What follows belongs to an exercise in optimizing a design on an open flow for small area; a production flow would make more cautious choices. At most, simulation tests tie the RTL to the original design; equivalence was not proved. Some runs may be left out. An edit can pass the tests and still lose a function that they never use. No functional check of the RTL was part of runs 2 to 5.

`flow/design.v`:
```
`timescale 1ns/1ps
package alu_pkg;
    typedef enum logic [3:0] {
        ALU_ADD = 4'b0000,
        ALU_SUB = 4'b0001,
        ALU_AND = 4'b0010,  
        ALU_ORR = 4'b0011,  
        ALU_EOR = 4'b0100,  
        ALU_LSL = 4'b0101,  
        ALU_LSR = 4'b0110,  
        ALU_ASR = 4'b0111   
    } alu_op_t;
    typedef struct packed {
        logic n;   
        logic z;   
        logic c;   
        logic v;   
    } alu_flags_t;
endpackage
`timescale 1ns/1ps
module Alu #()
(
    input  alu_pkg::alu_op_t     alu_opcode ,
    input  logic [31:0] data_in1   ,
    input  logic [31:0] data_in2   ,
    output logic[31:0]  data_out   ,
    output alu_pkg::alu_flags_t flags_out
);
    logic [32:0] result;
    always_comb begin : ALU_Execution
        unique case (alu_opcode)
            alu_pkg::ALU_ADD: begin
                result = {1'b0, data_in1} + {1'b0, data_in2};   
            end
            alu_pkg::ALU_SUB: begin
                result =  {1'b0, data_in1} - {1'b0, data_in2};  
            end
            alu_pkg::ALU_AND: begin
                result = {1'b0, data_in1} & {1'b0, data_in2};
            end
            alu_pkg::ALU_ORR: begin
                result = {1'b0, data_in1} | {1'b0, data_in2};
            end
            alu_pkg::ALU_EOR: begin
                result = {1'b0, data_in1} ^ {1'b0, data_in2};
            end
            alu_pkg::ALU_LSR: begin
                result = {1'b0, data_in1 >> data_in2[4:0]};
            end
            alu_pkg::ALU_LSL: begin
                result = {1'b0, data_in1} << data_in2[4:0];
            end
            alu_pkg::ALU_ASR: begin
                result = {1'b0, $signed(data_in1) >>> data_in2[4:0]};  
            end
            default: begin
                result = 33'b0;
            end
        endcase
    end
    always_comb begin : ALU_Flag_Assignment
        flags_out.n = result[31];  
        flags_out.z = (result[31:0] == 32'h0);  
        unique case (alu_opcode)
            alu_pkg::ALU_ADD: begin
                flags_out.c = result[32];   
                flags_out.v = (data_in1[31] == data_in2[31]) && (result[31] != data_in1[31]);
            end
            alu_pkg::ALU_SUB: begin
                flags_out.c = ~result[32];   
                flags_out.v = (data_in1[31] != data_in2[31]) && (result[31] != data_in1[31]);
            end
            alu_pkg::ALU_LSL: begin
                flags_out.c = result[32];
                flags_out.v = 1'b0;
            end
            alu_pkg::ALU_LSR, alu_pkg::ALU_ASR: begin  
                flags_out.c = (data_in2[4:0] != 0) ? data_in1[data_in2[4:0] - 1] : 1'b0;  
                flags_out.v = 1'b0;
            end
            default: begin
                flags_out.c = 1'b0;
                flags_out.v = 1'b0;
            end
        endcase
    end
    assign data_out = result[31:0];  
endmodule
`timescale 1ns/1ps
module register_file #()
(
    input  logic        clk,
    input  logic        rst_n,
    input  logic [3:0]  read_addr1,
    input  logic [3:0]  read_addr2,
    output logic [31:0] read_data1,
    output logic [31:0] read_data2,
    input  logic [3:0]  write_addr,
    input  logic [31:0] write_data,
    input  logic        write_en
);
logic [31:0] registers [16];  
integer  i;
    always_ff @( posedge clk ) begin : register_file_rst
        if (!rst_n) begin
            for ( i =  0;  i < 12; i++ ) begin
                registers[i] <= 32'b0;
            end
        end
        if(write_en) begin
            registers[write_addr] <= write_data;
        end
    end
    always_comb begin : read_registers
        read_data1 = registers[read_addr1];
        read_data2 = registers[read_addr2];
    end
endmodule
`timescale 1ns/1ps
module xPSR #()
(
    input  logic              clk,
    input  alu_pkg::alu_flags_t    flags_in,
    input  logic          write_en,
    input  logic [1:0]   read_addr,
    output logic [31:0]  read_data
);
logic [31:0] apsr;  
logic [31:0] ipsr;  
logic [31:0] epsr;  
assign ipsr = 32'b0;
assign epsr = 32'b0;
    always_ff @( posedge clk ) begin : APSR_write
        if (write_en) begin
            apsr <= {flags_in, apsr[27:0]};  
        end
    end
    always_comb begin : read_port
        case (read_addr)
            2'd0:    read_data = {apsr[31:28], 28'b0};  
            2'd1:    read_data = ipsr;
            2'd2:    read_data = epsr;
            default: read_data = 32'b0;
        endcase
    end
endmodule
`timescale 1ns/1ps
module exec_core
(
    input  logic        clk,
    input  logic        rst_n,
    input  logic [3:0]  rs1,
    input  logic [3:0]  rs2,
    input  logic [3:0]  rd,
    input  logic [3:0]  alu_op,
    input  logic        use_imm,
    input  logic [31:0] imm,
    input  logic        reg_we,
    input  logic        flags_we,
    input  logic [1:0]  psr_addr,
    output logic [31:0] result,
    output logic [31:0] psr_rdata
);
    logic [31:0] rdata1, rdata2, op2, alu_out;
    alu_pkg::alu_flags_t  alu_flags;
    register_file u_regs (
        .clk        (clk),
        .rst_n      (rst_n),
        .read_addr1 (rs1),
        .read_addr2 (rs2),
        .read_data1 (rdata1),
        .read_data2 (rdata2),
        .write_addr (rd),
        .write_data (alu_out),
        .write_en   (reg_we)
    );
    assign op2 = use_imm ? imm : rdata2;
    Alu u_alu (
        .alu_opcode (alu_pkg::alu_op_t'(alu_op)),
        .data_in1   (rdata1),
        .data_in2   (op2),
        .data_out   (alu_out),
        .flags_out  (alu_flags)
    );
    xPSR u_psr (
        .clk       (clk),
        .flags_in  (alu_flags),
        .write_en  (flags_we),
        .read_addr (psr_addr),
        .read_data (psr_rdata)
    );
    always_ff @(posedge clk) begin : result_reg
        if (!rst_n) result <= 32'b0;
        else        result <= alu_out;
    end
endmodule
```
`flow/run.sh`:
```
#!/bin/bash
# synth_recipe.tcl (not shown) runs the flow's synth.tcl, then flattens the netlist and writes it again
# the make line also repeats each setting of config.mk as NAME=value (left out here)
make -C /OpenROAD-flow-scripts/flow DESIGN_CONFIG=/design/flow/config.mk WORK_HOME=/design/flow/orfs CLKGATE_MAP_FILE= SYNTH_SCRIPT=/design/flow/synth_recipe.tcl finish
```
`flow/config.mk`:
```
export PLATFORM = sky130hd
export DESIGN_NAME = exec_core
export DESIGN_NICKNAME = exec_core
export VERILOG_FILES = /design/flow/design.v
export SDC_FILE = /design/flow/constraint.sdc
export NUM_CORES = 4
export LEC_CHECK = 0
export CAP_MARGIN = 20
export CORE_MARGIN = 2
export CORE_UTILIZATION = 40
export PLACE_DENSITY = 0.6
export SLEW_MARGIN = 20
```
`flow/constraint.sdc`:
```
create_clock -name core_clock -period 7.0 [get_ports {clk}]
set_input_delay 1.4000 -clock core_clock [delete_from_list [all_inputs] [get_ports {clk}]]
set_output_delay 1.4000 -clock core_clock [all_outputs]
set_load 0.01 [all_outputs]
```
Run 1, M1 wires:
Cells faint in the background.
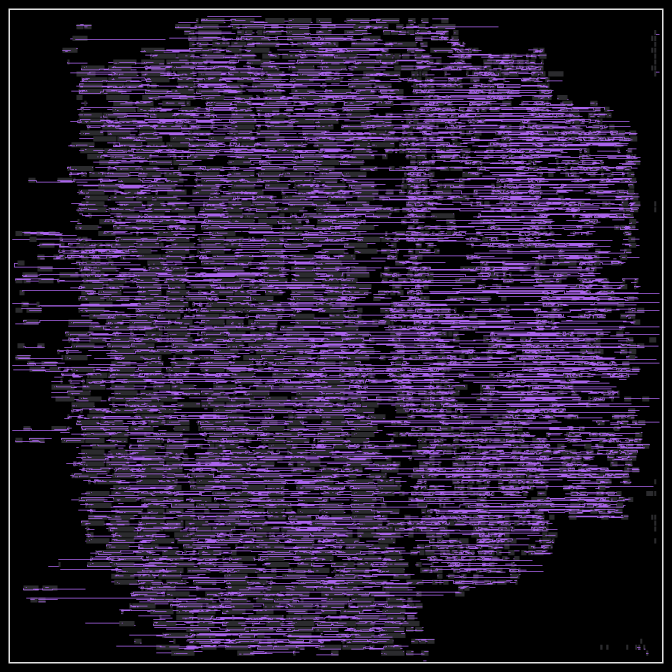
- share of all routed wire: 38%
- wire length on this layer: 51.6 mm
- main direction: horizontal
- longest straight run: 87.9 um
Detailed Route WL: 136 mm
via count: 27500
GR Layer Usage met1: 39.4%

Run 1, met2 routing:
Cells faint in the background.
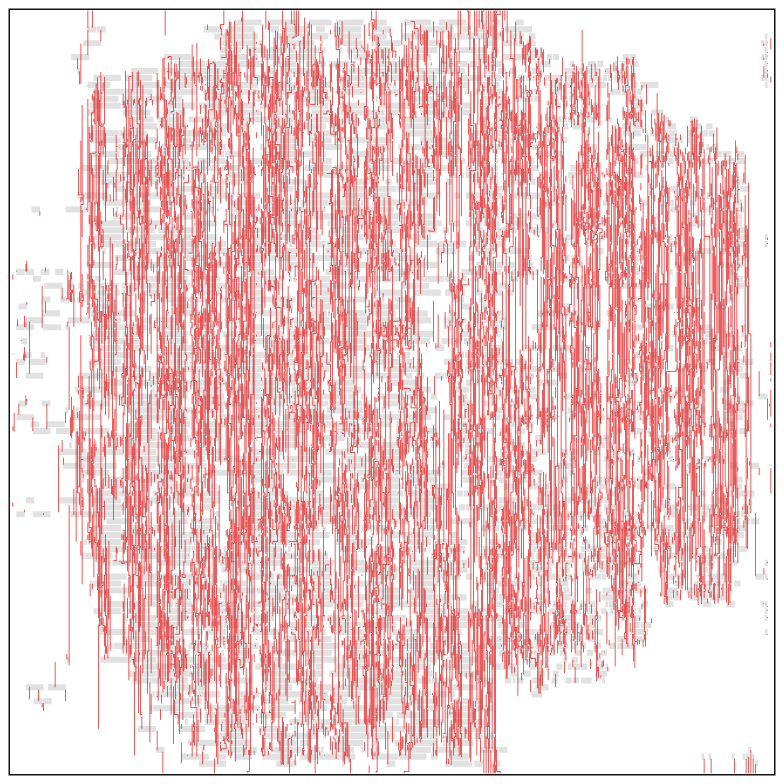
- wire length on this layer: 65.3 mm
- longest straight run: 91.8 um
GRT met2 Usage: 49.0%

Run 1, the metal 3 layer:
Cells faint in the background.
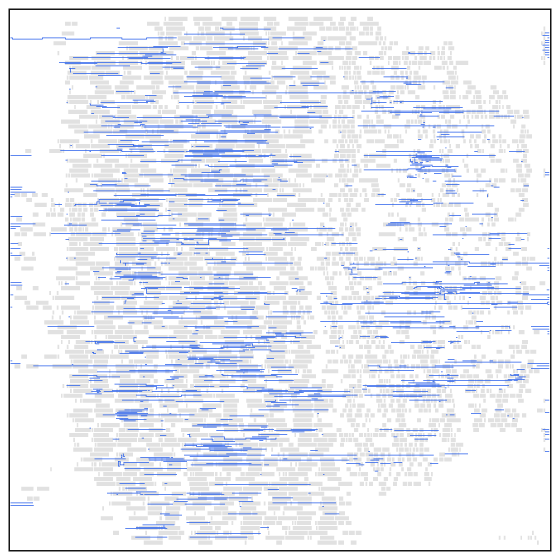
- longest straight run: 127 um
- wire length on this layer: 12400 um
- share of all routed wire: 9.1%
GR Layer Usage met3: 4.34%

Run 1, met4 routing:
Cells faint in the background.
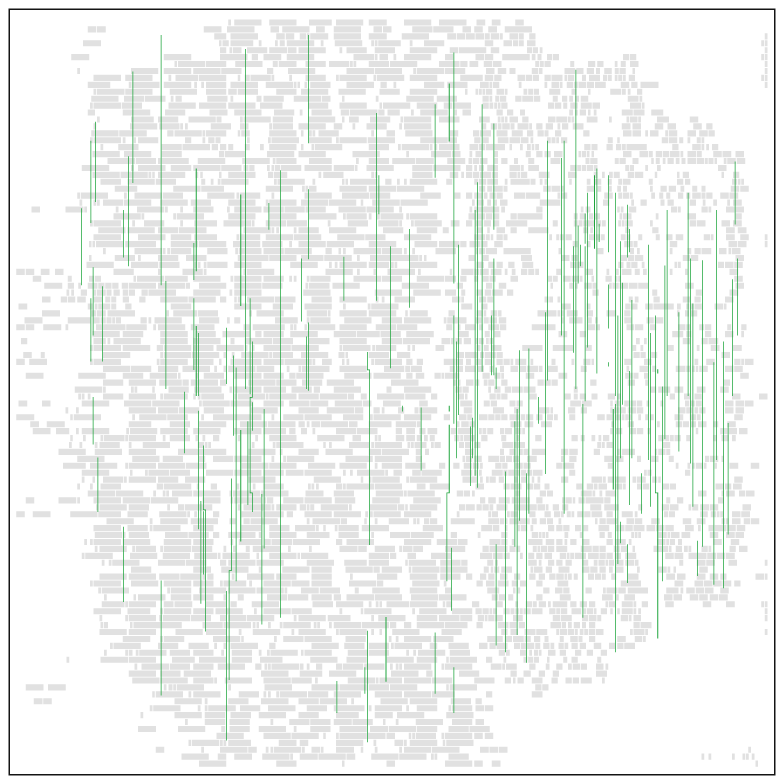
- share of all routed wire: 4.9%
- main direction: vertical
- wire length on this layer: 6620 um
- nets with wire on the layer: 105
- longest straight run: 175 um

==> impl_metrics.py, run 1 <==
metrics = {
    "final_layout": {
        "clock_area_share_pct": 4.11,
        "largestClassByArea": "multi-input gates",
        "layout_common_cells": "edfxtp_1, nor2_1, buf_4",
        "area_growth_pct": 19.7,
        "nClkBuffers": 61,
        "seq_share_pct": 38.5,
        "stdcell_count": 4384,
        "inverters": 109,
        "antenna_cells": 2,
        "multi_input_area_share_pct": 42.3,
        "seqCellArea_mm2": 0.0161,
        "nMultiInputCombCells": 1939,
        "nets": 3346,
    },
    "sta": {
        "rsz0062_at_grt": "true",
        "max_freq_mhz": 146,
        "worstMarginPinSlew_ns": 1.04,
        "slew_headroom_pct": 28.4,
        "fin_crit_ns": 6.84,
        "fin_crit_sh_pct": 97.7,
        "finClkSkew_ns": 0.0294,
    },
    "clock_network": {
        "htree_num_levels": 2,
        "clk_latency_ns": 0.61,
        "cts_hold_buf": 0,
    },
    "setup_path": {
        "critical_path_arrival_ns": 7.30,
        "slowest_stage": "mux4_2",
        "path_max_fanout": 15,
        "cp-start-kind": "input port",
        "reg2reg_to": "u_psr.apsr[30]$_DFFE_PP_",
        "timing.rr.start": "u_regs.registers[15][7]$_DFFE_PP_",
        "crit_end": "u_psr.apsr[30]$_DFFE_PP_",
        "worstSetupStartpoint": "rs2[0]",
    },
    "placement": {
        "place_area_mm2": 0.0400,
        "place_inst": 4273,
        "io_buffers": 90,
    },
    "synthesis": {
        "ys_top_cells_by_count": "edfxtp_1, nor2_1, mux4_2",
        "synth.distinct_cells": 88,
        "yosysMostFrequentCell": "edfxtp_1",
        "synth_adder_area_share_pct": 3.84,
        "synth-edff-count": 516,
        "synth_flop_cell": "edfxtp_1",
        "synth_top_area_share_pct": 44.2,
    },
    "min_path": {
        "hp-class": "flop to flop",
        "hold-path-endpoint": "u_psr.apsr[29]$_DFFE_PP_",
    },
    "detailed_routing": {
        "wl_met3_mm": 12.4,
        "wl_per_cell_um": 31.0,
        "wl_met2_mm": 65.3,
    },
    "job": {
        "drv_cap": 0,
    },
    "die": {
        "die_y_um": 300,
        "start_util_pct": 40.4,
        "tap_cells": 1155,
        "die_w_um": 300,
        "std_cell_rows": 108,
        "die_area_mm2": 0.0900,
    },
    "global_routing": {
        "grt_pass1_vias": 28100,
        "grt_pass1_wl_mm": 195,
    },
    "outcome": {
        "outcome": "no timing/DRC/antenna violations",
    },
}
Run 1, full-chip view from the flow's report step:
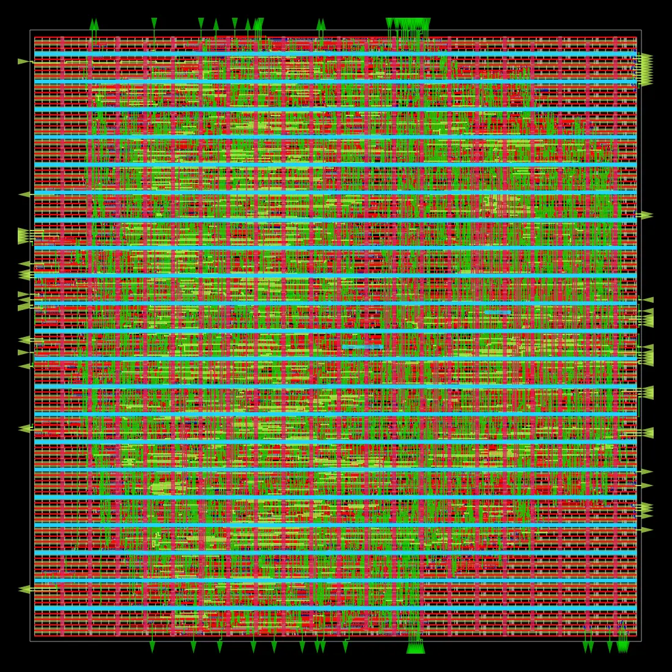

==> run 2: a larger rewrite; changed files in full <==
==> flow/design.v <==
`timescale 1ns/1ps
package alu_pkg;
    typedef enum logic [3:0] {
        ALU_ADD = 4'b0000,
        ALU_SUB = 4'b0001,
        ALU_AND = 4'b0010,  
        ALU_ORR = 4'b0011,  
        ALU_EOR = 4'b0100,  
        ALU_LSL = 4'b0101,  
        ALU_LSR = 4'b0110,  
        ALU_ASR = 4'b0111   
    } alu_op_t;
    typedef struct packed {
        logic n;   
        logic z;   
        logic c;   
        logic v;   
    } alu_flags_t;
endpackage
`timescale 1ns/1ps
module lf_muxi (input logic s, d0, d1, output logic y);
    assign y = ~(s ? d1 : d0);
endmodule
module alu_add32
(
    input  logic [31:0] a,
    input  logic [31:0] b,
    input  logic        cin,
    output logic [31:0] p,
    output logic [31:0] g,
    output logic [32:0] c
);
    assign p = a ^ b;
    assign g = a & b;
    logic [31:0] G [0:5];
    logic [31:0] P [0:5];
    logic [31:0] GG, PP;
    always_comb begin
        G[0] = g;
        P[0] = p;
        G[0][0] = g[0] | (p[0] & cin);
        for (int l = 1; l <= 5; l++) begin
            G[l] = G[l-1];
            P[l] = P[l-1];
            for (int i = 0; i < 32; i++) begin
                if (((i + 1) % (1 << l)) == 0) begin
                    G[l][i] = G[l-1][i] | (P[l-1][i] & G[l-1][i - (1 << (l-1))]);
                    P[l][i] = P[l-1][i] & P[l-1][i - (1 << (l-1))];
                end
            end
        end
        GG = G[5];
        PP = P[5];
        for (int l = 4; l >= 1; l--) begin
            for (int i = 0; i < 32; i++) begin
                if (((i + 1) % (1 << l)) == (1 << (l-1)) && i >= (1 << l)) begin
                    GG[i] = GG[i] | (PP[i] & GG[i - (1 << (l-1))]);
                    PP[i] = PP[i] & PP[i - (1 << (l-1))];
                end
            end
        end
        for (int i = 2; i < 32; i += 2) begin
            GG[i] = GG[i] | (PP[i] & GG[i-1]);
        end
    end
    assign c[0] = cin;
    assign c[32:1] = GG;
endmodule
module alu_rot32n
(
    input  logic [31:0] x,
    input  logic [4:0]  k,
    output logic [31:0] yn
);
    logic [31:0] s0, s1, s2, s3;    
    genvar i;
    generate
        for (i = 0; i < 32; i++) begin : g_rot
            lf_muxi m0 (.s(k[0]), .d0(x[i]),            .d1(x[(i + 1) % 32]),   .y(s0[i]));
            lf_muxi m1 (.s(k[1]), .d0(s0[i]),           .d1(s0[(i + 2) % 32]),  .y(s1[i]));
            lf_muxi m2 (.s(k[2]), .d0(s1[i]),           .d1(s1[(i + 4) % 32]),  .y(s2[i]));
            lf_muxi m3 (.s(k[3]), .d0(s2[i]),           .d1(s2[(i + 8) % 32]),  .y(s3[i]));
            lf_muxi m4 (.s(k[4]), .d0(s3[i]),           .d1(s3[(i + 16) % 32]), .y(yn[i]));
        end
    endgenerate
endmodule
module alu_res_bit
(
    input  logic p, g, c, rotn, keep_r, keep_l,
    input  logic arith, en_g, en_p, lsl, rsh, fill,
    output logic r
);
    logic sh_keep;
    assign sh_keep = (lsl & keep_l) | (rsh & keep_r);
    assign r = (arith & (p ^ c)) | (en_g & g) | (en_p & p)
             | (sh_keep & ~rotn) | (~keep_r & fill);
endmodule
module alu_zero32 (input logic [31:0] x, output logic z);
    assign z = (x == 32'h0);
endmodule
module Alu
(
    input  logic [3:0]          alu_opcode,
    input  logic [31:0]         data_in1,
    input  logic [31:0]         data_in2,
    output logic [31:0]         data_out,
    output alu_pkg::alu_flags_t flags_out
);
    logic op_sub, op_and, op_orr, op_eor, op_lsl, op_lsr, op_asr, arith, rsh, en_g, en_p;
    assign arith  = (alu_opcode[3:1] == 3'b000);
    assign op_sub = (alu_opcode == 4'd1);
    assign op_and = (alu_opcode == 4'd2);
    assign op_orr = (alu_opcode == 4'd3);
    assign op_eor = (alu_opcode == 4'd4);
    assign op_lsl = (alu_opcode == 4'd5);
    assign op_lsr = (alu_opcode == 4'd6);
    assign op_asr = (alu_opcode == 4'd7);
    assign rsh    = op_lsr | op_asr;
    assign en_g   = op_and | op_orr;
    assign en_p   = op_orr | op_eor;
    logic [31:0] bx, p, g;
    logic [32:0] c;
    assign bx = data_in2 ^ {32{op_sub}};
    alu_add32 u_add (.a(data_in1), .b(bx), .cin(op_sub), .p(p), .g(g), .c(c));
    logic [4:0]  sh, k;
    logic [31:0] rotn, keep_t;
    logic        fill;
    assign sh = data_in2[4:0];
    assign k  = op_lsl ? (5'd0 - sh) : sh;
    alu_rot32n u_rot (.x(data_in1), .k(k), .yn(rotn));
    genvar i;
    generate
        for (i = 0; i < 32; i++) begin : g_keep
            assign keep_t[i] = ({1'b0, sh} <= 6'(i));
        end
    endgenerate
    assign fill = op_asr & data_in1[31];
    generate
        for (i = 0; i < 32; i++) begin : g_res
            alu_res_bit u_rb (
                .p(p[i]), .g(g[i]), .c(c[i]), .rotn(rotn[i]),
                .keep_r(keep_t[31 - i]), .keep_l(keep_t[i]),
                .arith(arith), .en_g(en_g), .en_p(en_p), .lsl(op_lsl), .rsh(rsh), .fill(fill),
                .r(data_out[i]));
        end
    endgenerate
    logic z;
    alu_zero32 u_z (.x(data_out), .z(z));
    assign flags_out.n = data_out[31];
    assign flags_out.z = z;
    assign flags_out.c = (arith & c[32]) | ((op_lsl | rsh) & (sh != 5'd0) & ~(op_lsl ? rotn[0] : rotn[31]));
    assign flags_out.v = arith & (c[32] ^ c[31]);
endmodule
`timescale 1ns/1ps
module lf_ao22 (input logic a1, a2, b1, b2, output logic y);
    assign y = (a1 & a2) | (b1 & b2);
endmodule
module lf_aoi222 (input logic a1, a2, b1, b2, c1, c2, output logic y);
    assign y = ~((a1 & a2) | (b1 & b2) | (c1 & c2));
endmodule
module lf_aoi22 (input logic a1, a2, b1, b2, output logic y);
    assign y = ~((a1 & a2) | (b1 & b2));
endmodule
module lf_nand2 (input logic a, b, output logic y);
    assign y = ~(a & b);
endmodule
module lf_and3 (input logic a, b, c, output logic y);
    assign y = a & b & c;
endmodule
module lf_nand4 (input logic a, b, c, d, output logic y);
    assign y = ~(a & b & c & d);
endmodule
module rf_rd16
(
    input  logic [15:0] s,
    input  logic [15:0] d,
    output logic        y
);
    logic t0, t1, t2, t3, t4, t5, u;
    lf_aoi222 m0 (.a1(s[0]),  .a2(d[0]),  .b1(s[1]),  .b2(d[1]),  .c1(s[2]),  .c2(d[2]),  .y(t0));
    lf_aoi222 m1 (.a1(s[3]),  .a2(d[3]),  .b1(s[4]),  .b2(d[4]),  .c1(s[5]),  .c2(d[5]),  .y(t1));
    lf_aoi222 m2 (.a1(s[6]),  .a2(d[6]),  .b1(s[7]),  .b2(d[7]),  .c1(s[8]),  .c2(d[8]),  .y(t2));
    lf_aoi222 m3 (.a1(s[9]),  .a2(d[9]),  .b1(s[10]), .b2(d[10]), .c1(s[11]), .c2(d[11]), .y(t3));
    lf_aoi222 m4 (.a1(s[12]), .a2(d[12]), .b1(s[13]), .b2(d[13]), .c1(s[14]), .c2(d[14]), .y(t4));
    lf_nand2  m5 (.a(s[15]), .b(d[15]), .y(t5));
    lf_and3   m6 (.a(t0), .b(t1), .c(t2), .y(u));
    lf_nand4  m7 (.a(u), .b(t3), .c(t4), .d(t5), .y(y));
endmodule
module rf_rd17
(
    input  logic [15:0] s,
    input  logic [15:0] d,
    input  logic        si,
    input  logic        imm,
    output logic        y
);
    logic t0, t1, t2, t3, t4, t5, u;
    lf_aoi222 m0 (.a1(s[0]),  .a2(d[0]),  .b1(s[1]),  .b2(d[1]),  .c1(s[2]),  .c2(d[2]),  .y(t0));
    lf_aoi222 m1 (.a1(s[3]),  .a2(d[3]),  .b1(s[4]),  .b2(d[4]),  .c1(s[5]),  .c2(d[5]),  .y(t1));
    lf_aoi222 m2 (.a1(s[6]),  .a2(d[6]),  .b1(s[7]),  .b2(d[7]),  .c1(s[8]),  .c2(d[8]),  .y(t2));
    lf_aoi222 m3 (.a1(s[9]),  .a2(d[9]),  .b1(s[10]), .b2(d[10]), .c1(s[11]), .c2(d[11]), .y(t3));
    lf_aoi222 m4 (.a1(s[12]), .a2(d[12]), .b1(s[13]), .b2(d[13]), .c1(s[14]), .c2(d[14]), .y(t4));
    lf_aoi22  m5 (.a1(s[15]), .a2(d[15]), .b1(si), .b2(imm), .y(t5));
    lf_and3   m6 (.a(t0), .b(t1), .c(t2), .y(u));
    lf_nand4  m7 (.a(u), .b(t3), .c(t4), .d(t5), .y(y));
endmodule
`timescale 1ns/1ps
module xPSR
(
    input  logic [3:0]  nzcv,
    input  logic [1:0]  read_addr,
    output logic [31:0] read_data
);
    assign read_data = {nzcv & {4{read_addr == 2'd0}}, 28'b0};
endmodule
`timescale 1ns/1ps
module exec_core
(
    input  logic        clk,
    input  logic        rst_n,
    input  logic [3:0]  rs1,
    input  logic [3:0]  rs2,
    input  logic [3:0]  rd,
    input  logic [3:0]  alu_op,
    input  logic        use_imm,
    input  logic [31:0] imm,
    input  logic        reg_we,
    input  logic        flags_we,
    input  logic [1:0]  psr_addr,
    output logic [31:0] result,
    output logic [31:0] psr_rdata
);
    logic [15:0][31:0] regs;        
    logic [15:0][31:0] regs_d;
    logic [15:0]       sel1, sel2, we, keep;
    logic [31:0]       rdata1, op2, alu_out;
    logic [3:0]        apsr_nzcv, apsr_d;
    alu_pkg::alu_flags_t alu_flags;
    genvar i, j;
    generate
        for (i = 0; i < 16; i++) begin : g_dec
            assign sel1[i] = (rs1 == i);
            assign sel2[i] = !use_imm && (rs2 == i);
            assign we[i]   = reg_we && (rd == i);
            if (i < 12) begin : g_rst
                assign keep[i] = !we[i] && rst_n;
            end else begin : g_norst
                assign keep[i] = !we[i];
            end
        end
        for (i = 0; i < 16; i++) begin : g_wr
            for (j = 0; j < 32; j++) begin : g_bit
                lf_ao22 u_w (.a1(we[i]), .a2(alu_out[j]), .b1(keep[i]), .b2(regs[i][j]), .y(regs_d[i][j]));
            end
        end
        for (j = 0; j < 32; j++) begin : g_rd
            logic [15:0] col;
            for (i = 0; i < 16; i++) begin : g_col
                assign col[i] = regs[i][j];
            end
            rf_rd16 u_r1 (.s(sel1), .d(col), .y(rdata1[j]));
            rf_rd17 u_r2 (.s(sel2), .d(col), .si(use_imm), .imm(imm[j]), .y(op2[j]));
        end
        for (i = 0; i < 4; i++) begin : g_psr
            lf_ao22 u_f (.a1(flags_we), .a2(alu_flags[i]), .b1(!flags_we), .b2(apsr_nzcv[i]), .y(apsr_d[i]));
        end
    endgenerate
    always_ff @(posedge clk) begin : reg_write
        regs      <= regs_d;
        apsr_nzcv <= apsr_d;
    end
    Alu u_alu (
        .alu_opcode (alu_op),
        .data_in1   (rdata1),
        .data_in2   (op2),
        .data_out   (alu_out),
        .flags_out  (alu_flags)
    );
    xPSR u_psr (
        .nzcv      (apsr_nzcv),
        .read_addr (psr_addr),
        .read_data (psr_rdata)
    );
    always_ff @(posedge clk) begin : result_reg
        if (!rst_n) result <= 32'b0;
        else        result <= alu_out;
    end
endmodule
==> flow/config.mk <==
export PLATFORM = sky130hd
export DESIGN_NAME = exec_core
export DESIGN_NICKNAME = exec_core
export VERILOG_FILES = /design/flow/design.v
export SDC_FILE = /design/flow/constraint.sdc
export NUM_CORES = 4
export LEC_CHECK = 0
export CAP_MARGIN = 20
export CORE_MARGIN = 2
export CORE_UTILIZATION = 40
export PLACE_DENSITY = 0.6
export SLEW_MARGIN = 20
export SYNTH_HIERARCHICAL = 1
export SYNTH_MINIMUM_KEEP_SIZE = 0
Run 2, full-chip view from the flow's report step:
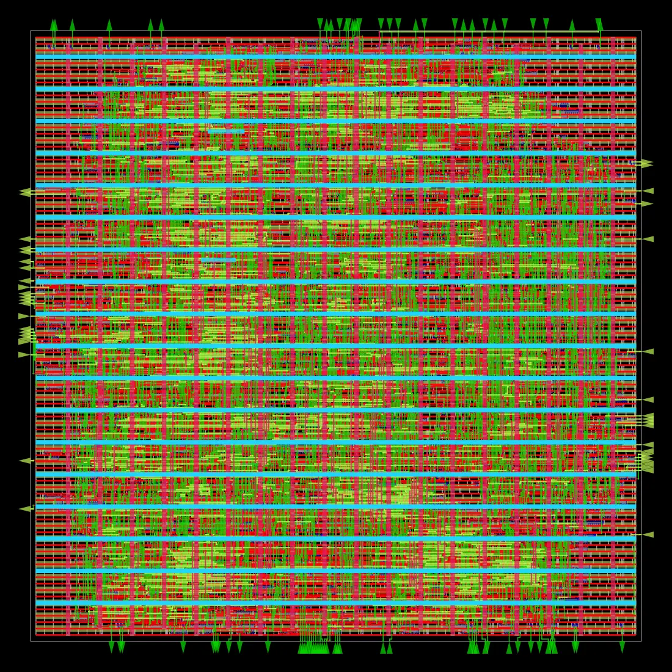
DIE WIDTH: 259 um
Detailed Route WL: 116 mm
Layout Cells excl Fill: 3639

Run 2, met2 routing:
Cells faint in the background.
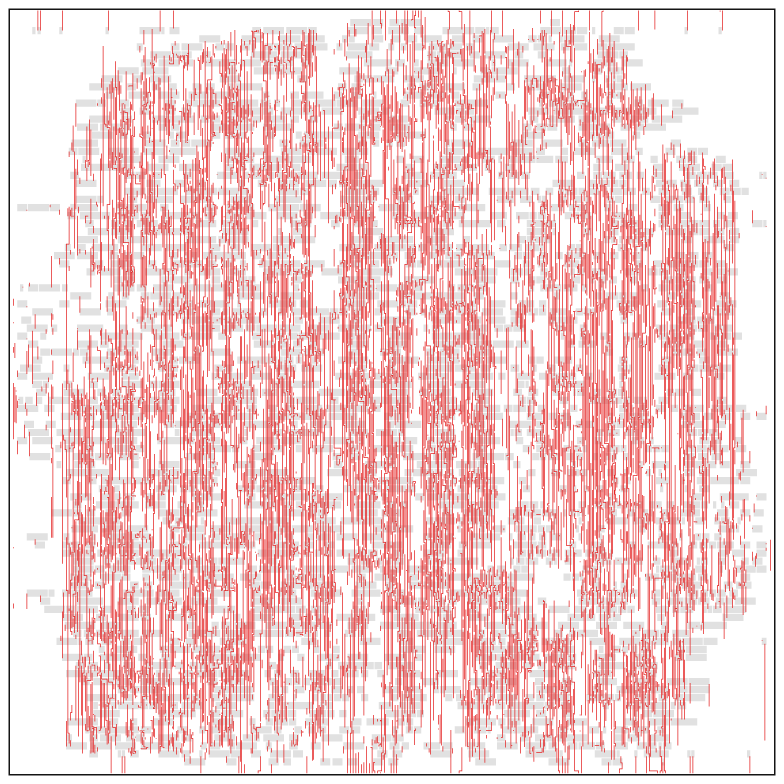
- share of all routed wire: 43%
- wire length on this layer: 50.1 mm
GRT met2 Usage: 49.7%
via count: 26200

==> impl_metrics.py, run 2 <==
metrics = {
    "final_layout": {
        "nClkBuffers": 82,
        "fin_area_mm2": 0.0322,
        "largestClassByArea": "multi-input gates",
        "clock_area_share_pct": 6.20,
        "seq_share_pct": 34.1,
        "seqCellArea_mm2": 0.0110,
        "layout_common_cells": "dfxtp_1, a22o_1, a222oi_1",
        "area_growth_pct": 24.0,
        "antenna_cells": 1,
        "nets": 2825,
        "layout_commonest_cell": "dfxtp_1",
        "inverters": 43,
        "multi_input_area_share_pct": 46.4,
        "nMultiInputCombCells": 1733,
    },
    "synthesis": {
        "syn_inst": 2349,
        "synth_adder_area_share_pct": 1.79,
        "synth_top_area_share_pct": 42.3,
        "ys_top_cells_by_count": "dfxtp_1, a22o_1, a222oi_1",
        "synth_top_cell_by_area": "dfxtp_1",
        "synth_flop_cell": "dfxtp_1",
        "synth.distinct_cells": 59,
        "synth-edff-count": 0,
        "yosysMostFrequentCell": "dfxtp_1",
        "ys_ff_latch": 548,
    },
    "sta": {
        "rsz0062_at_grt": "false",
        "worstMarginPinSlew_ns": 1.13,
        "fin_crit_ns": 6.66,
        "fin_crit_sh_pct": 95.1,
        "max_freq_mhz": 150,
        "finClkSkew_ns": 0.0320,
        "slew_headroom_pct": 24.4,
    },
    "global_routing": {
        "grt_pass1_wl_mm": 169,
        "grtUsageMet1_pct": 45.7,
        "grt_pass1_vias": 25100,
    },
    "min_path": {
        "hold-path-endpoint": "apsr_nzcv[1]$_DFF_P_",
        "hold_depth": 1,
        "hp-class": "flop to flop",
    },
    "clock_network": {
        "clk_latency_ns": 0.65,
        "cts_hold_buf": 0,
        "htree_num_levels": 2,
    },
    "setup_path": {
        "crit_end": "apsr_nzcv[2]$_DFF_P_",
        "cp-start-kind": "input port",
        "timing.rr.start": "regs[104]$_DFF_P_",
        "reg2reg_to": "apsr_nzcv[2]$_DFF_P_",
        "critical_path_arrival_ns": 7.23,
        "path_max_fanout": 11,
        "worstSetupStartpoint": "rs2[0]",
        "slowest_stage": "a222oi_1",
    },
    "placement": {
        "io_buffers": 90,
        "place_area_mm2": 0.0302,
        "place_inst": 3526,
    },
    "die": {
        "tap_cells": 855,
        "start_util_pct": 40.4,
        "die_area_mm2": 0.0669,
        "std_cell_rows": 93,
    },
    "outcome": {
        "outcome": "no timing/DRC/antenna violations",
    },
    "job": {
        "drv_cap": 0,
    },
    "detailed_routing": {
        "wl_per_cell_um": 32.0,
        "drtIter0Drc": 5107,
        "wl_met2_mm": 50.1,
        "wl_met3_mm": 14.1,
    },
}
Run 2, the metal 3 layer:
Cells faint in the background.
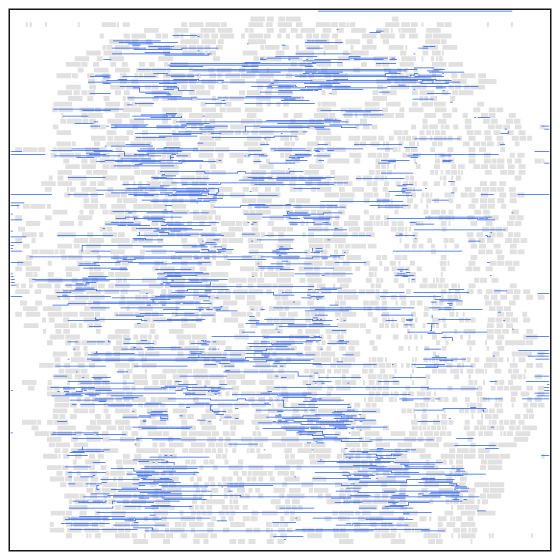
- nets with wire on the layer: 479
- wire length on this layer: 14100 um
- longest straight run: 160 um
- main direction: horizontal
GR Layer Usage met3: 8.33%

Run 2, met4 routing:
Cells faint in the background.
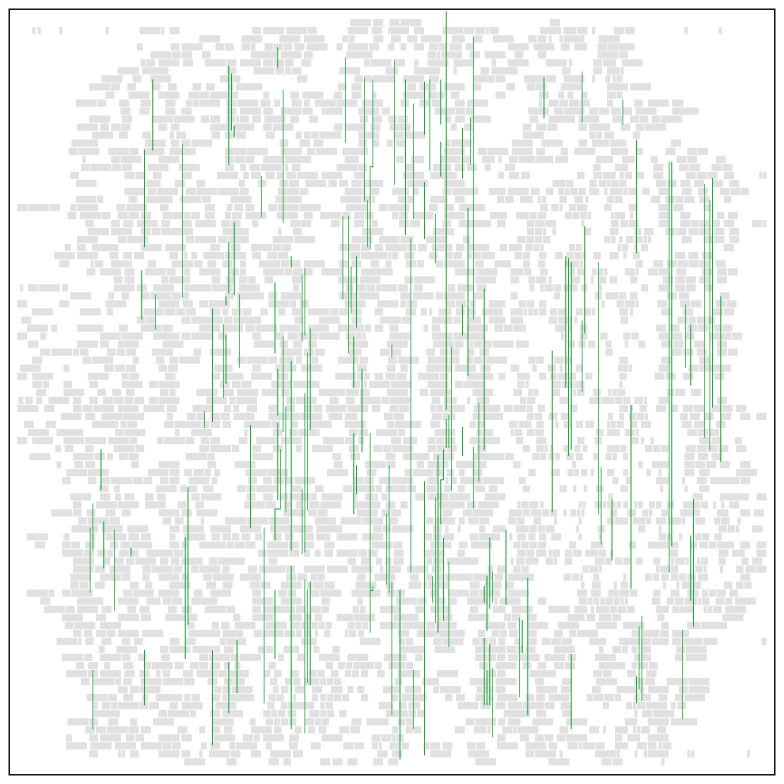

## Run 3: files that changed since run 2, shown whole
==> flow/design.v <==
`timescale 1ns/1ps
package alu_pkg;
    typedef enum logic [3:0] {
        ALU_ADD = 4'b0000,
        ALU_SUB = 4'b0001,
        ALU_AND = 4'b0010,  
        ALU_ORR = 4'b0011,  
        ALU_EOR = 4'b0100,  
        ALU_LSL = 4'b0101,  
        ALU_LSR = 4'b0110,  
        ALU_ASR = 4'b0111   
    } alu_op_t;
    typedef struct packed {
        logic n;   
        logic z;   
        logic c;   
        logic v;   
    } alu_flags_t;
endpackage
`timescale 1ns/1ps
module lf_xor2 (input logic a, b, output logic y);
    assign y = a ^ b;
endmodule
module lf_ao21 (input logic a1, a2, b1, output logic y);
    assign y = (a1 & a2) | b1;
endmodule
module lf_ao221 (input logic a1, a2, b1, b2, c1, output logic y);
    assign y = (a1 & a2) | (b1 & b2) | c1;
endmodule
module lf_res (input logic p, c, en_t, rot, mk, lg, output logic y);
    assign y = ((p ^ c) & en_t) | (rot & mk) | lg;
endmodule
module alu_add32
(
    input  logic [31:0] a,
    input  logic [31:0] b,
    input  logic        cin,
    output logic [31:0] p,
    output logic [31:0] g,
    output logic [32:0] c
);
    assign p = a ^ b;
    assign g = a & b;
    logic [31:0] G [0:5];
    logic [31:0] P [0:5];
    logic [31:0] GG, PP;
    always_comb begin
        G[0] = g;
        P[0] = p;
        G[0][0] = g[0] | (p[0] & cin);
        for (int l = 1; l <= 5; l++) begin
            G[l] = G[l-1];
            P[l] = P[l-1];
            for (int i = 0; i < 32; i++) begin
                if (((i + 1) % (1 << l)) == 0) begin
                    G[l][i] = G[l-1][i] | (P[l-1][i] & G[l-1][i - (1 << (l-1))]);
                    P[l][i] = P[l-1][i] & P[l-1][i - (1 << (l-1))];
                end
            end
        end
        GG = G[5];
        PP = P[5];
        for (int l = 4; l >= 1; l--) begin
            for (int i = 0; i < 32; i++) begin
                if (((i + 1) % (1 << l)) == (1 << (l-1)) && i >= (1 << l)) begin
                    GG[i] = GG[i] | (PP[i] & GG[i - (1 << (l-1))]);
                    PP[i] = PP[i] & PP[i - (1 << (l-1))];
                end
            end
        end
        for (int i = 2; i < 32; i += 2) begin
            GG[i] = GG[i] | (PP[i] & GG[i-1]);
        end
    end
    assign c[0] = cin;
    assign c[32:1] = GG;
endmodule
module alu_rot32
(
    input  logic [31:0] x,
    input  logic [4:0]  k,
    input  logic [4:0]  kn,
    output logic [31:0] y
);
    logic [31:0] s [0:5];
    assign s[0] = x;
    genvar i, l;
    generate
        for (l = 0; l < 5; l++) begin : g_stage
            for (i = 0; i < 32; i++) begin : g_bit
                lf_ao22 m (.a1(kn[l]), .a2(s[l][i]), .b1(k[l]), .b2(s[l][(i + (1 << l)) % 32]), .y(s[l+1][i]));
            end
        end
    endgenerate
    assign y = s[5];
endmodule
module alu_zero32 (input logic [31:0] x, output logic z);
    assign z = ~|x;
endmodule
module Alu
(
    input  logic [3:0]          alu_opcode,
    input  logic [31:0]         data_in1,
    input  logic [31:0]         data_in2,
    output logic [31:0]         data_out,
    output alu_pkg::alu_flags_t flags_out
);
    logic op_sub, op_and, op_orr, op_eor, op_lsl, op_lsr, op_asr, arith, rsh, en_g, en_p;
    assign arith  = (alu_opcode[3:1] == 3'b000);
    assign op_sub = (alu_opcode == 4'd1);
    assign op_and = (alu_opcode == 4'd2);
    assign op_orr = (alu_opcode == 4'd3);
    assign op_eor = (alu_opcode == 4'd4);
    assign op_lsl = (alu_opcode == 4'd5);
    assign op_lsr = (alu_opcode == 4'd6);
    assign op_asr = (alu_opcode == 4'd7);
    assign rsh    = op_lsr | op_asr;
    assign en_g   = op_and | op_orr;
    assign en_p   = op_orr | op_eor;
    genvar i;
    logic [31:0] bx, p, g;
    logic [32:0] c;
    generate
        for (i = 0; i < 32; i++) begin : g_bx
            lf_xor2 u_x (.a(data_in2[i]), .b(op_sub), .y(bx[i]));
        end
    endgenerate
    alu_add32 u_add (.a(data_in1), .b(bx), .cin(op_sub), .p(p), .g(g), .c(c));
    logic [4:0]  sh, k;
    logic [31:0] rot;
    assign sh = data_in2[4:0];
    assign k  = op_lsl ? (5'd0 - sh) : sh;
    alu_rot32 u_rot (.x(data_in1), .k(k), .kn(~k), .y(rot));
    logic [1:0] qs;
    logic [2:0] rs;
    logic [3:0] lt, eq, gt, eq_l, eq_r, lt_c, gt_f, eq_f;
    logic [7:0] le, gtr;
    logic       fill;
    assign qs   = sh[4:3];
    assign rs   = sh[2:0];
    assign fill = op_asr & data_in1[31];
    generate
        for (i = 0; i < 4; i++) begin : g_q
            assign lt[i]   = (qs < i);
            assign eq[i]   = (qs == i);
            assign gt[i]   = (qs > i);
            assign eq_l[i] = op_lsl & eq[i];
            assign eq_r[i] = rsh & eq[3 - i];
            assign gt_f[i] = fill & gt[3 - i];
            assign eq_f[i] = fill & eq[3 - i];
        end
        for (i = 0; i < 4; i++) begin : g_qc
            assign lt_c[i] = (op_lsl & lt[i]) | (rsh & lt[3 - i]);
        end
        for (i = 0; i < 8; i++) begin : g_r
            assign le[i]  = (rs <= i);
            assign gtr[i] = (rs > (7 - i));
        end
    endgenerate
    logic [31:0] mk, fk, lg;
    generate
        for (i = 0; i < 32; i++) begin : g_res
            lf_ao221 u_mk (.a1(eq_l[i / 8]), .a2(le[i % 8]), .b1(eq_r[i / 8]), .b2(le[7 - (i % 8)]),
                           .c1(lt_c[i / 8]), .y(mk[i]));
            lf_ao21  u_fk (.a1(eq_f[i / 8]), .a2(gtr[i % 8]), .b1(gt_f[i / 8]), .y(fk[i]));
            lf_ao221 u_lg (.a1(g[i]), .a2(en_g), .b1(p[i]), .b2(en_p), .c1(fk[i]), .y(lg[i]));
            lf_res   u_r  (.p(p[i]), .c(c[i]), .en_t(arith), .rot(rot[i]), .mk(mk[i]), .lg(lg[i]),
                           .y(data_out[i]));
        end
    endgenerate
    logic z;
    alu_zero32 u_z (.x(data_out), .z(z));
    assign flags_out.n = data_out[31];
    assign flags_out.z = z;
    assign flags_out.c = (arith & c[32]) | ((op_lsl | rsh) & (sh != 5'd0) & (op_lsl ? rot[0] : rot[31]));
    assign flags_out.v = arith & (c[32] ^ c[31]);
endmodule
`timescale 1ns/1ps
module lf_ao22 (input logic a1, a2, b1, b2, output logic y);
    assign y = (a1 & a2) | (b1 & b2);
endmodule
module lf_aoi222 (input logic a1, a2, b1, b2, c1, c2, output logic y);
    assign y = ~((a1 & a2) | (b1 & b2) | (c1 & c2));
endmodule
module lf_nand2 (input logic a, b, output logic y);
    assign y = ~(a & b);
endmodule
module lf_and3 (input logic a, b, c, output logic y);
    assign y = a & b & c;
endmodule
module lf_nand4 (input logic a, b, c, d, output logic y);
    assign y = ~(a & b & c & d);
endmodule
module lf_rd_tail (input logic a, b, c, d1, d2, e1, e2, output logic y);
    assign y = ~(a & b & c & ~((d1 & d2) | (e1 & e2)));
endmodule
module rf_rd16
(
    input  logic [15:0] s,
    input  logic [15:0] d,
    output logic        y
);
    logic t0, t1, t2, t3, t4, t5, u;
    lf_aoi222 m0 (.a1(s[0]),  .a2(d[0]),  .b1(s[1]),  .b2(d[1]),  .c1(s[2]),  .c2(d[2]),  .y(t0));
    lf_aoi222 m1 (.a1(s[3]),  .a2(d[3]),  .b1(s[4]),  .b2(d[4]),  .c1(s[5]),  .c2(d[5]),  .y(t1));
    lf_aoi222 m2 (.a1(s[6]),  .a2(d[6]),  .b1(s[7]),  .b2(d[7]),  .c1(s[8]),  .c2(d[8]),  .y(t2));
    lf_aoi222 m3 (.a1(s[9]),  .a2(d[9]),  .b1(s[10]), .b2(d[10]), .c1(s[11]), .c2(d[11]), .y(t3));
    lf_aoi222 m4 (.a1(s[12]), .a2(d[12]), .b1(s[13]), .b2(d[13]), .c1(s[14]), .c2(d[14]), .y(t4));
    lf_nand2  m5 (.a(s[15]), .b(d[15]), .y(t5));
    lf_and3   m6 (.a(t0), .b(t1), .c(t2), .y(u));
    lf_nand4  m7 (.a(u), .b(t3), .c(t4), .d(t5), .y(y));
endmodule
module rf_rd17
(
    input  logic [15:0] s,
    input  logic [15:0] d,
    input  logic        si,
    input  logic        imm,
    output logic        y
);
    logic t0, t1, t2, t3, t4, u;
    lf_aoi222  m0 (.a1(s[0]),  .a2(d[0]),  .b1(s[1]),  .b2(d[1]),  .c1(s[2]),  .c2(d[2]),  .y(t0));
    lf_aoi222  m1 (.a1(s[3]),  .a2(d[3]),  .b1(s[4]),  .b2(d[4]),  .c1(s[5]),  .c2(d[5]),  .y(t1));
    lf_aoi222  m2 (.a1(s[6]),  .a2(d[6]),  .b1(s[7]),  .b2(d[7]),  .c1(s[8]),  .c2(d[8]),  .y(t2));
    lf_aoi222  m3 (.a1(s[9]),  .a2(d[9]),  .b1(s[10]), .b2(d[10]), .c1(s[11]), .c2(d[11]), .y(t3));
    lf_aoi222  m4 (.a1(s[12]), .a2(d[12]), .b1(s[13]), .b2(d[13]), .c1(s[14]), .c2(d[14]), .y(t4));
    lf_and3    m6 (.a(t0), .b(t1), .c(t2), .y(u));
    lf_rd_tail m7 (.a(u), .b(t3), .c(t4), .d1(s[15]), .d2(d[15]), .e1(si), .e2(imm), .y(y));
endmodule
`timescale 1ns/1ps
module xPSR
(
    input  logic [3:0]  nzcv,
    input  logic [1:0]  read_addr,
    output logic [3:0]  read_nzcv
);
    assign read_nzcv = nzcv & {4{read_addr == 2'd0}};
endmodule
`timescale 1ns/1ps
module exec_core
(
    input  logic        clk,
    input  logic        rst_n,
    input  logic [3:0]  rs1,
    input  logic [3:0]  rs2,
    input  logic [3:0]  rd,
    input  logic [3:0]  alu_op,
    input  logic        use_imm,
    input  logic [31:0] imm,
    input  logic        reg_we,
    input  logic        flags_we,
    input  logic [1:0]  psr_addr,
    output logic [31:0] result,
    output logic [31:0] psr_rdata
);
    logic [15:0][31:0] regs;        
    logic [15:0][31:0] regs_d;
    logic [15:0]       sel1, sel2, we, keep;
    logic [31:0]       rdata1, op2, alu_out;
    logic [3:0]        apsr_nzcv, apsr_d;
    alu_pkg::alu_flags_t alu_flags;
    genvar i, j;
    generate
        for (i = 0; i < 16; i++) begin : g_dec
            assign sel1[i] = (rs1 == i);
            assign sel2[i] = !use_imm && (rs2 == i);
            assign we[i]   = reg_we && (rd == i);
            if (i < 12) begin : g_rst
                assign keep[i] = !we[i] && rst_n;
            end else begin : g_norst
                assign keep[i] = !we[i];
            end
        end
        for (i = 0; i < 16; i++) begin : g_wr
            for (j = 0; j < 32; j++) begin : g_bit
                lf_ao22 u_w (.a1(we[i]), .a2(alu_out[j]), .b1(keep[i]), .b2(regs[i][j]), .y(regs_d[i][j]));
            end
        end
        for (j = 0; j < 32; j++) begin : g_rd
            logic [15:0] col;
            for (i = 0; i < 16; i++) begin : g_col
                assign col[i] = regs[i][j];
            end
            rf_rd16 u_r1 (.s(sel1), .d(col), .y(rdata1[j]));
            rf_rd17 u_r2 (.s(sel2), .d(col), .si(use_imm), .imm(imm[j]), .y(op2[j]));
        end
        for (i = 0; i < 4; i++) begin : g_psr
            lf_ao22 u_f (.a1(flags_we), .a2(alu_flags[i]), .b1(!flags_we), .b2(apsr_nzcv[i]), .y(apsr_d[i]));
        end
    endgenerate
    always_ff @(posedge clk) begin : reg_write
        regs      <= regs_d;
        apsr_nzcv <= apsr_d;
    end
    Alu u_alu (
        .alu_opcode (alu_op),
        .data_in1   (rdata1),
        .data_in2   (op2),
        .data_out   (alu_out),
        .flags_out  (alu_flags)
    );
    xPSR u_psr (
        .nzcv      (apsr_nzcv),
        .read_addr (psr_addr),
        .read_nzcv (psr_rdata[31:28])
    );
    assign psr_rdata[27:0] = 28'b0;
    always_ff @(posedge clk) begin : result_reg
        if (!rst_n) result <= 32'b0;
        else        result <= alu_out;
    end
endmodule
Run 3, met4 routing:
Cells faint in the background.
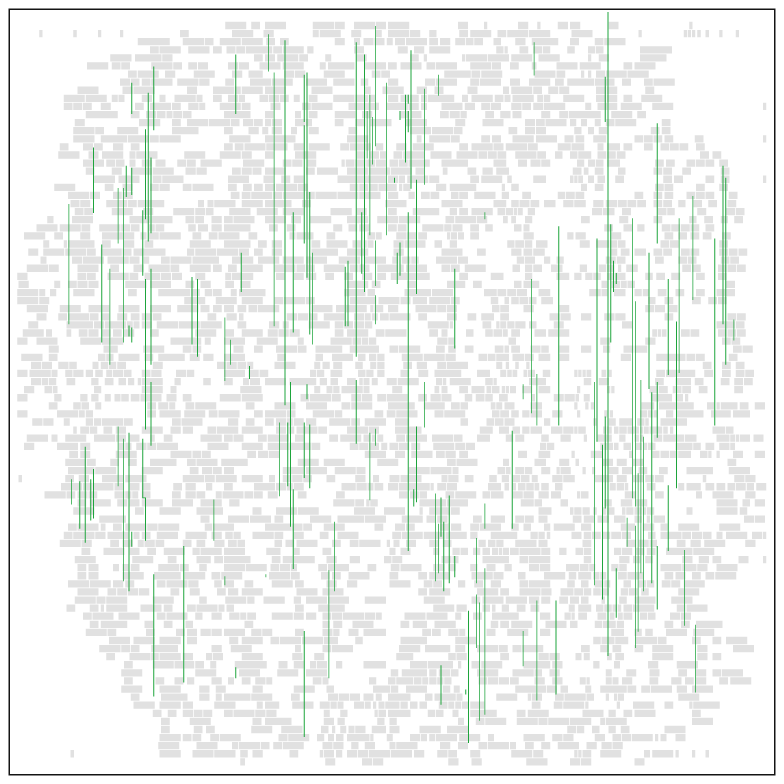
- wire length on this layer: 4610 um
- nets with wire on the layer: 94
- share of all routed wire: 3.9%
- longest straight run: 216 um
Detailed Route WL: 118 mm
via count: 26500

Run 3, the metal 3 layer:
Cells faint in the background.
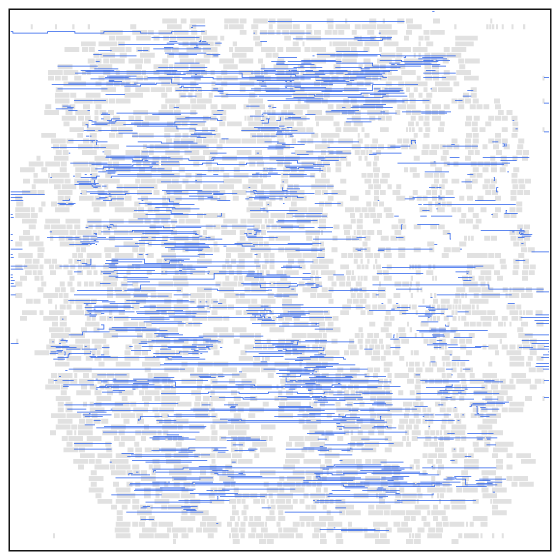
- share of all routed wire: 13%
- longest straight run: 144 um
- main direction: horizontal
- nets with wire on the layer: 466
GR Layer Usage met3: 9.14%

Run 3, full-chip view from the flow's report step:
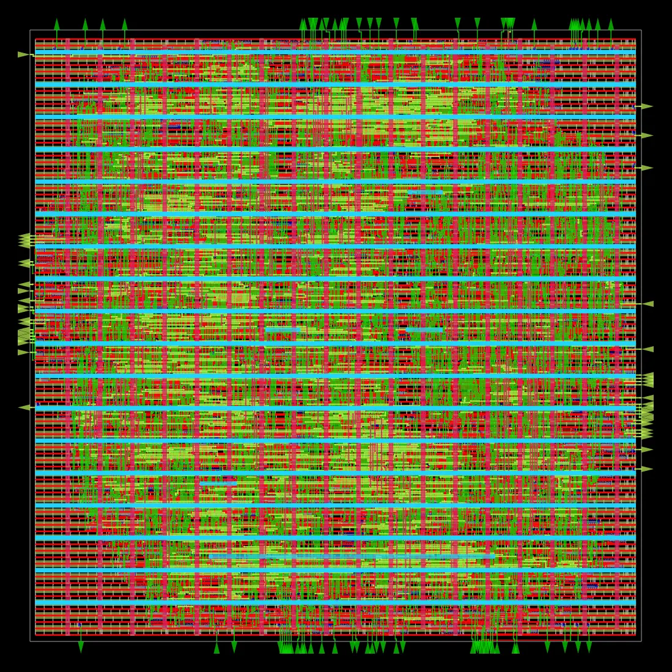
die area: 0.0660 mm^2
Final Util: 50.0%

==> impl_metrics.py, run 3 <==
metrics = {
    "setup_path": {
        "cp-start-kind": "input port",
        "reg2reg_to": "apsr_nzcv[2]$_DFF_P_",
        "crit_end": "apsr_nzcv[2]$_DFF_P_",
        "worstSetupStartpoint": "rs2[1]",
        "critical_path_arrival_ns": 7.29,
        "cp.depth": 19,
        "cp_cell_sequence": "clkdlybuf4s50_1, nand2b_1, nor4b_4, a222oi_1, nand4_1, buf_4, clkinvlp_4, buf_4, a22o_1, a22o_1, a22o_1, a22o_1, a22o_1, a221o_2, nor4_1, buf_4, nand4_1, nor2_1, a22o_1",
        "path_max_fanout": 39,
        "slowest_stage": "nor4b_4",
        "timing.rr.start": "regs[6]$_DFF_P_",
    },
    "detailed_routing": {
        "first_pass_iters": 15,
        "drtIter0Drc": 5188,
        "maxUsedRoutingLayer": "met5",
        "wl_met3_mm": 14.8,
        "wl_per_cell_um": 33.2,
        "route.layer.met1.wl_mm": 46.6,
        "wl_met2_mm": 51.7,
    },
    "min_path": {
        "hold-path-endpoint": "apsr_nzcv[0]$_DFF_P_",
        "hold_depth": 1,
        "hp-class": "flop to flop",
    },
    "sta": {
        "max_freq_mhz": 149,
        "rsz0062_at_grt": "false",
        "slew_headroom_pct": 39.1,
        "worstMarginPinSlew_ns": 0.909,
        "setup_viol": 0,
        "fin_crit_ns": 6.70,
        "fin_crit_sh_pct": 95.8,
        "finClkSkew_ns": 0.0346,
    },
    "die": {
        "tap_cells": 846,
        "std_cell_rows": 92,
        "start_util_pct": 40.5,
        "die_w_um": 257,
        "core-area_mm2": 0.0631,
        "die_y_um": 257,
    },
    "final_layout": {
        "antenna_cells": 3,
        "clock_area_share_pct": 6.48,
        "nMultiInputCombCells": 1733,
        "stdcell_count": 3547,
        "fin_area_mm2": 0.0315,
        "layout_commonest_cell": "a22o_1",
        "nets": 2744,
        "nonClockBufferCount": 293,
        "layout_common_cells": "a22o_1, dfxtp_1, a222oi_1",
        "seqCellArea_mm2": 0.0110,
        "inverters": 17,
        "area_growth_pct": 23.3,
        "nClkBuffers": 80,
        "bufAreaShareNonClock_pct": 8.16,
        "multi_input_area_share_pct": 46.9,
        "largestClassByArea": "multi-input gates",
        "seq_share_pct": 34.8,
    },
    "synthesis": {
        "synth.distinct_cells": 53,
        "synth_adder_area_share_pct": 1.86,
        "synth-edff-count": 0,
        "synth_top_area_share_pct": 42.9,
        "ys_top_cells_by_count": "a22o_1, dfxtp_1, a222oi_1",
        "synth_flop_cell": "dfxtp_1",
        "ys_ff_latch": 548,
        "synth_top_cell_by_area": "dfxtp_1",
        "async_reset_ff_share_pct": 0,
        "syn_inst": 2315,
        "yosysMostFrequentCell": "a22o_1",
    },
    "placement": {
        "dpl_worst_slack_ns": -0.182,
        "place_inst": 3436,
        "io_buffers": 90,
        "place_area_mm2": 0.0294,
    },
    "clock_network": {
        "clk_latency_ns": 0.63,
        "htree_num_levels": 2,
        "numCtsBuffers": 58,
        "cts_hold_buf": 0,
    },
    "global_routing": {
        "grt.met2_usage_pct": 51.9,
        "grt_pass1_vias": 25100,
        "grtUsageMet1_pct": 45.3,
        "grt_pass1_wl_mm": 171,
        "grt_max_degree": 45,
    },
    "job": {
        "drv_cap": 0,
    },
    "outcome": {
        "outcome": "no timing/DRC/antenna violations",
    },
}
Run 3, M1 wires:
Cells faint in the background.
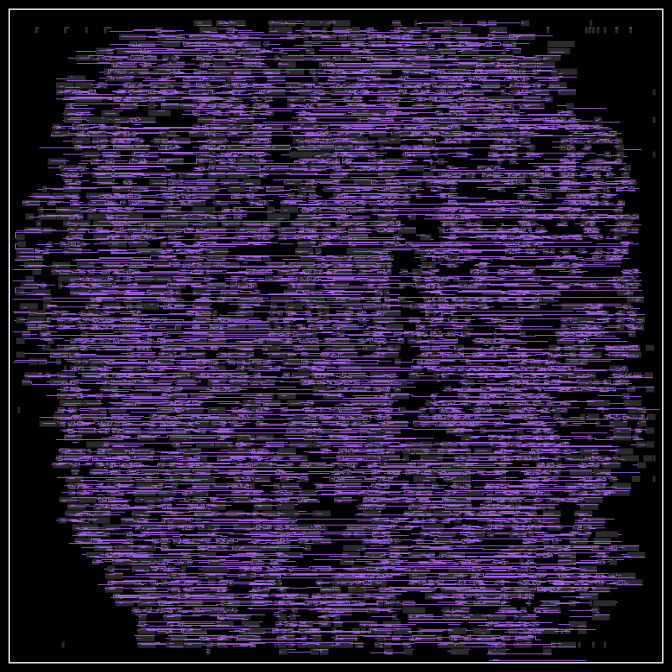

==> run 4, diff against run 3 <==
==> flow/config.mk (replaced) <==
export PLATFORM = sky130hd
export DESIGN_NAME = exec_core
export DESIGN_NICKNAME = exec_core
export VERILOG_FILES = /design/flow/design.v
export SDC_FILE = /design/flow/constraint.sdc
export NUM_CORES = 4
export LEC_CHECK = 0
export CAP_MARGIN = 0
export CORE_MARGIN = 2
export CORE_UTILIZATION = 50
export CTS_BUF_LIST = sky130_fd_sc_hd__clkbuf_16
export CTS_CLUSTER_DIAMETER = 100
export CTS_CLUSTER_SIZE = 24
export PLACE_DENSITY = 0.75
export SLEW_MARGIN = 0
export SYNTH_HIERARCHICAL = 1
export SYNTH_MINIMUM_KEEP_SIZE = 0
Run 4, M1 wires:
Cells faint in the background.
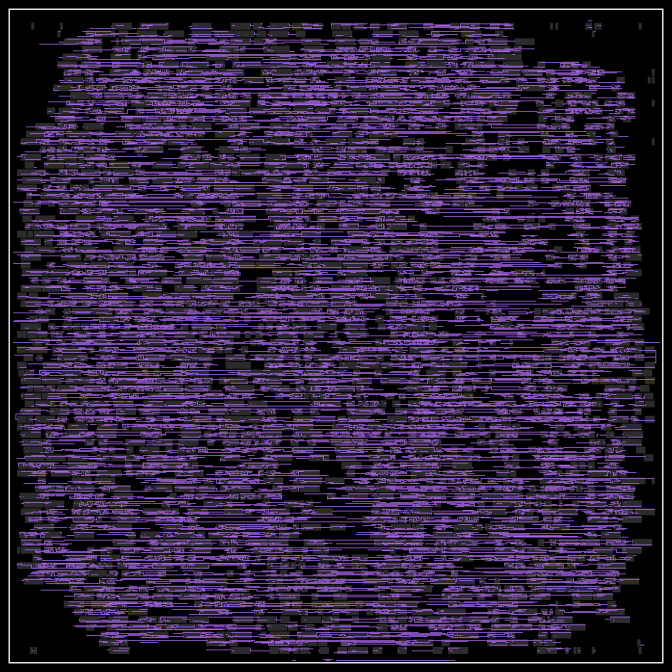
- main direction: horizontal
- wire length on this layer: 41.6 mm
via count: 26700
GR Layer Usage met1: 52.6%
Detailed Route WL: 111 mm

Run 4, full-chip view from the flow's report step:
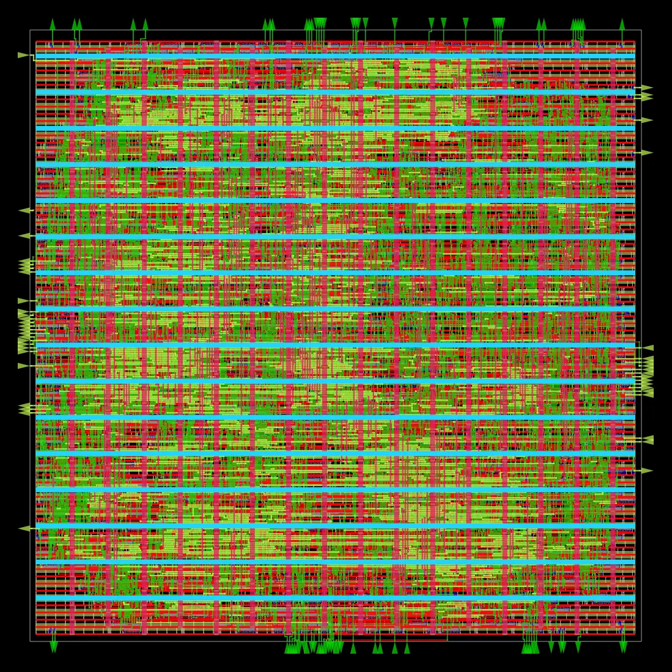
I/O pins: 119
row cnt: 82
Layout Cells excl Fill: 3325
die area: 0.0530 mm^2

==> impl_metrics.py, run 4 <==
metrics = {
    "outcome": {
        "outcome": "no timing/DRC/antenna violations",
    },
    "clock_network": {
        "htree_num_levels": 1,
        "cts_hold_buf": 0,
        "clk_latency_ns": 0.64,
    },
    "synthesis": {
        "synth_adder_area_share_pct": 1.86,
        "synth-edff-count": 0,
        "ys_top_cells_by_count": "a22o_1, dfxtp_1, a222oi_1",
        "async_reset_ff_share_pct": 0,
        "synth.distinct_cells": 53,
        "synth_flop_cell": "dfxtp_1",
        "yosysMostFrequentCell": "a22o_1",
    },
    "sta": {
        "rsz0062_at_grt": "false",
        "fin_crit_ns": 6.84,
        "setup_viol": 0,
        "max_freq_mhz": 146,
        "finClkSkew_ns": 0.0200,
        "slew_headroom_pct": 26.7,
    },
    "min_path": {
        "hp-class": "flop to flop",
        "hold_depth": 1,
        "hold-path-endpoint": "apsr_nzcv[0]$_DFF_P_",
    },
    "setup_path": {
        "reg2reg_to": "apsr_nzcv[2]$_DFF_P_",
        "cp.depth": 22,
        "slowest_stage": "nor3_2",
        "cp-start-kind": "input port",
        "path_max_fanout": 18,
        "worstSetupStartpoint": "rs1[2]",
        "cp_cell_sequence": "clkdlybuf4s50_1, nand2b_1, nor3_2, buf_4, a222oi_1, and3_1, nand4_1, ha_1, and2_1, a211o_1, buf_4, a31oi_1, inv_1, a21o_1, a21o_1, a21o_1, xor2_1, a221o_2, nor4_1, nand4_1, nor2_1, a22o_1",
    },
    "final_layout": {
        "inverters": 17,
        "seq_share_pct": 36.5,
        "nMultiInputCombCells": 1733,
        "antenna_cells": 3,
        "nets": 2741,
        "area_growth_pct": 17.6,
        "layout_commonest_cell": "a22o_1",
        "fin_area_mm2": 0.0301,
        "nClkBuffers": 27,
        "fin_util_pct": 59.8,
        "layout_common_cells": "a22o_1, dfxtp_1, a222oi_1",
        "clock_area_share_pct": 2.43,
    },
    "detailed_routing": {
        "maxUsedRoutingLayer": "met4",
        "drtIter0Drc": 5472,
        "first_pass_iters": 13,
        "wl_met2_mm": 46.9,
        "wl_per_cell_um": 33.3,
    },
    "placement": {
        "place_inst": 3287,
    },
    "die": {
        "die_w_um": 230,
        "die_y_um": 230,
    },
    "global_routing": {
        "grt_max_degree": 41,
        "grt_pass1_wl_mm": 163,
    },
}
Run 4, the metal 3 layer:
Cells faint in the background.
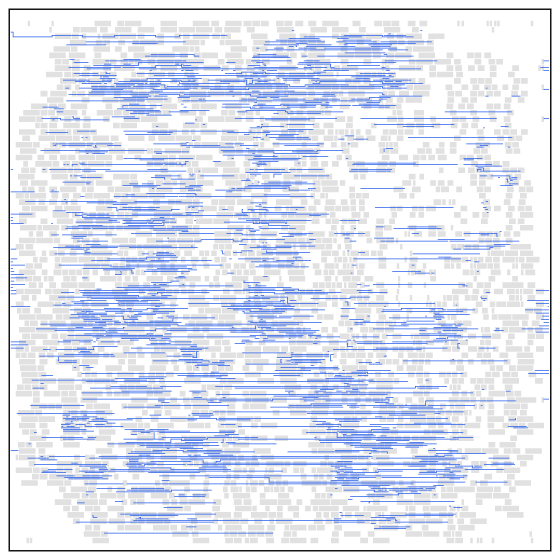
- main direction: horizontal
- nets with wire on the layer: 537
- share of all routed wire: 15%
GR Layer Usage met3: 12.6%

Run 4, met2 routing:
Cells faint in the background.
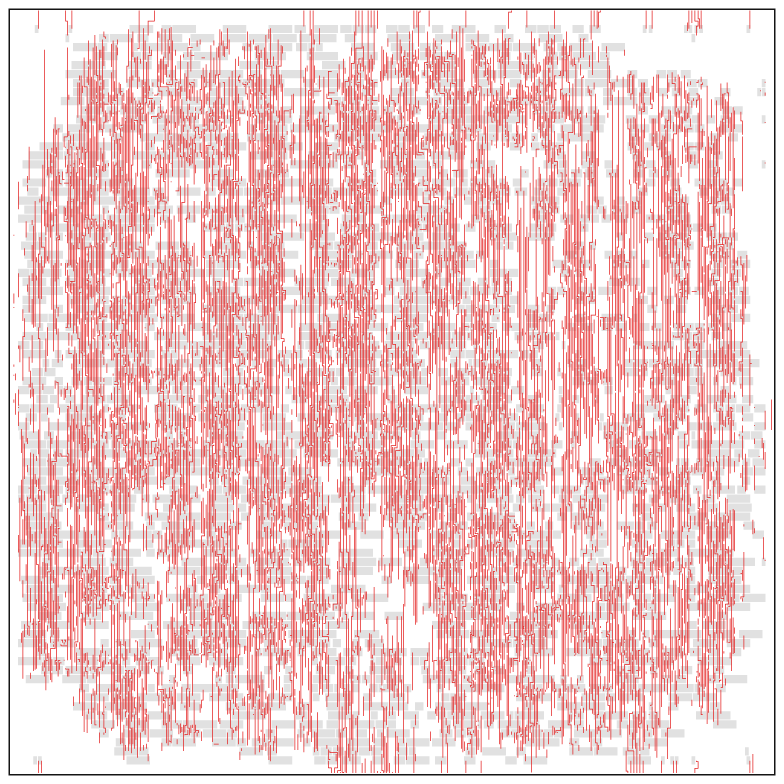

==> run 5, diff against run 4 <==
==> flow/flow/run.sh (new file) <==
#!/bin/bash
# Layout flow: the standard ORFS flow (standard.sh) with two changes:
#  - the input and output ports are buffered with sky130_fd_sc_hd__buf_1
#    instead of the default port buffer cell;
#  - after global routing, repair_timing -recover_power downsizes cells on
#    paths that have slack to spare.
# standard.sh's full output goes to standard.log in the work folder; ORFS's
# per-step logs stay under orfs/logs/.
set -euo pipefail
export BUFFER_PORTS_ARGS="-buffer_cell sky130_fd_sc_hd__buf_1"
export RECOVER_POWER=100
bash standard.sh > standard.log 2>&1
==> flow/standard.sh (new file) <==
#!/bin/bash
# synth_recipe.tcl (not shown) runs the flow's synth.tcl, then flattens the netlist and writes it again
# the make line also repeats each setting of config.mk as NAME=value (left out here)
make -C /OpenROAD-flow-scripts/flow DESIGN_CONFIG=/design/flow/config.mk WORK_HOME=/design/flow/orfs CLKGATE_MAP_FILE= SYNTH_SCRIPT=/design/flow/synth_recipe.tcl "${@:-finish}"
--- a/flow/config.mk
+++ b/flow/config.mk
@@ -7,11 +7,11 @@
 export LEC_CHECK = 0
 export CAP_MARGIN = 0
 export CORE_MARGIN = 2
-export CORE_UTILIZATION = 50
+export CORE_UTILIZATION = 40
 export CTS_BUF_LIST = sky130_fd_sc_hd__clkbuf_16
 export CTS_CLUSTER_DIAMETER = 100
 export CTS_CLUSTER_SIZE = 24
-export PLACE_DENSITY = 0.75
+export PLACE_DENSITY = 0.6
 export SLEW_MARGIN = 0
 export SYNTH_HIERARCHICAL = 1
 export SYNTH_MINIMUM_KEEP_SIZE = 0
removed: flow/run.sh
Run 5, met2 routing:
Cells faint in the background.
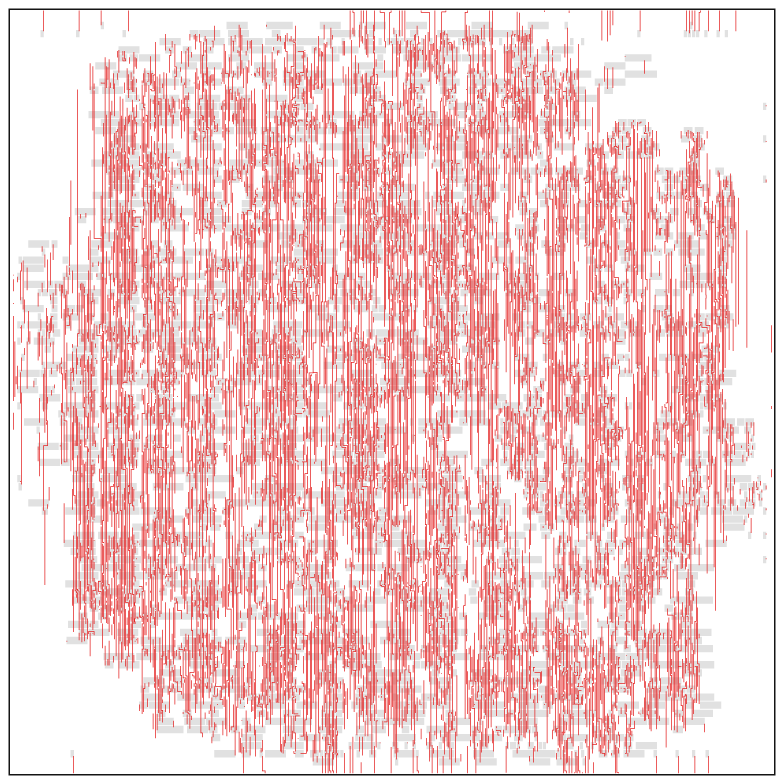
- longest straight run: 86.6 um
- wire length on this layer: 51.4 mm
- main direction: vertical
Detailed Route WL: 117 mm
via count: 26200
GRT met2 Usage: 52.1%

Run 5, full-chip view from the flow's report step:
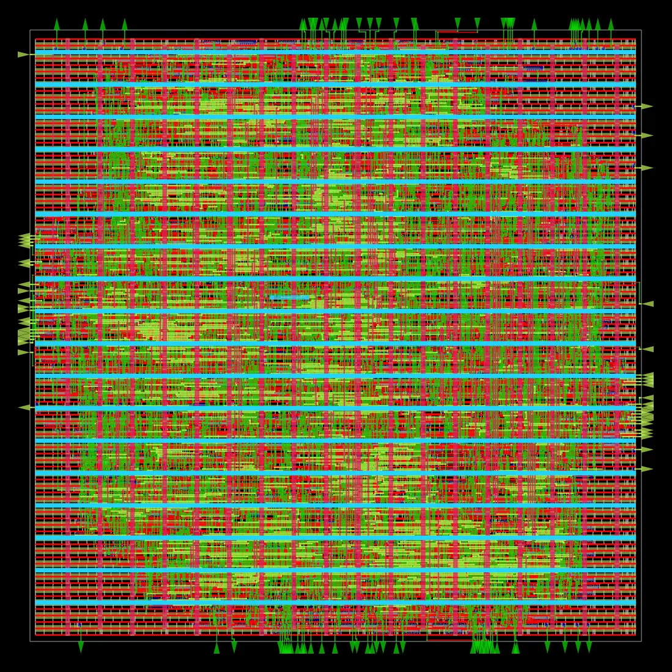
final instance area: 0.0293 mm^2
DIE WIDTH: 257 um
die area: 0.0660 mm^2
Final Util: 46.4%

Run 5, M1 wires:
Cells faint in the background.
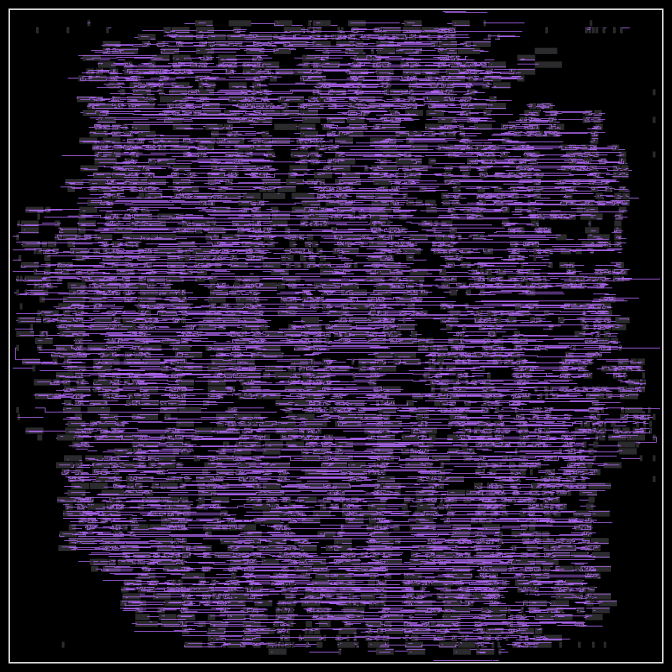
- nets with wire on the layer: 2570
- main direction: horizontal
GR Layer Usage met1: 45.7%

==> impl_metrics.py, run 5 <==
metrics = {
    "detailed_routing": {
        "wl_met2_mm": 51.4,
        "maxUsedRoutingLayer": "met5",
        "drtIter0Drc": 5693,
    },
    "clock_network": {
        "clk_latency_ns": 0.64,
        "cts_hold_buf": 0,
        "numCtsBuffers": 28,
    },
    "setup_path": {
        "slowest_stage": "nor4_4",
        "cp.depth": 23,
        "path_max_fanout": 17,
        "worstSetupStartpoint": "use_imm",
        "cp_cell_sequence": "clkbuf_2, buf_12, nor4_4, a222oi_1, and3_1, nand4_1, xor2_1, ha_1, a21o_1, a31o_1, a211o_1, clkbuf_1, a31oi_1, inv_1, a21o_1, a21o_1, a21o_1, xor2_1, a221o_2, nor4_1, nand4_1, nor2_1, a22o_1",
    },
    "final_layout": {
        "largestClassByArea": "multi-input gates",
        "seqCellArea_mm2": 0.0110,
        "bufAreaShareNonClock_pct": 5.33,
        "stdcell_count": 3434,
        "layout_common_cells": "a22o_1, dfxtp_1, a222oi_1",
        "nClkBuffers": 29,
        "area_growth_pct": 14.4,
        "multi_input_area_share_pct": 50.6,
        "inverters": 17,
        "nMultiInputCombCells": 1734,
        "antenna_cells": 0,
    },
    "sta": {
        "worstMarginPinSlew_ns": 1.28,
        "setup_viol": 0,
        "fin_crit_ns": 6.82,
        "max_freq_mhz": 147,
    },
    "min_path": {
        "hold_depth": 1,
        "hold-path-endpoint": "apsr_nzcv[0]$_DFF_P_",
    },
    "global_routing": {
        "grt_pass1_wl_mm": 168,
        "grt_pass1_vias": 24500,
        "met3_usage_pct": 6.36,
    },
    "die": {
        "std_cell_rows": 92,
        "io_pins": 119,
        "core-area_mm2": 0.0631,
        "start_util_pct": 40.5,
    },
    "synthesis": {
        "syn_inst": 2315,
        "synth_top_area_share_pct": 42.9,
        "async_reset_ff_share_pct": 0,
        "ys_top_cells_by_count": "a22o_1, dfxtp_1, a222oi_1",
        "ys_ff_latch": 548,
        "synth_adder_area_share_pct": 1.86,
    },
    "placement": {
        "place_area_mm2": 0.0285,
    },
    "job": {
        "drv_cap": 0,
    },
    "outcome": {
        "outcome": "no timing/DRC/antenna violations",
    },
}
Run 5, the metal 3 layer:
Cells faint in the background.
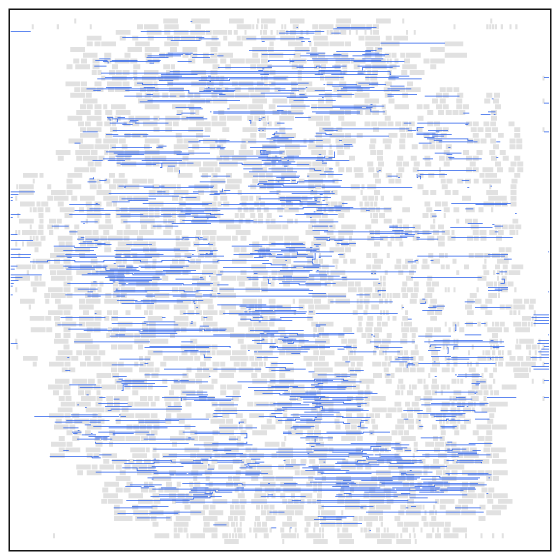

==> run 6, diff against run 5 <==
--- a/flow/design.v
+++ b/flow/design.v
@@ -21,14 +21,8 @@
 module lf_xor2 (input logic a, b, output logic y);
     assign y = a ^ b;
 endmodule
-module lf_ao21 (input logic a1, a2, b1, output logic y);
-    assign y = (a1 & a2) | b1;
-endmodule
-module lf_ao221 (input logic a1, a2, b1, b2, c1, output logic y);
-    assign y = (a1 & a2) | (b1 & b2) | c1;
-endmodule
-module lf_res (input logic p, c, en_t, rot, mk, lg, output logic y);
-    assign y = ((p ^ c) & en_t) | (rot & mk) | lg;
+module lf_res (input logic t, en_t, g, en_g, p, en_p, sn, output logic y);
+    assign y = (t & en_t) | (g & en_g) | (p & en_p) | ~sn;
 endmodule
 module alu_add32
 (
@@ -75,24 +69,59 @@
     assign c[0] = cin;
     assign c[32:1] = GG;
 endmodule
-module alu_rot32
+module lf_sh (input logic n, xn, r, xr, l, xl, output logic y);
+    assign y = ~((n & xn) | (r & xr) | (l & xl));
+endmodule
+module alu_shift
 (
     input  logic [31:0] x,
-    input  logic [4:0]  k,
-    input  logic [4:0]  kn,
-    output logic [31:0] y
+    input  logic        fill,
+    input  logic [4:0]  n,
+    input  logic [4:0]  r,
+    input  logic [4:0]  l_,
+    output logic [33:0] yn         
 );
-    logic [31:0] s [0:5];
-    assign s[0] = x;
-    genvar i, l;
+    logic [33:0] col [0:5];
+    assign col[0] = {1'b0, x, 1'b0};    
+    genvar i, s;
     generate
-        for (l = 0; l < 5; l++) begin : g_stage
-            for (i = 0; i < 32; i++) begin : g_bit
-                lf_ao22 m (.a1(kn[l]), .a2(s[l][i]), .b1(k[l]), .b2(s[l][(i + (1 << l)) % 32]), .y(s[l+1][i]));
+        for (s = 0; s < 5; s++) begin : g_st
+            localparam int D = 1 << s;
+            localparam bit INV = (s % 2) == 1;    
+            logic fs;
+            assign fs = INV ? ~fill : fill;
+            for (i = -1; i <= 32; i++) begin : g_col
+                if (s == 0 && i == -1) begin : g_m1
+                    lf_nand2 m (.a(r[0]), .b(x[0]), .y(col[1][0]));
+                end else if (s == 0 && i == 32) begin : g_p32
+                    lf_nand2 m (.a(l_[0]), .b(x[31]), .y(col[1][33]));
+                end else if (i == -1) begin : g_m1s
+                    lf_sh m (.n(n[s]), .xn(col[s][0]), .r(r[s]), .xr(col[s][D]),
+                             .l(l_[s]), .xl(n[s]), .y(col[s+1][0]));
+                end else if (i == 32) begin : g_p32s
+                    lf_sh m (.n(n[s]), .xn(col[s][33]), .r(l_[s]), .xr(col[s][33 - D]),
+                             .l(r[s]), .xl(l_[s]), .y(col[s+1][33]));
+                end else begin : g_mid
+                    logic xr_, xl_, ll;
+                    if (i + D <= 31) begin : g_r
+                        assign xr_ = col[s][i + D + 1];
+                    end else begin : g_rf
+                        assign xr_ = fs;
+                    end
+                    if (i - D >= 0) begin : g_l
+                        assign xl_ = col[s][i - D + 1];
+                    end else if (INV) begin : g_l1
+                        assign xl_ = l_[s];
+                    end else begin : g_l0
+                        assign xl_ = n[s];
+                    end
+                    lf_sh m (.n(n[s]), .xn(col[s][i + 1]), .r(r[s]), .xr(xr_),
+                             .l(l_[s]), .xl(xl_), .y(col[s+1][i + 1]));
+                end
             end
         end
     endgenerate
-    assign y = s[5];
+    assign yn = col[5];
 endmodule
 module alu_zero32 (input logic [31:0] x, output logic z);
     assign z = ~|x;
@@ -105,7 +134,7 @@
     output logic [31:0]         data_out,
     output alu_pkg::alu_flags_t flags_out
 );
-    logic op_sub, op_and, op_orr, op_eor, op_lsl, op_lsr, op_asr, arith, rsh, en_g, en_p;
+    logic op_sub, op_and, op_orr, op_eor, op_lsl, op_lsr, op_asr, arith, rsh, shift, en_g, en_p;
     assign arith  = (alu_opcode[3:1] == 3'b000);
     assign op_sub = (alu_opcode == 4'd1);
     assign op_and = (alu_opcode == 4'd2);
@@ -115,10 +144,11 @@
     assign op_lsr = (alu_opcode == 4'd6);
     assign op_asr = (alu_opcode == 4'd7);
     assign rsh    = op_lsr | op_asr;
+    assign shift  = op_lsl | rsh;
     assign en_g   = op_and | op_orr;
     assign en_p   = op_orr | op_eor;
     genvar i;
-    logic [31:0] bx, p, g;
+    logic [31:0] bx, p, g, t;
     logic [32:0] c;
     generate
         for (i = 0; i < 32; i++) begin : g_bx
@@ -126,53 +156,25 @@
         end
     endgenerate
     alu_add32 u_add (.a(data_in1), .b(bx), .cin(op_sub), .p(p), .g(g), .c(c));
-    logic [4:0]  sh, k;
-    logic [31:0] rot;
-    assign sh = data_in2[4:0];
-    assign k  = op_lsl ? (5'd0 - sh) : sh;
-    alu_rot32 u_rot (.x(data_in1), .k(k), .kn(~k), .y(rot));
-    logic [1:0] qs;
-    logic [2:0] rs;
-    logic [3:0] lt, eq, gt, eq_l, eq_r, lt_c, gt_f, eq_f;
-    logic [7:0] le, gtr;
-    logic       fill;
-    assign qs   = sh[4:3];
-    assign rs   = sh[2:0];
-    assign fill = op_asr & data_in1[31];
-    generate
-        for (i = 0; i < 4; i++) begin : g_q
-            assign lt[i]   = (qs < i);
-            assign eq[i]   = (qs == i);
-            assign gt[i]   = (qs > i);
-            assign eq_l[i] = op_lsl & eq[i];
-            assign eq_r[i] = rsh & eq[3 - i];
-            assign gt_f[i] = fill & gt[3 - i];
-            assign eq_f[i] = fill & eq[3 - i];
-        end
-        for (i = 0; i < 4; i++) begin : g_qc
-            assign lt_c[i] = (op_lsl & lt[i]) | (rsh & lt[3 - i]);
-        end
-        for (i = 0; i < 8; i++) begin : g_r
-            assign le[i]  = (rs <= i);
-            assign gtr[i] = (rs > (7 - i));
-        end
-    endgenerate
-    logic [31:0] mk, fk, lg;
+    logic [4:0]  sh, sn_n, sn_r, sn_l;
+    logic [33:0] shn;
+    assign sh   = data_in2[4:0];
+    assign sn_r = {5{rsh}} & sh;
+    assign sn_l = {5{op_lsl}} & sh;
+    assign sn_n = {shift, 4'b1111} & ~sh;
+    alu_shift u_sh (.x(data_in1), .fill(op_asr & data_in1[31]), .n(sn_n), .r(sn_r), .l_(sn_l), .yn(shn));
     generate
         for (i = 0; i < 32; i++) begin : g_res
-            lf_ao221 u_mk (.a1(eq_l[i / 8]), .a2(le[i % 8]), .b1(eq_r[i / 8]), .b2(le[7 - (i % 8)]),
-                           .c1(lt_c[i / 8]), .y(mk[i]));
-            lf_ao21  u_fk (.a1(eq_f[i / 8]), .a2(gtr[i % 8]), .b1(gt_f[i / 8]), .y(fk[i]));
-            lf_ao221 u_lg (.a1(g[i]), .a2(en_g), .b1(p[i]), .b2(en_p), .c1(fk[i]), .y(lg[i]));
-            lf_res   u_r  (.p(p[i]), .c(c[i]), .en_t(arith), .rot(rot[i]), .mk(mk[i]), .lg(lg[i]),
-                           .y(data_out[i]));
+            lf_xor2 u_t (.a(p[i]), .b(c[i]), .y(t[i]));
+            lf_res  u_r (.t(t[i]), .en_t(arith), .g(g[i]), .en_g(en_g), .p(p[i]), .en_p(en_p),
+                         .sn(shn[i + 1]), .y(data_out[i]));
         end
     endgenerate
     logic z;
     alu_zero32 u_z (.x(data_out), .z(z));
     assign flags_out.n = data_out[31];
     assign flags_out.z = z;
-    assign flags_out.c = (arith & c[32]) | ((op_lsl | rsh) & (sh != 5'd0) & (op_lsl ? rot[0] : rot[31]));
+    assign flags_out.c = (arith & c[32]) | (shift & (sh != 5'd0) & ~(op_lsl ? shn[33] : shn[0]));
     assign flags_out.v = arith & (c[32] ^ c[31]);
 endmodule
 `timescale 1ns/1ps
--- a/flow/config.mk
+++ b/flow/config.mk
@@ -10,7 +10,7 @@
 export CORE_UTILIZATION = 40
 export CTS_BUF_LIST = sky130_fd_sc_hd__clkbuf_16
 export CTS_CLUSTER_DIAMETER = 100
-export CTS_CLUSTER_SIZE = 24
+export CTS_CLUSTER_SIZE = 30
 export PLACE_DENSITY = 0.6
 export SLEW_MARGIN = 0
 export SYNTH_HIERARCHICAL = 1
Run 6, the metal 3 layer:
Cells faint in the background.
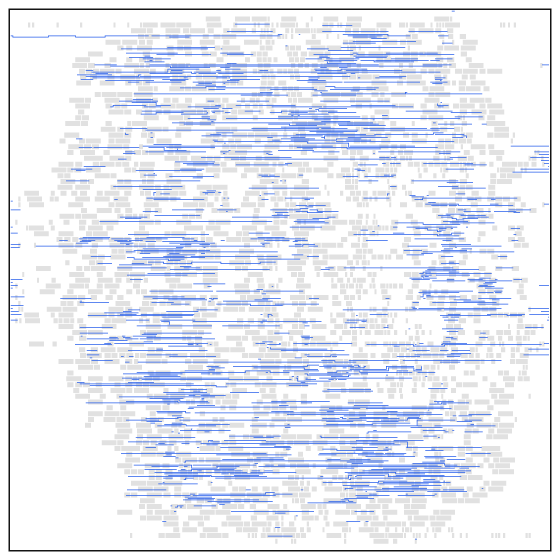
- main direction: horizontal
- nets with wire on the layer: 462
- share of all routed wire: 13%
- longest straight run: 119 um
- wire length on this layer: 14100 um
GR Layer Usage met3: 7.91%
via count: 25700
Detailed Route WL: 106 mm

Run 6, met2 routing:
Cells faint in the background.
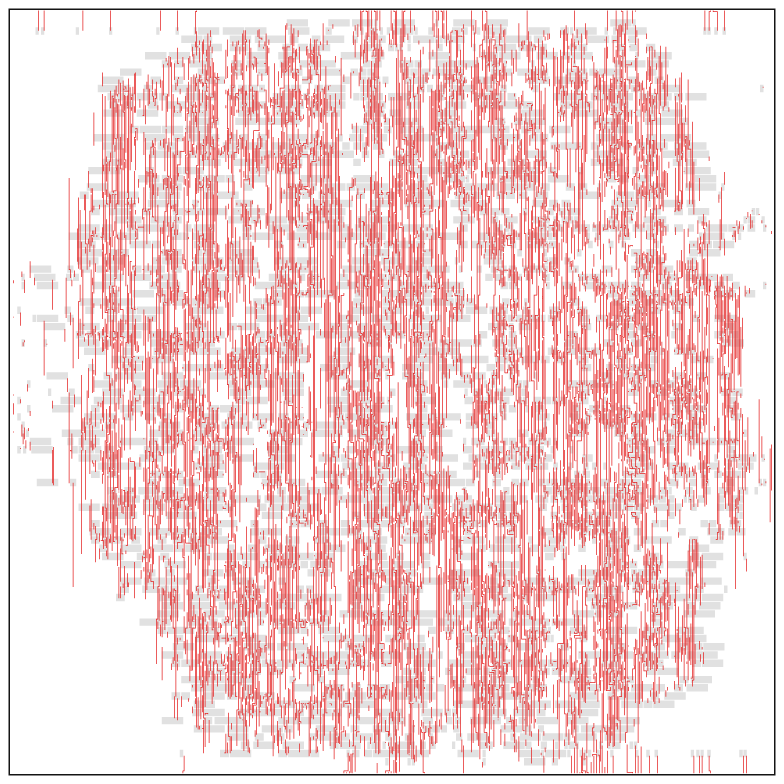
- main direction: vertical
- share of all routed wire: 43%
GRT met2 Usage: 47.6%

==> impl_metrics.py, run 6 <==
metrics = {
    "synthesis": {
        "ys_ff_latch": 548,
        "ys_top_cells_by_count": "dfxtp_1, a22o_1, a222oi_1",
        "async_reset_ff_share_pct": 0,
        "synth_top_cell_by_area": "dfxtp_1",
        "synth-edff-count": 0,
        "synth_adder_area_share_pct": 1.61,
        "yosysMostFrequentCell": "dfxtp_1",
        "synth_top_area_share_pct": 44.2,
        "synth_flop_cell": "dfxtp_1",
        "synth.distinct_cells": 46,
        "syn_inst": 2236,
        "postSynthAreaPerCell_um2": 11.1,
    },
    "final_layout": {
        "layout_common_cells": "dfxtp_1, a22o_1, a222oi_1",
        "nClkBuffers": 23,
        "nMultiInputCombCells": 1661,
        "nonClockBufferCount": 251,
        "seqCellArea_mm2": 0.0110,
        "clock_area_share_pct": 2.28,
        "seq_share_pct": 39.1,
        "area_growth_pct": 13.1,
        "inverters": 10,
        "fin_util_pct": 45.7,
        "bufAreaShareNonClock_pct": 5.25,
        "fin_area_mm2": 0.0281,
        "largestClassByArea": "multi-input gates",
    },
    "sta": {
        "timing.hold.ws_ns": 0.482,
        "slew_headroom_pct": 12.5,
        "fin_crit_ns": 6.77,
        "rsz0062_at_grt": "false",
        "setup_viol": 0,
        "worstMarginPinSlew_ns": 1.31,
        "finClkSkew_ns": 0.0189,
        "hold_viol_final": 0,
        "max_freq_mhz": 148,
    },
    "setup_path": {
        "timing.rr.start": "regs[192]$_DFF_P_",
        "cp_common_cell": "a222oi_1",
        "worstSetupStartpoint": "rs1[0]",
        "critical_path_arrival_ns": 7.30,
        "slowest_stage": "a222oi_1",
        "reg2reg_to": "apsr_nzcv[2]$_DFF_P_",
        "crit_end": "apsr_nzcv[2]$_DFF_P_",
        "cp-start-kind": "input port",
        "cp.depth": 17,
        "cp_cell_sequence": "clkbuf_1, nand2b_1, nor2_2, buf_4, a222oi_1, and3_1, nand4_1, a222oi_1, a222oi_1, a222oi_1, a222oi_1, a222oi_1, nand3_1, nor4_2, nand4_1, nor2_1, a22o_1",
    },
    "detailed_routing": {
        "wl_met3_mm": 14.1,
        "route.layer.met1.wl_mm": 42.2,
        "first_pass_iters": 19,
        "wl_per_cell_um": 32.3,
        "drtIter0Drc": 5477,
        "wl_met2_mm": 45.7,
        "maxUsedRoutingLayer": "met4",
    },
    "die": {
        "core-area_mm2": 0.0615,
        "start_util_pct": 40.4,
        "die_y_um": 253,
        "io_pins": 119,
        "tap_cells": 790,
        "die_w_um": 253,
    },
    "clock_network": {
        "numCtsBuffers": 23,
        "clk_latency_ns": 0.60,
        "cts_hold_buf": 0,
        "htree_num_levels": 1,
    },
    "min_path": {
        "hold-path-endpoint": "apsr_nzcv[0]$_DFF_P_",
        "hold_depth": 1,
        "hp-class": "flop to flop",
    },
    "placement": {
        "place_area_mm2": 0.0275,
        "place_inst": 3252,
        "dpl_worst_slack_ns": -0.228,
        "io_buffers": 90,
    },
    "global_routing": {
        "top_usage_layer": "met2",
        "track_usage_pct": 31.6,
        "grt_pass1_vias": 24000,
        "grt_max_degree": 52,
        "grt_pass1_wl_mm": 156,
    },
    "outcome": {
        "outcome": "no timing/DRC/antenna violations",
    },
    "job": {
        "drv_cap": 0,
    },
}
Run 6, full-chip view from the flow's report step:
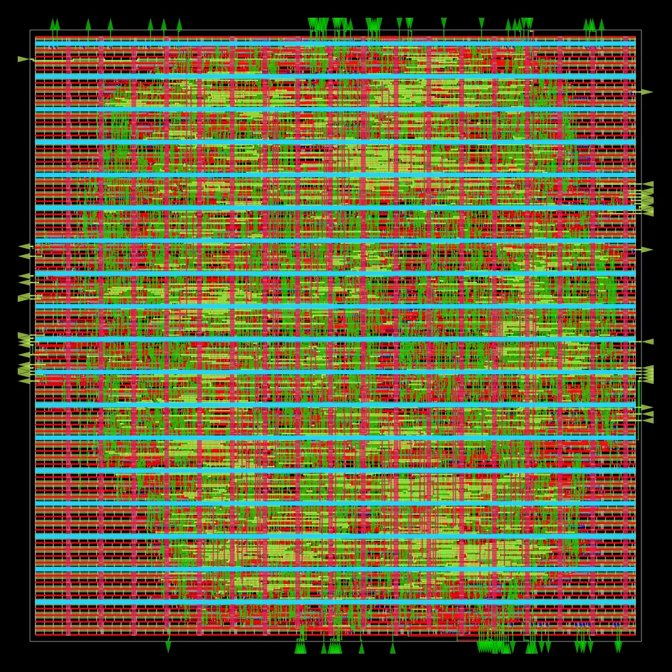
row cnt: 91
Layout Cells excl Fill: 3289

Run 6, M1 wires:
Cells faint in the background.
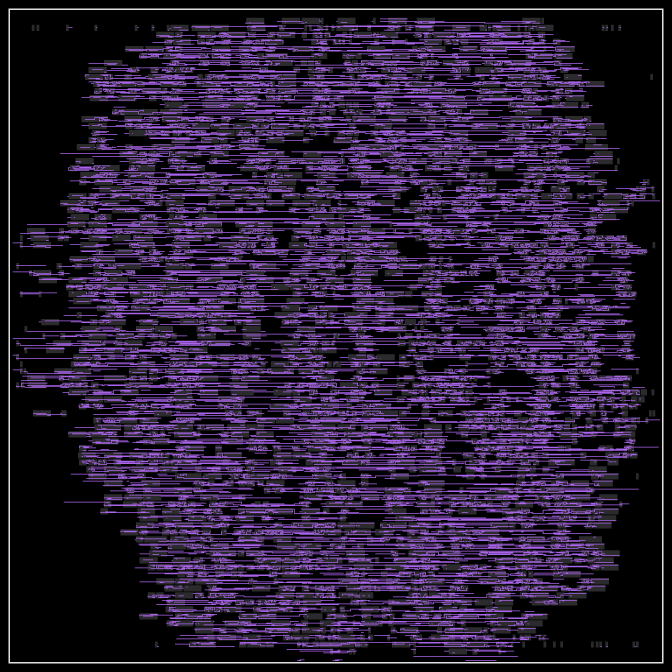

==> run 7, diff against run 6 <==
==> flow/run.sh (new file) <==
#!/bin/bash
# synth_recipe.tcl (not shown) runs the flow's synth.tcl, then flattens the netlist and writes it again
# the make line also repeats each setting of config.mk as NAME=value (left out here)
make -C /OpenROAD-flow-scripts/flow DESIGN_CONFIG=/design/flow/config.mk WORK_HOME=/design/flow/orfs CLKGATE_MAP_FILE= SYNTH_SCRIPT=/design/flow/synth_recipe.tcl finish
removed: flow/flow/run.sh
removed: flow/standard.sh
Run 7, M1 wires:
Cells faint in the background.
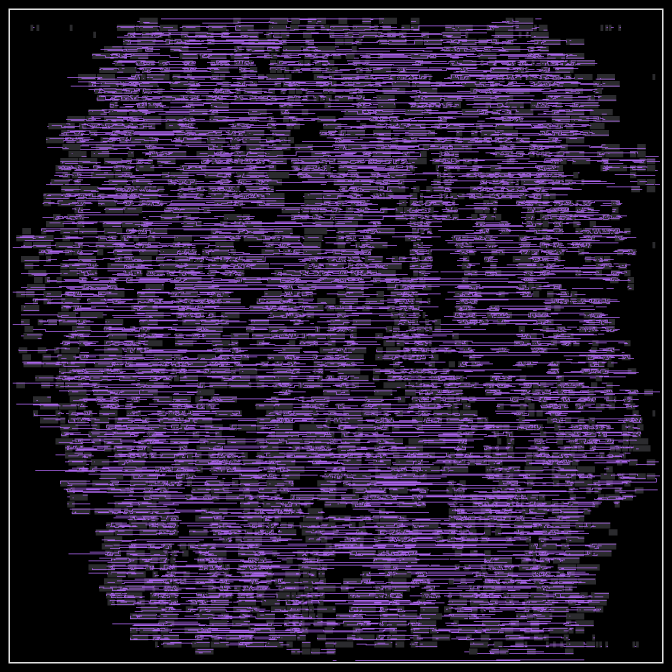
- wire length on this layer: 44.2 mm
- nets with wire on the layer: 2657
- main direction: horizontal
GR Layer Usage met1: 45.4%
Detailed Route WL: 111 mm
via count: 26500

Run 7, met2 routing:
Cells faint in the background.
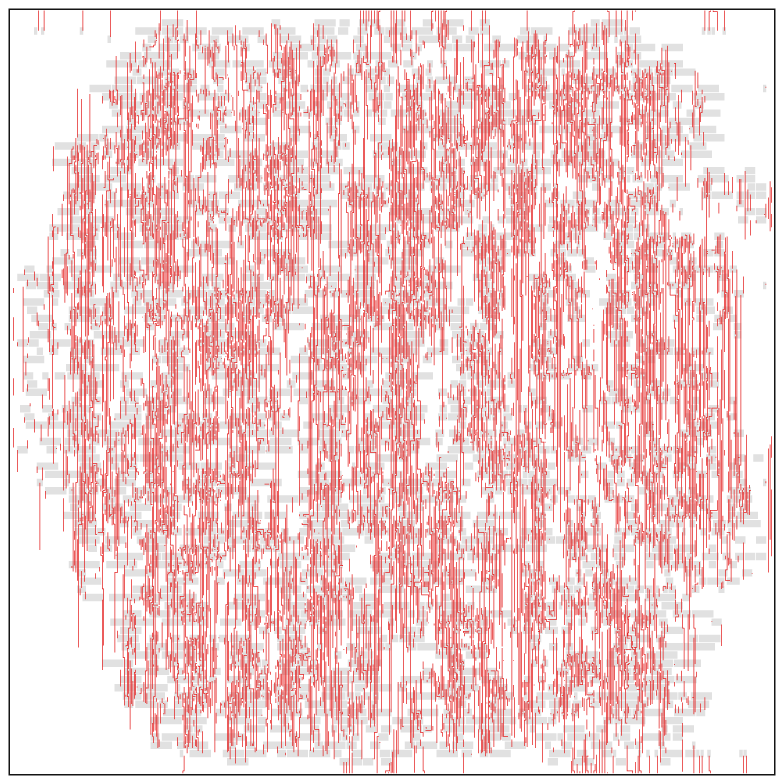
- wire length on this layer: 46.6 mm
- main direction: vertical
- nets with wire on the layer: 2477
- longest straight run: 92.5 um
- share of all routed wire: 42%
GRT met2 Usage: 48.7%

==> impl_metrics.py, run 7 <==
metrics = {
    "min_path": {
        "hp-class": "flop to flop",
        "hold_depth": 1,
        "hold-path-endpoint": "apsr_nzcv[3]$_DFF_P_",
    },
    "die": {
        "die_area_mm2": 0.0641,
        "die_w_um": 253,
        "start_util_pct": 40.4,
        "std_cell_rows": 91,
        "io_pins": 119,
        "tap_cells": 790,
        "core-area_mm2": 0.0615,
        "die_y_um": 253,
    },
    "global_routing": {
        "top_usage_layer": "met2",
        "track_usage_pct": 33.0,
        "grt_max_degree": 52,
        "grt_pass1_wl_mm": 163,
        "grt_pass1_vias": 24700,
        "met3_usage_pct": 10.0,
    },
    "final_layout": {
        "nClkBuffers": 23,
        "layout_common_cells": "dfxtp_1, a22o_1, a222oi_1",
        "largest_reg_flops": 512,
        "area_growth_pct": 22.7,
        "fin_area_mm2": 0.0305,
        "antenna_cells": 2,
        "largestClassByArea": "multi-input gates",
        "multi_input_area_share_pct": 46.0,
        "inverters": 10,
        "clock_area_share_pct": 2.12,
        "fin_util_pct": 49.6,
        "stdcell_count": 3477,
        "bufAreaShareNonClock_pct": 12.5,
        "seq_share_pct": 36.0,
        "nMultiInputCombCells": 1661,
        "nonClockBufferCount": 435,
        "layout_commonest_cell": "dfxtp_1",
        "nets": 2766,
        "multi_input_area_mm2": 0.0140,
    },
    "setup_path": {
        "cp.depth": 23,
        "worstSetupStartpoint": "rs1[2]",
        "cp-start-kind": "input port",
        "timing.rr.start": "regs[288]$_DFF_P_",
        "cp_common_cell": "buf_4",
        "slowest_stage": "a222oi_1",
        "reg2reg_to": "apsr_nzcv[2]$_DFF_P_",
        "cp_cell_sequence": "clkdlybuf4s50_1, buf_4, nand2b_1, nor3_4, buf_4, buf_4, a222oi_1, and3_1, nand4_1, a222oi_1, buf_4, buf_4, a222oi_1, a222oi_1, a222oi_1, a222oi_1, buf_4, nand3_1, nor4_1, buf_4, nand4_1, nor2_1, a22o_1",
    },
    "placement": {
        "place_inst": 3439,
        "place_area_mm2": 0.0298,
        "dpl_worst_slack_ns": -0.399,
        "io_buffers": 90,
    },
    "detailed_routing": {
        "wl_per_cell_um": 31.9,
        "wl_met3_mm": 15.8,
        "maxUsedRoutingLayer": "met5",
        "wl_met2_mm": 46.6,
        "first_pass_iters": 15,
        "route.layer.met1.wl_mm": 44.2,
    },
    "synthesis": {
        "synth-edff-count": 0,
        "synth.distinct_cells": 46,
        "ys_top_cells_by_count": "dfxtp_1, a22o_1, a222oi_1",
        "ys_ff_latch": 548,
        "synth_top_cell_by_area": "dfxtp_1",
        "yosysMostFrequentCell": "dfxtp_1",
        "async_reset_ff_share_pct": 0,
        "synth_top_area_share_pct": 44.2,
        "synth_top_family_by_area": "compound AO/OA/AOI/OAI gates",
        "syn_inst": 2236,
        "postSynthAreaPerCell_um2": 11.1,
    },
    "sta": {
        "setup_viol": 0,
        "worstMarginPinSlew_ns": 1.16,
        "max_freq_mhz": 148,
        "timing.hold.ws_ns": 0.481,
        "slew_headroom_pct": 22.3,
        "finClkSkew_ns": 0.0218,
        "fin_crit_ns": 6.75,
        "hold_viol_final": 0,
    },
    "clock_network": {
        "htree_num_levels": 1,
        "clk_latency_ns": 0.61,
        "cts_hold_buf": 0,
    },
    "outcome": {
        "outcome": "no timing/DRC/antenna violations",
    },
}
Run 7, met4 routing:
Cells faint in the background.
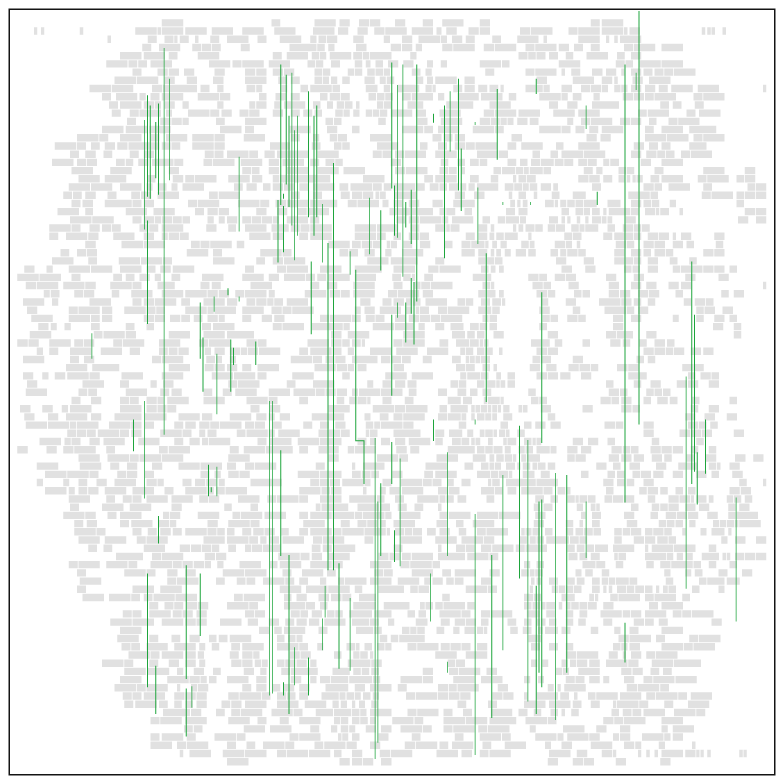
- share of all routed wire: 3.7%
- longest straight run: 145 um

Run 7, the metal 3 layer:
Cells faint in the background.
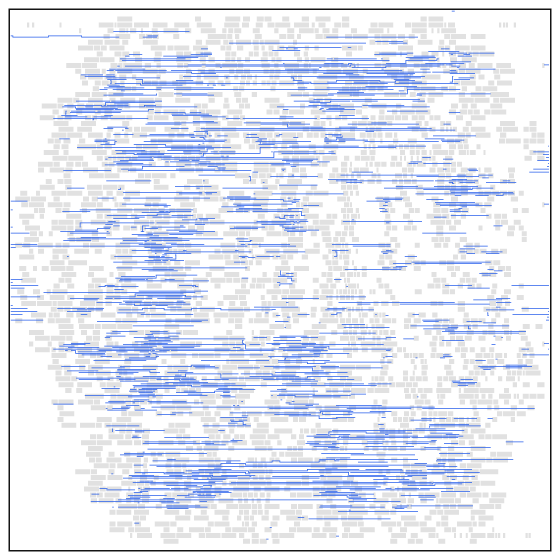

==> run 8, diff against run 7 <==
--- a/flow/design.v
+++ b/flow/design.v
@@ -187,6 +187,12 @@
 module lf_nand2 (input logic a, b, output logic y);
     assign y = ~(a & b);
 endmodule
+module lf_nor2 (input logic a, b, output logic y);
+    assign y = ~(a | b);
+endmodule
+module lf_inv (input logic a, output logic y);
+    assign y = ~a;
+endmodule
 module lf_and3 (input logic a, b, c, output logic y);
     assign y = a & b & c;
 endmodule
@@ -258,19 +264,30 @@
     logic [15:0][31:0] regs;        
     logic [15:0][31:0] regs_d;
     logic [15:0]       sel1, sel2, we, keep;
+    logic [3:0]        lo1_n, hi1_n, lo2_n, hi2_n, low_n, hiw_n;
+    logic              rst;
     logic [31:0]       rdata1, op2, alu_out;
     logic [3:0]        apsr_nzcv, apsr_d;
     alu_pkg::alu_flags_t alu_flags;
+    assign rst = !rst_n;
     genvar i, j;
     generate
+        for (i = 0; i < 4; i++) begin : g_pre
+            assign lo1_n[i] = (rs1[1:0] != i);
+            assign hi1_n[i] = (rs1[3:2] != i);
+            assign lo2_n[i] = (rs2[1:0] != i);
+            assign hi2_n[i] = use_imm || (rs2[3:2] != i);
+            assign low_n[i] = (rd[1:0] != i);
+            assign hiw_n[i] = !reg_we || (rd[3:2] != i);
+        end
         for (i = 0; i < 16; i++) begin : g_dec
-            assign sel1[i] = (rs1 == i);
-            assign sel2[i] = !use_imm && (rs2 == i);
-            assign we[i]   = reg_we && (rd == i);
+            lf_nor2 u_s1 (.a(lo1_n[i % 4]), .b(hi1_n[i / 4]), .y(sel1[i]));
+            lf_nor2 u_s2 (.a(lo2_n[i % 4]), .b(hi2_n[i / 4]), .y(sel2[i]));
+            lf_nor2 u_we (.a(low_n[i % 4]), .b(hiw_n[i / 4]), .y(we[i]));
             if (i < 12) begin : g_rst
-                assign keep[i] = !we[i] && rst_n;
+                lf_nor2 u_k (.a(we[i]), .b(rst), .y(keep[i]));
             end else begin : g_norst
-                assign keep[i] = !we[i];
+                lf_inv  u_k (.a(we[i]), .y(keep[i]));
             end
         end
         for (i = 0; i < 16; i++) begin : g_wr
==> flow/flow/run.sh (new file) <==
#!/bin/bash
# Layout flow: the standard ORFS flow (standard.sh) with these changes:
#  - the input and output ports are buffered with sky130_fd_sc_hd__buf_1
#    instead of the default port buffer cell;
#  - the synthesised netlist is not resized before placement (its
#    synthesis buffers are removed instead, REMOVE_ABC_BUFFERS);
#  - after global routing, repair_timing -recover_power downsizes cells on
#    paths that have slack to spare.
# standard.sh's full output goes to standard.log in the work folder; ORFS's
# per-step logs stay under orfs/logs/.
set -euo pipefail
export BUFFER_PORTS_ARGS="-buffer_cell sky130_fd_sc_hd__buf_1"
export RECOVER_POWER=100
export REMOVE_ABC_BUFFERS=1
bash standard.sh > standard.log 2>&1
==> flow/standard.sh (new file) <==
#!/bin/bash
# synth_recipe.tcl (not shown) runs the flow's synth.tcl, then flattens the netlist and writes it again
# the make line also repeats each setting of config.mk as NAME=value (left out here)
make -C /OpenROAD-flow-scripts/flow DESIGN_CONFIG=/design/flow/config.mk WORK_HOME=/design/flow/orfs CLKGATE_MAP_FILE= SYNTH_SCRIPT=/design/flow/synth_recipe.tcl "${@:-finish}"
--- a/flow/config.mk
+++ b/flow/config.mk
@@ -10,7 +10,7 @@
 export CORE_UTILIZATION = 40
 export CTS_BUF_LIST = sky130_fd_sc_hd__clkbuf_16
 export CTS_CLUSTER_DIAMETER = 100
-export CTS_CLUSTER_SIZE = 30
+export CTS_CLUSTER_SIZE = 24
 export PLACE_DENSITY = 0.6
 export SLEW_MARGIN = 0
 export SYNTH_HIERARCHICAL = 1
removed: flow/run.sh
Run 8, the metal 3 layer:
Cells faint in the background.
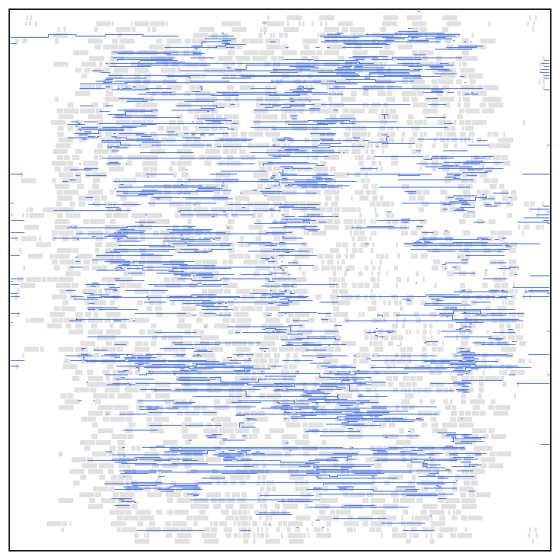
- longest straight run: 121 um
- nets with wire on the layer: 468
- wire length on this layer: 14900 um
- main direction: horizontal
- share of all routed wire: 13%
Detailed Route WL: 113 mm
via count: 26100
GR Layer Usage met3: 9.40%

Run 8, full-chip view from the flow's report step:
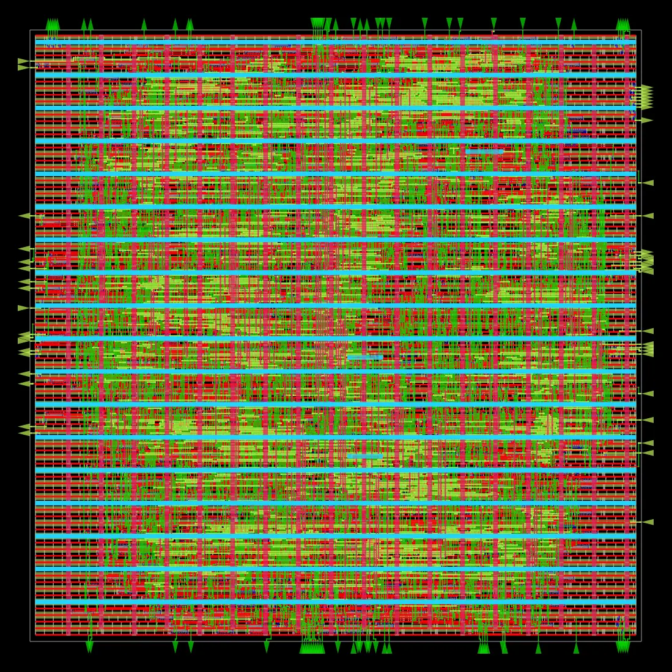
final instance area: 0.0281 mm^2
DIE WIDTH: 253 um
Layout Cells excl Fill: 3306
Final Util: 45.8%
Die Ht: 253 um

==> impl_metrics.py, run 8 <==
metrics = {
    "final_layout": {
        "nClkBuffers": 27,
        "largestClassByArea": "multi-input gates",
        "area_growth_pct": 13.8,
        "antenna_cells": 2,
        "largest_reg_flops": 512,
        "layout_common_cells": "dfxtp_1, a22o_1, a222oi_1",
        "layout_commonest_cell": "dfxtp_1",
        "nets": 2600,
        "multi_input_area_mm2": 0.0138,
        "nMultiInputCombCells": 1660,
        "seqCellArea_mm2": 0.0110,
        "seq_share_pct": 39.0,
        "nonClockBufferCount": 261,
        "inverters": 15,
        "bufAreaShareNonClock_pct": 5.51,
        "multi_input_area_share_pct": 49.2,
        "clock_area_share_pct": 2.55,
    },
    "die": {
        "start_util_pct": 40.3,
        "tap_cells": 790,
        "core-area_mm2": 0.0614,
        "die_area_mm2": 0.0638,
        "io_pins": 119,
        "std_cell_rows": 91,
    },
    "clock_network": {
        "clk_latency_ns": 0.61,
        "numCtsBuffers": 27,
        "htree_num_levels": 1,
        "cts_hold_buf": 0,
    },
    "placement": {
        "place_inst": 3272,
        "place_area_mm2": 0.0275,
        "dpl_worst_slack_ns": -0.425,
        "io_buffers": 90,
    },
    "detailed_routing": {
        "first_pass_iters": 14,
        "maxUsedRoutingLayer": "met5",
        "wl_met3_mm": 14.9,
        "wl_per_cell_um": 34.2,
        "wl_met2_mm": 49.1,
        "drtIter0Drc": 5923,
        "route.layer.met1.wl_mm": 43.2,
        "route.detailed.drc": 0,
    },
    "synthesis": {
        "async_reset_ff_share_pct": 0,
        "synth_adder_area_share_pct": 1.62,
        "synth_top_family_by_area": "compound AO/OA/AOI/OAI gates",
        "synth_top_area_share_pct": 44.4,
        "synth_area_mm2": 0.0247,
        "synth_flop_cell": "dfxtp_1",
        "syn_inst": 2230,
        "ys_ff_latch": 548,
        "yosysMostFrequentCell": "dfxtp_1",
        "ys_top_cells_by_count": "dfxtp_1, a22o_1, a222oi_1",
        "synth_top_cell_by_area": "dfxtp_1",
        "postSynthAreaPerCell_um2": 11.1,
        "synth.distinct_cells": 44,
        "synth-edff-count": 0,
    },
    "min_path": {
        "hold_depth": 1,
        "hp-class": "flop to flop",
        "hold-path-endpoint": "apsr_nzcv[1]$_DFF_P_",
    },
    "sta": {
        "slew_headroom_pct": 9.67,
        "rsz0062_at_grt": "false",
        "finClkSkew_ns": 0.0204,
        "max_freq_mhz": 146,
        "hold_viol_final": 0,
        "fin_crit_sh_pct": 97.8,
        "timing.hold.ws_ns": 0.485,
        "setup_viol": 0,
        "worstMarginPinSlew_ns": 1.35,
        "fin_crit_ns": 6.85,
    },
    "outcome": {
        "outcome": "no timing/DRC/antenna violations",
    },
    "setup_path": {
        "worstSetupStartpoint": "rs1[3]",
        "crit_end": "apsr_nzcv[2]$_DFF_P_",
        "reg2reg_to": "apsr_nzcv[2]$_DFF_P_",
        "cp.depth": 19,
        "cp-start-kind": "input port",
        "crit_required_ns": 7.50,
        "critical_path_arrival_ns": 7.35,
        "path_max_fanout": 21,
        "timing.rr.start": "regs[96]$_DFF_P_",
        "slowest_stage": "nor2_2",
        "cp_common_cell": "a222oi_1",
        "cp_cell_sequence": "buf_1, nand2b_1, nor2_2, buf_4, a222oi_1, and3_1, nand4_1, a222oi_1, clkbuf_1, a222oi_1, a222oi_1, a222oi_1, a222oi_1, nand3_1, clkbuf_1, nor4_1, nand4_1, nor2_1, a22o_1",
    },
    "global_routing": {
        "grt_pass1_wl_mm": 164,
        "grt_pass1_vias": 24600,
        "grt.met2_usage_pct": 52.2,
        "top_usage_layer": "met2",
        "grt_max_degree": 52,
        "track_usage_pct": 33.7,
        "grtUsageMet1_pct": 43.9,
    },
    "job": {
        "drv_cap": 0,
    },
}
Run 8, met4 routing:
Cells faint in the background.
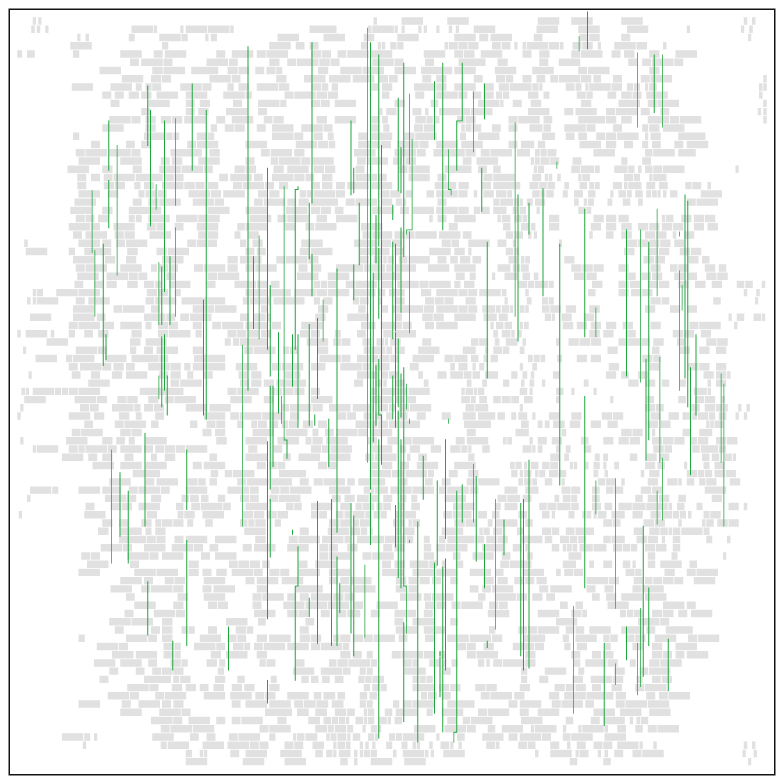
- main direction: vertical
- wire length on this layer: 5720 um
- longest straight run: 148 um
- nets with wire on the layer: 117
- share of all routed wire: 5.1%

==> run 9, diff against run 8 <==
--- a/flow/flow/run.sh
+++ b/flow/flow/run.sh
@@ -5,11 +5,13 @@
 #  - the synthesised netlist is not resized before placement (its
 #    synthesis buffers are removed instead, REMOVE_ABC_BUFFERS);
 #  - after global routing, repair_timing -recover_power downsizes cells on
-#    paths that have slack to spare.
+#    paths that have slack to spare, and setup timing is then repaired to a
+#    0.1 ns margin (flow/grt_hook.tcl).
 # standard.sh's full output goes to standard.log in the work folder; ORFS's
 # per-step logs stay under orfs/logs/.
 set -euo pipefail
 export BUFFER_PORTS_ARGS="-buffer_cell sky130_fd_sc_hd__buf_1"
 export RECOVER_POWER=100
 export REMOVE_ABC_BUFFERS=1
+export PRE_GLOBAL_ROUTE_TCL="$PWD/flow/grt_hook.tcl"
 bash standard.sh > standard.log 2>&1
==> flow/flow/grt_hook.tcl (new file) <==
proc ::recover_power_helper { } {
  puts "Power recovery, then setup repair to a 0.1 ns margin"
  report_tns
  report_wns
  log_cmd repair_timing -verbose -recover_power 100
  report_tns
  report_wns
  log_cmd repair_timing -verbose -setup -setup_margin 0.1
  report_tns
  report_wns
}
--- a/flow/config.mk
+++ b/flow/config.mk
@@ -10,7 +10,8 @@
 export CORE_UTILIZATION = 40
 export CTS_BUF_LIST = sky130_fd_sc_hd__clkbuf_16
 export CTS_CLUSTER_DIAMETER = 100
-export CTS_CLUSTER_SIZE = 24
+export CTS_CLUSTER_SIZE = 30
+export GPL_TIMING_DRIVEN = 0
 export PLACE_DENSITY = 0.6
 export SLEW_MARGIN = 0
 export SYNTH_HIERARCHICAL = 1
==> impl_metrics.py, run 9 <==
metrics = {
    "synthesis": {
        "synth_top_area_share_pct": 44.4,
        "synth_top_family_by_area": "compound AO/OA/AOI/OAI gates",
        "synth-xor-area-share_pct": 2.30,
        "synth-compound-area-share_pct": 41.5,
        "synth.distinct_cells": 44,
        "synth-edff-count": 0,
        "yosysWarningCount": 13,
        "synth_adder_area_share_pct": 1.62,
        "netlist_top_cells_area": "dfxtp_1, a222oi_1, a22o_1, xor2_1, a22oi_1",
        "postSynthAreaPerCell_um2": 11.1,
        "yosys.area_share.simple_pct": 8.93,
        "synth_mux_area_share_pct": 0,
        "synth_flop_cell": "dfxtp_1",
        "async_reset_ff_share_pct": 0,
        "synth_top_cell_by_area": "dfxtp_1",
        "yosysMostFrequentCell": "dfxtp_1",
        "ys_ff_latch": 548,
        "synth_area_mm2": 0.0247,
        "ys_top_cells_by_count": "dfxtp_1, a22o_1, a222oi_1",
        "syn_inst": 2230,
        "seq_area_frac_synth_pct": 44.4,
    },
    "placement": {
        "dp_hpwl_mm": 72.9,
        "routabilityCongestion": 0.937,
        "place_inst": 3173,
        "dpl_worst_slack_ns": -2.59,
        "io_buffers": 90,
        "place_area_mm2": 0.0279,
    },
    "clock_network": {
        "cts_setup_buffers": 46,
        "htree_num_levels": 1,
        "cts.repair.resized": 76,
        "cts_max_path_buffers": 3,
        "root_buffer": "clkbuf_16",
        "numCtsBuffers": 24,
        "clkSinkCount": 548,
        "cts_hold_buf": 0,
    },
    "outcome": {
        "first-error": "[ERROR DPL-0033] detailed placement checks failed during check placement.",
        "haltStage": "global routing (5_1_grt)",
        "outcome": "did not finish",
    },
    "die": {
        "die_y_um": 253,
        "io_pins": 119,
        "std_cell_rows": 91,
        "start_util_pct": 40.3,
        "die_w_um": 253,
    },
    "global_routing": {
        "grt_max_degree": 44,
        "antenna_found_initial": 3,
    },
    "sta": {
        "worstEpCategory": "register input",
        "worst_endpoint": "apsr_nzcv[2]$_DFF_P_/D",
    },
}

## Gallery

Met4 routing.
Cells faint in the background.
Plate I
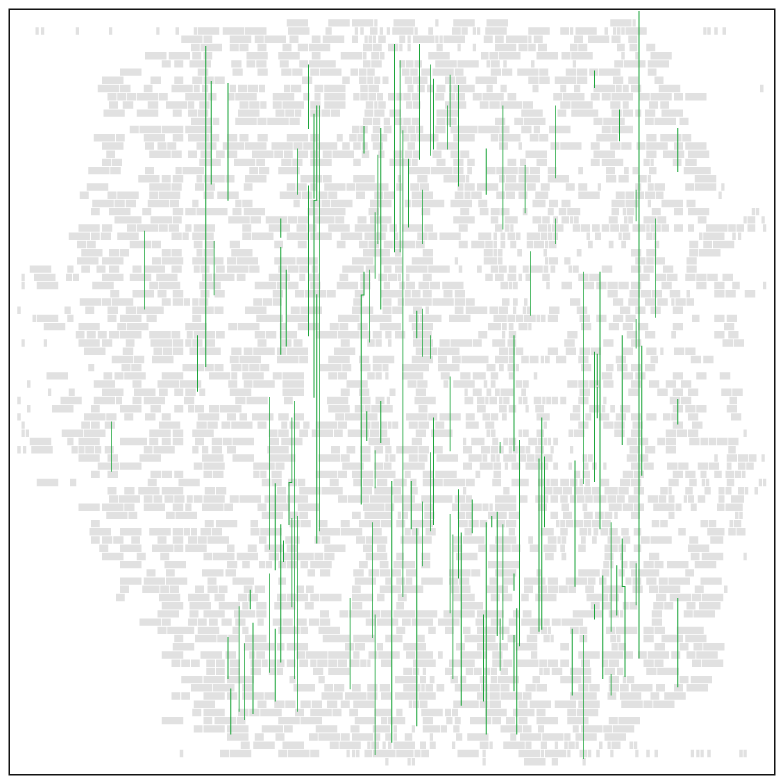
Plate II
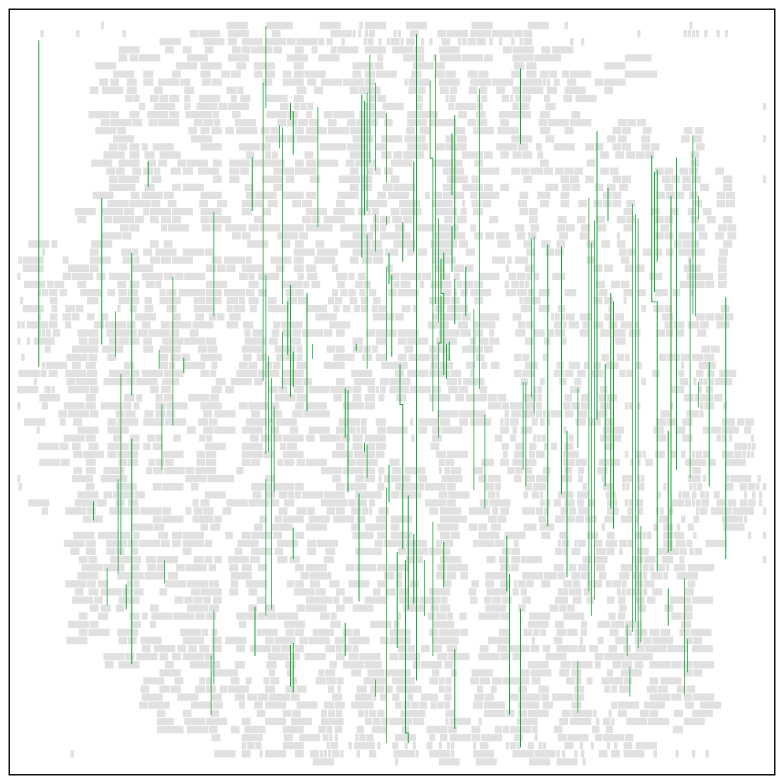
Plate III
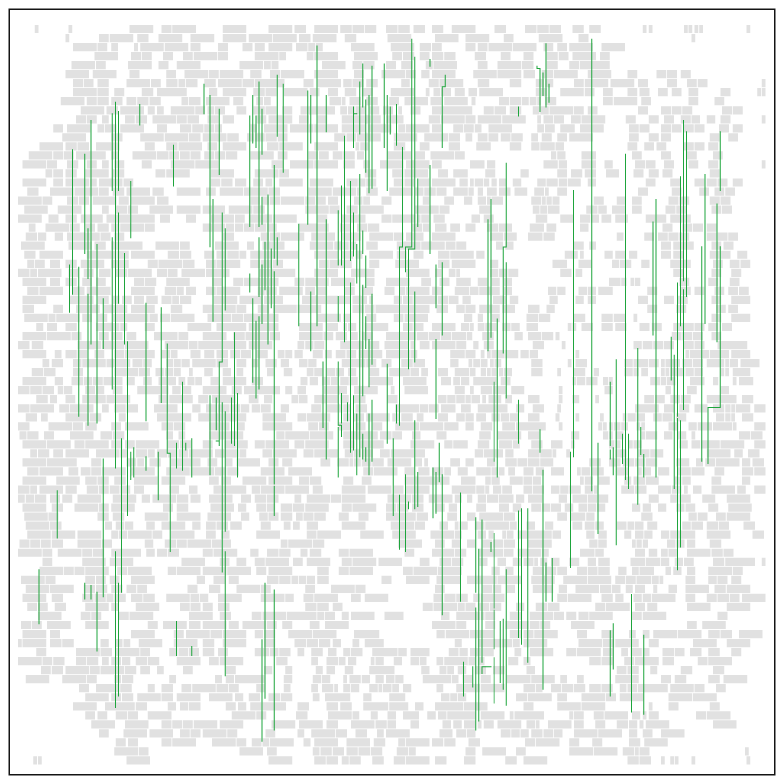
Plate II: run 5
Plate III: run 4
Plate I: run 6

## port drivers added, routing unchanged
The flow's constraints put no driver on any port. The routed layouts listed below were extracted and timed again, unchanged, in two steps.
Step 1 (the two cells are an assumption about what drives the block):
set clk [get_ports {clk}]
set_driving_cell -lib_cell sky130_fd_sc_hd__clkbuf_16 $clk
set_driving_cell -lib_cell sky130_fd_sc_hd__buf_2 [delete_from_list [all_inputs] $clk]
Step 2 also shifts input and output timing later by t, the mid clock arrival at the registers, as if the neighbouring blocks saw the same clock.
a / b / c = no drivers / after step 1 / after step 2; a / b = the first two.
| run | t (ns) | setup WS [ns] | worst setup path at the end | latest minus earliest clock arrival (ns) | worst data-port slew with drivers (ns) |
|---|---|---|---|---|---|
| run 1 | 0.661 | 0.159 / 0.104 / -0.556 | input to register | 0.029 / 0.029 | 0.14 |
| run 2 | 0.695 | 0.340 / 0.377 / -0.318 | input to register | 0.032 / 0.032 | 0.05 |
| run 3 | 0.684 | 0.296 / 0.340 / -0.345 | input to register | 0.035 / 0.035 | 0.20 |
| run 4 | 0.686 | 0.160 / 0.187 / -0.499 | input to register | 0.020 / 0.020 | 0.18 |
| run 5 | 0.682 | 0.182 / 0.188 / -0.494 | input to register | 0.047 / 0.048 | 0.07 |
| run 6 | 0.653 | 0.233 / 0.079 / -0.573 | input to register | 0.018 / 0.019 | 0.28 |
| run 7 | 0.665 | 0.254 / 0.298 / -0.367 | input to register | 0.022 / 0.022 | 0.25 |
| run 8 | 0.671 | 0.154 / 0.194 / -0.477 | input to register | 0.020 / 0.021 | 0.18 |
With both steps, setup timing fails in every run listed, where it was met with ideal ports. The setup slack of run 6, which loses most, moves by -0.154 ns with the drivers and by -0.806 ns with both steps.
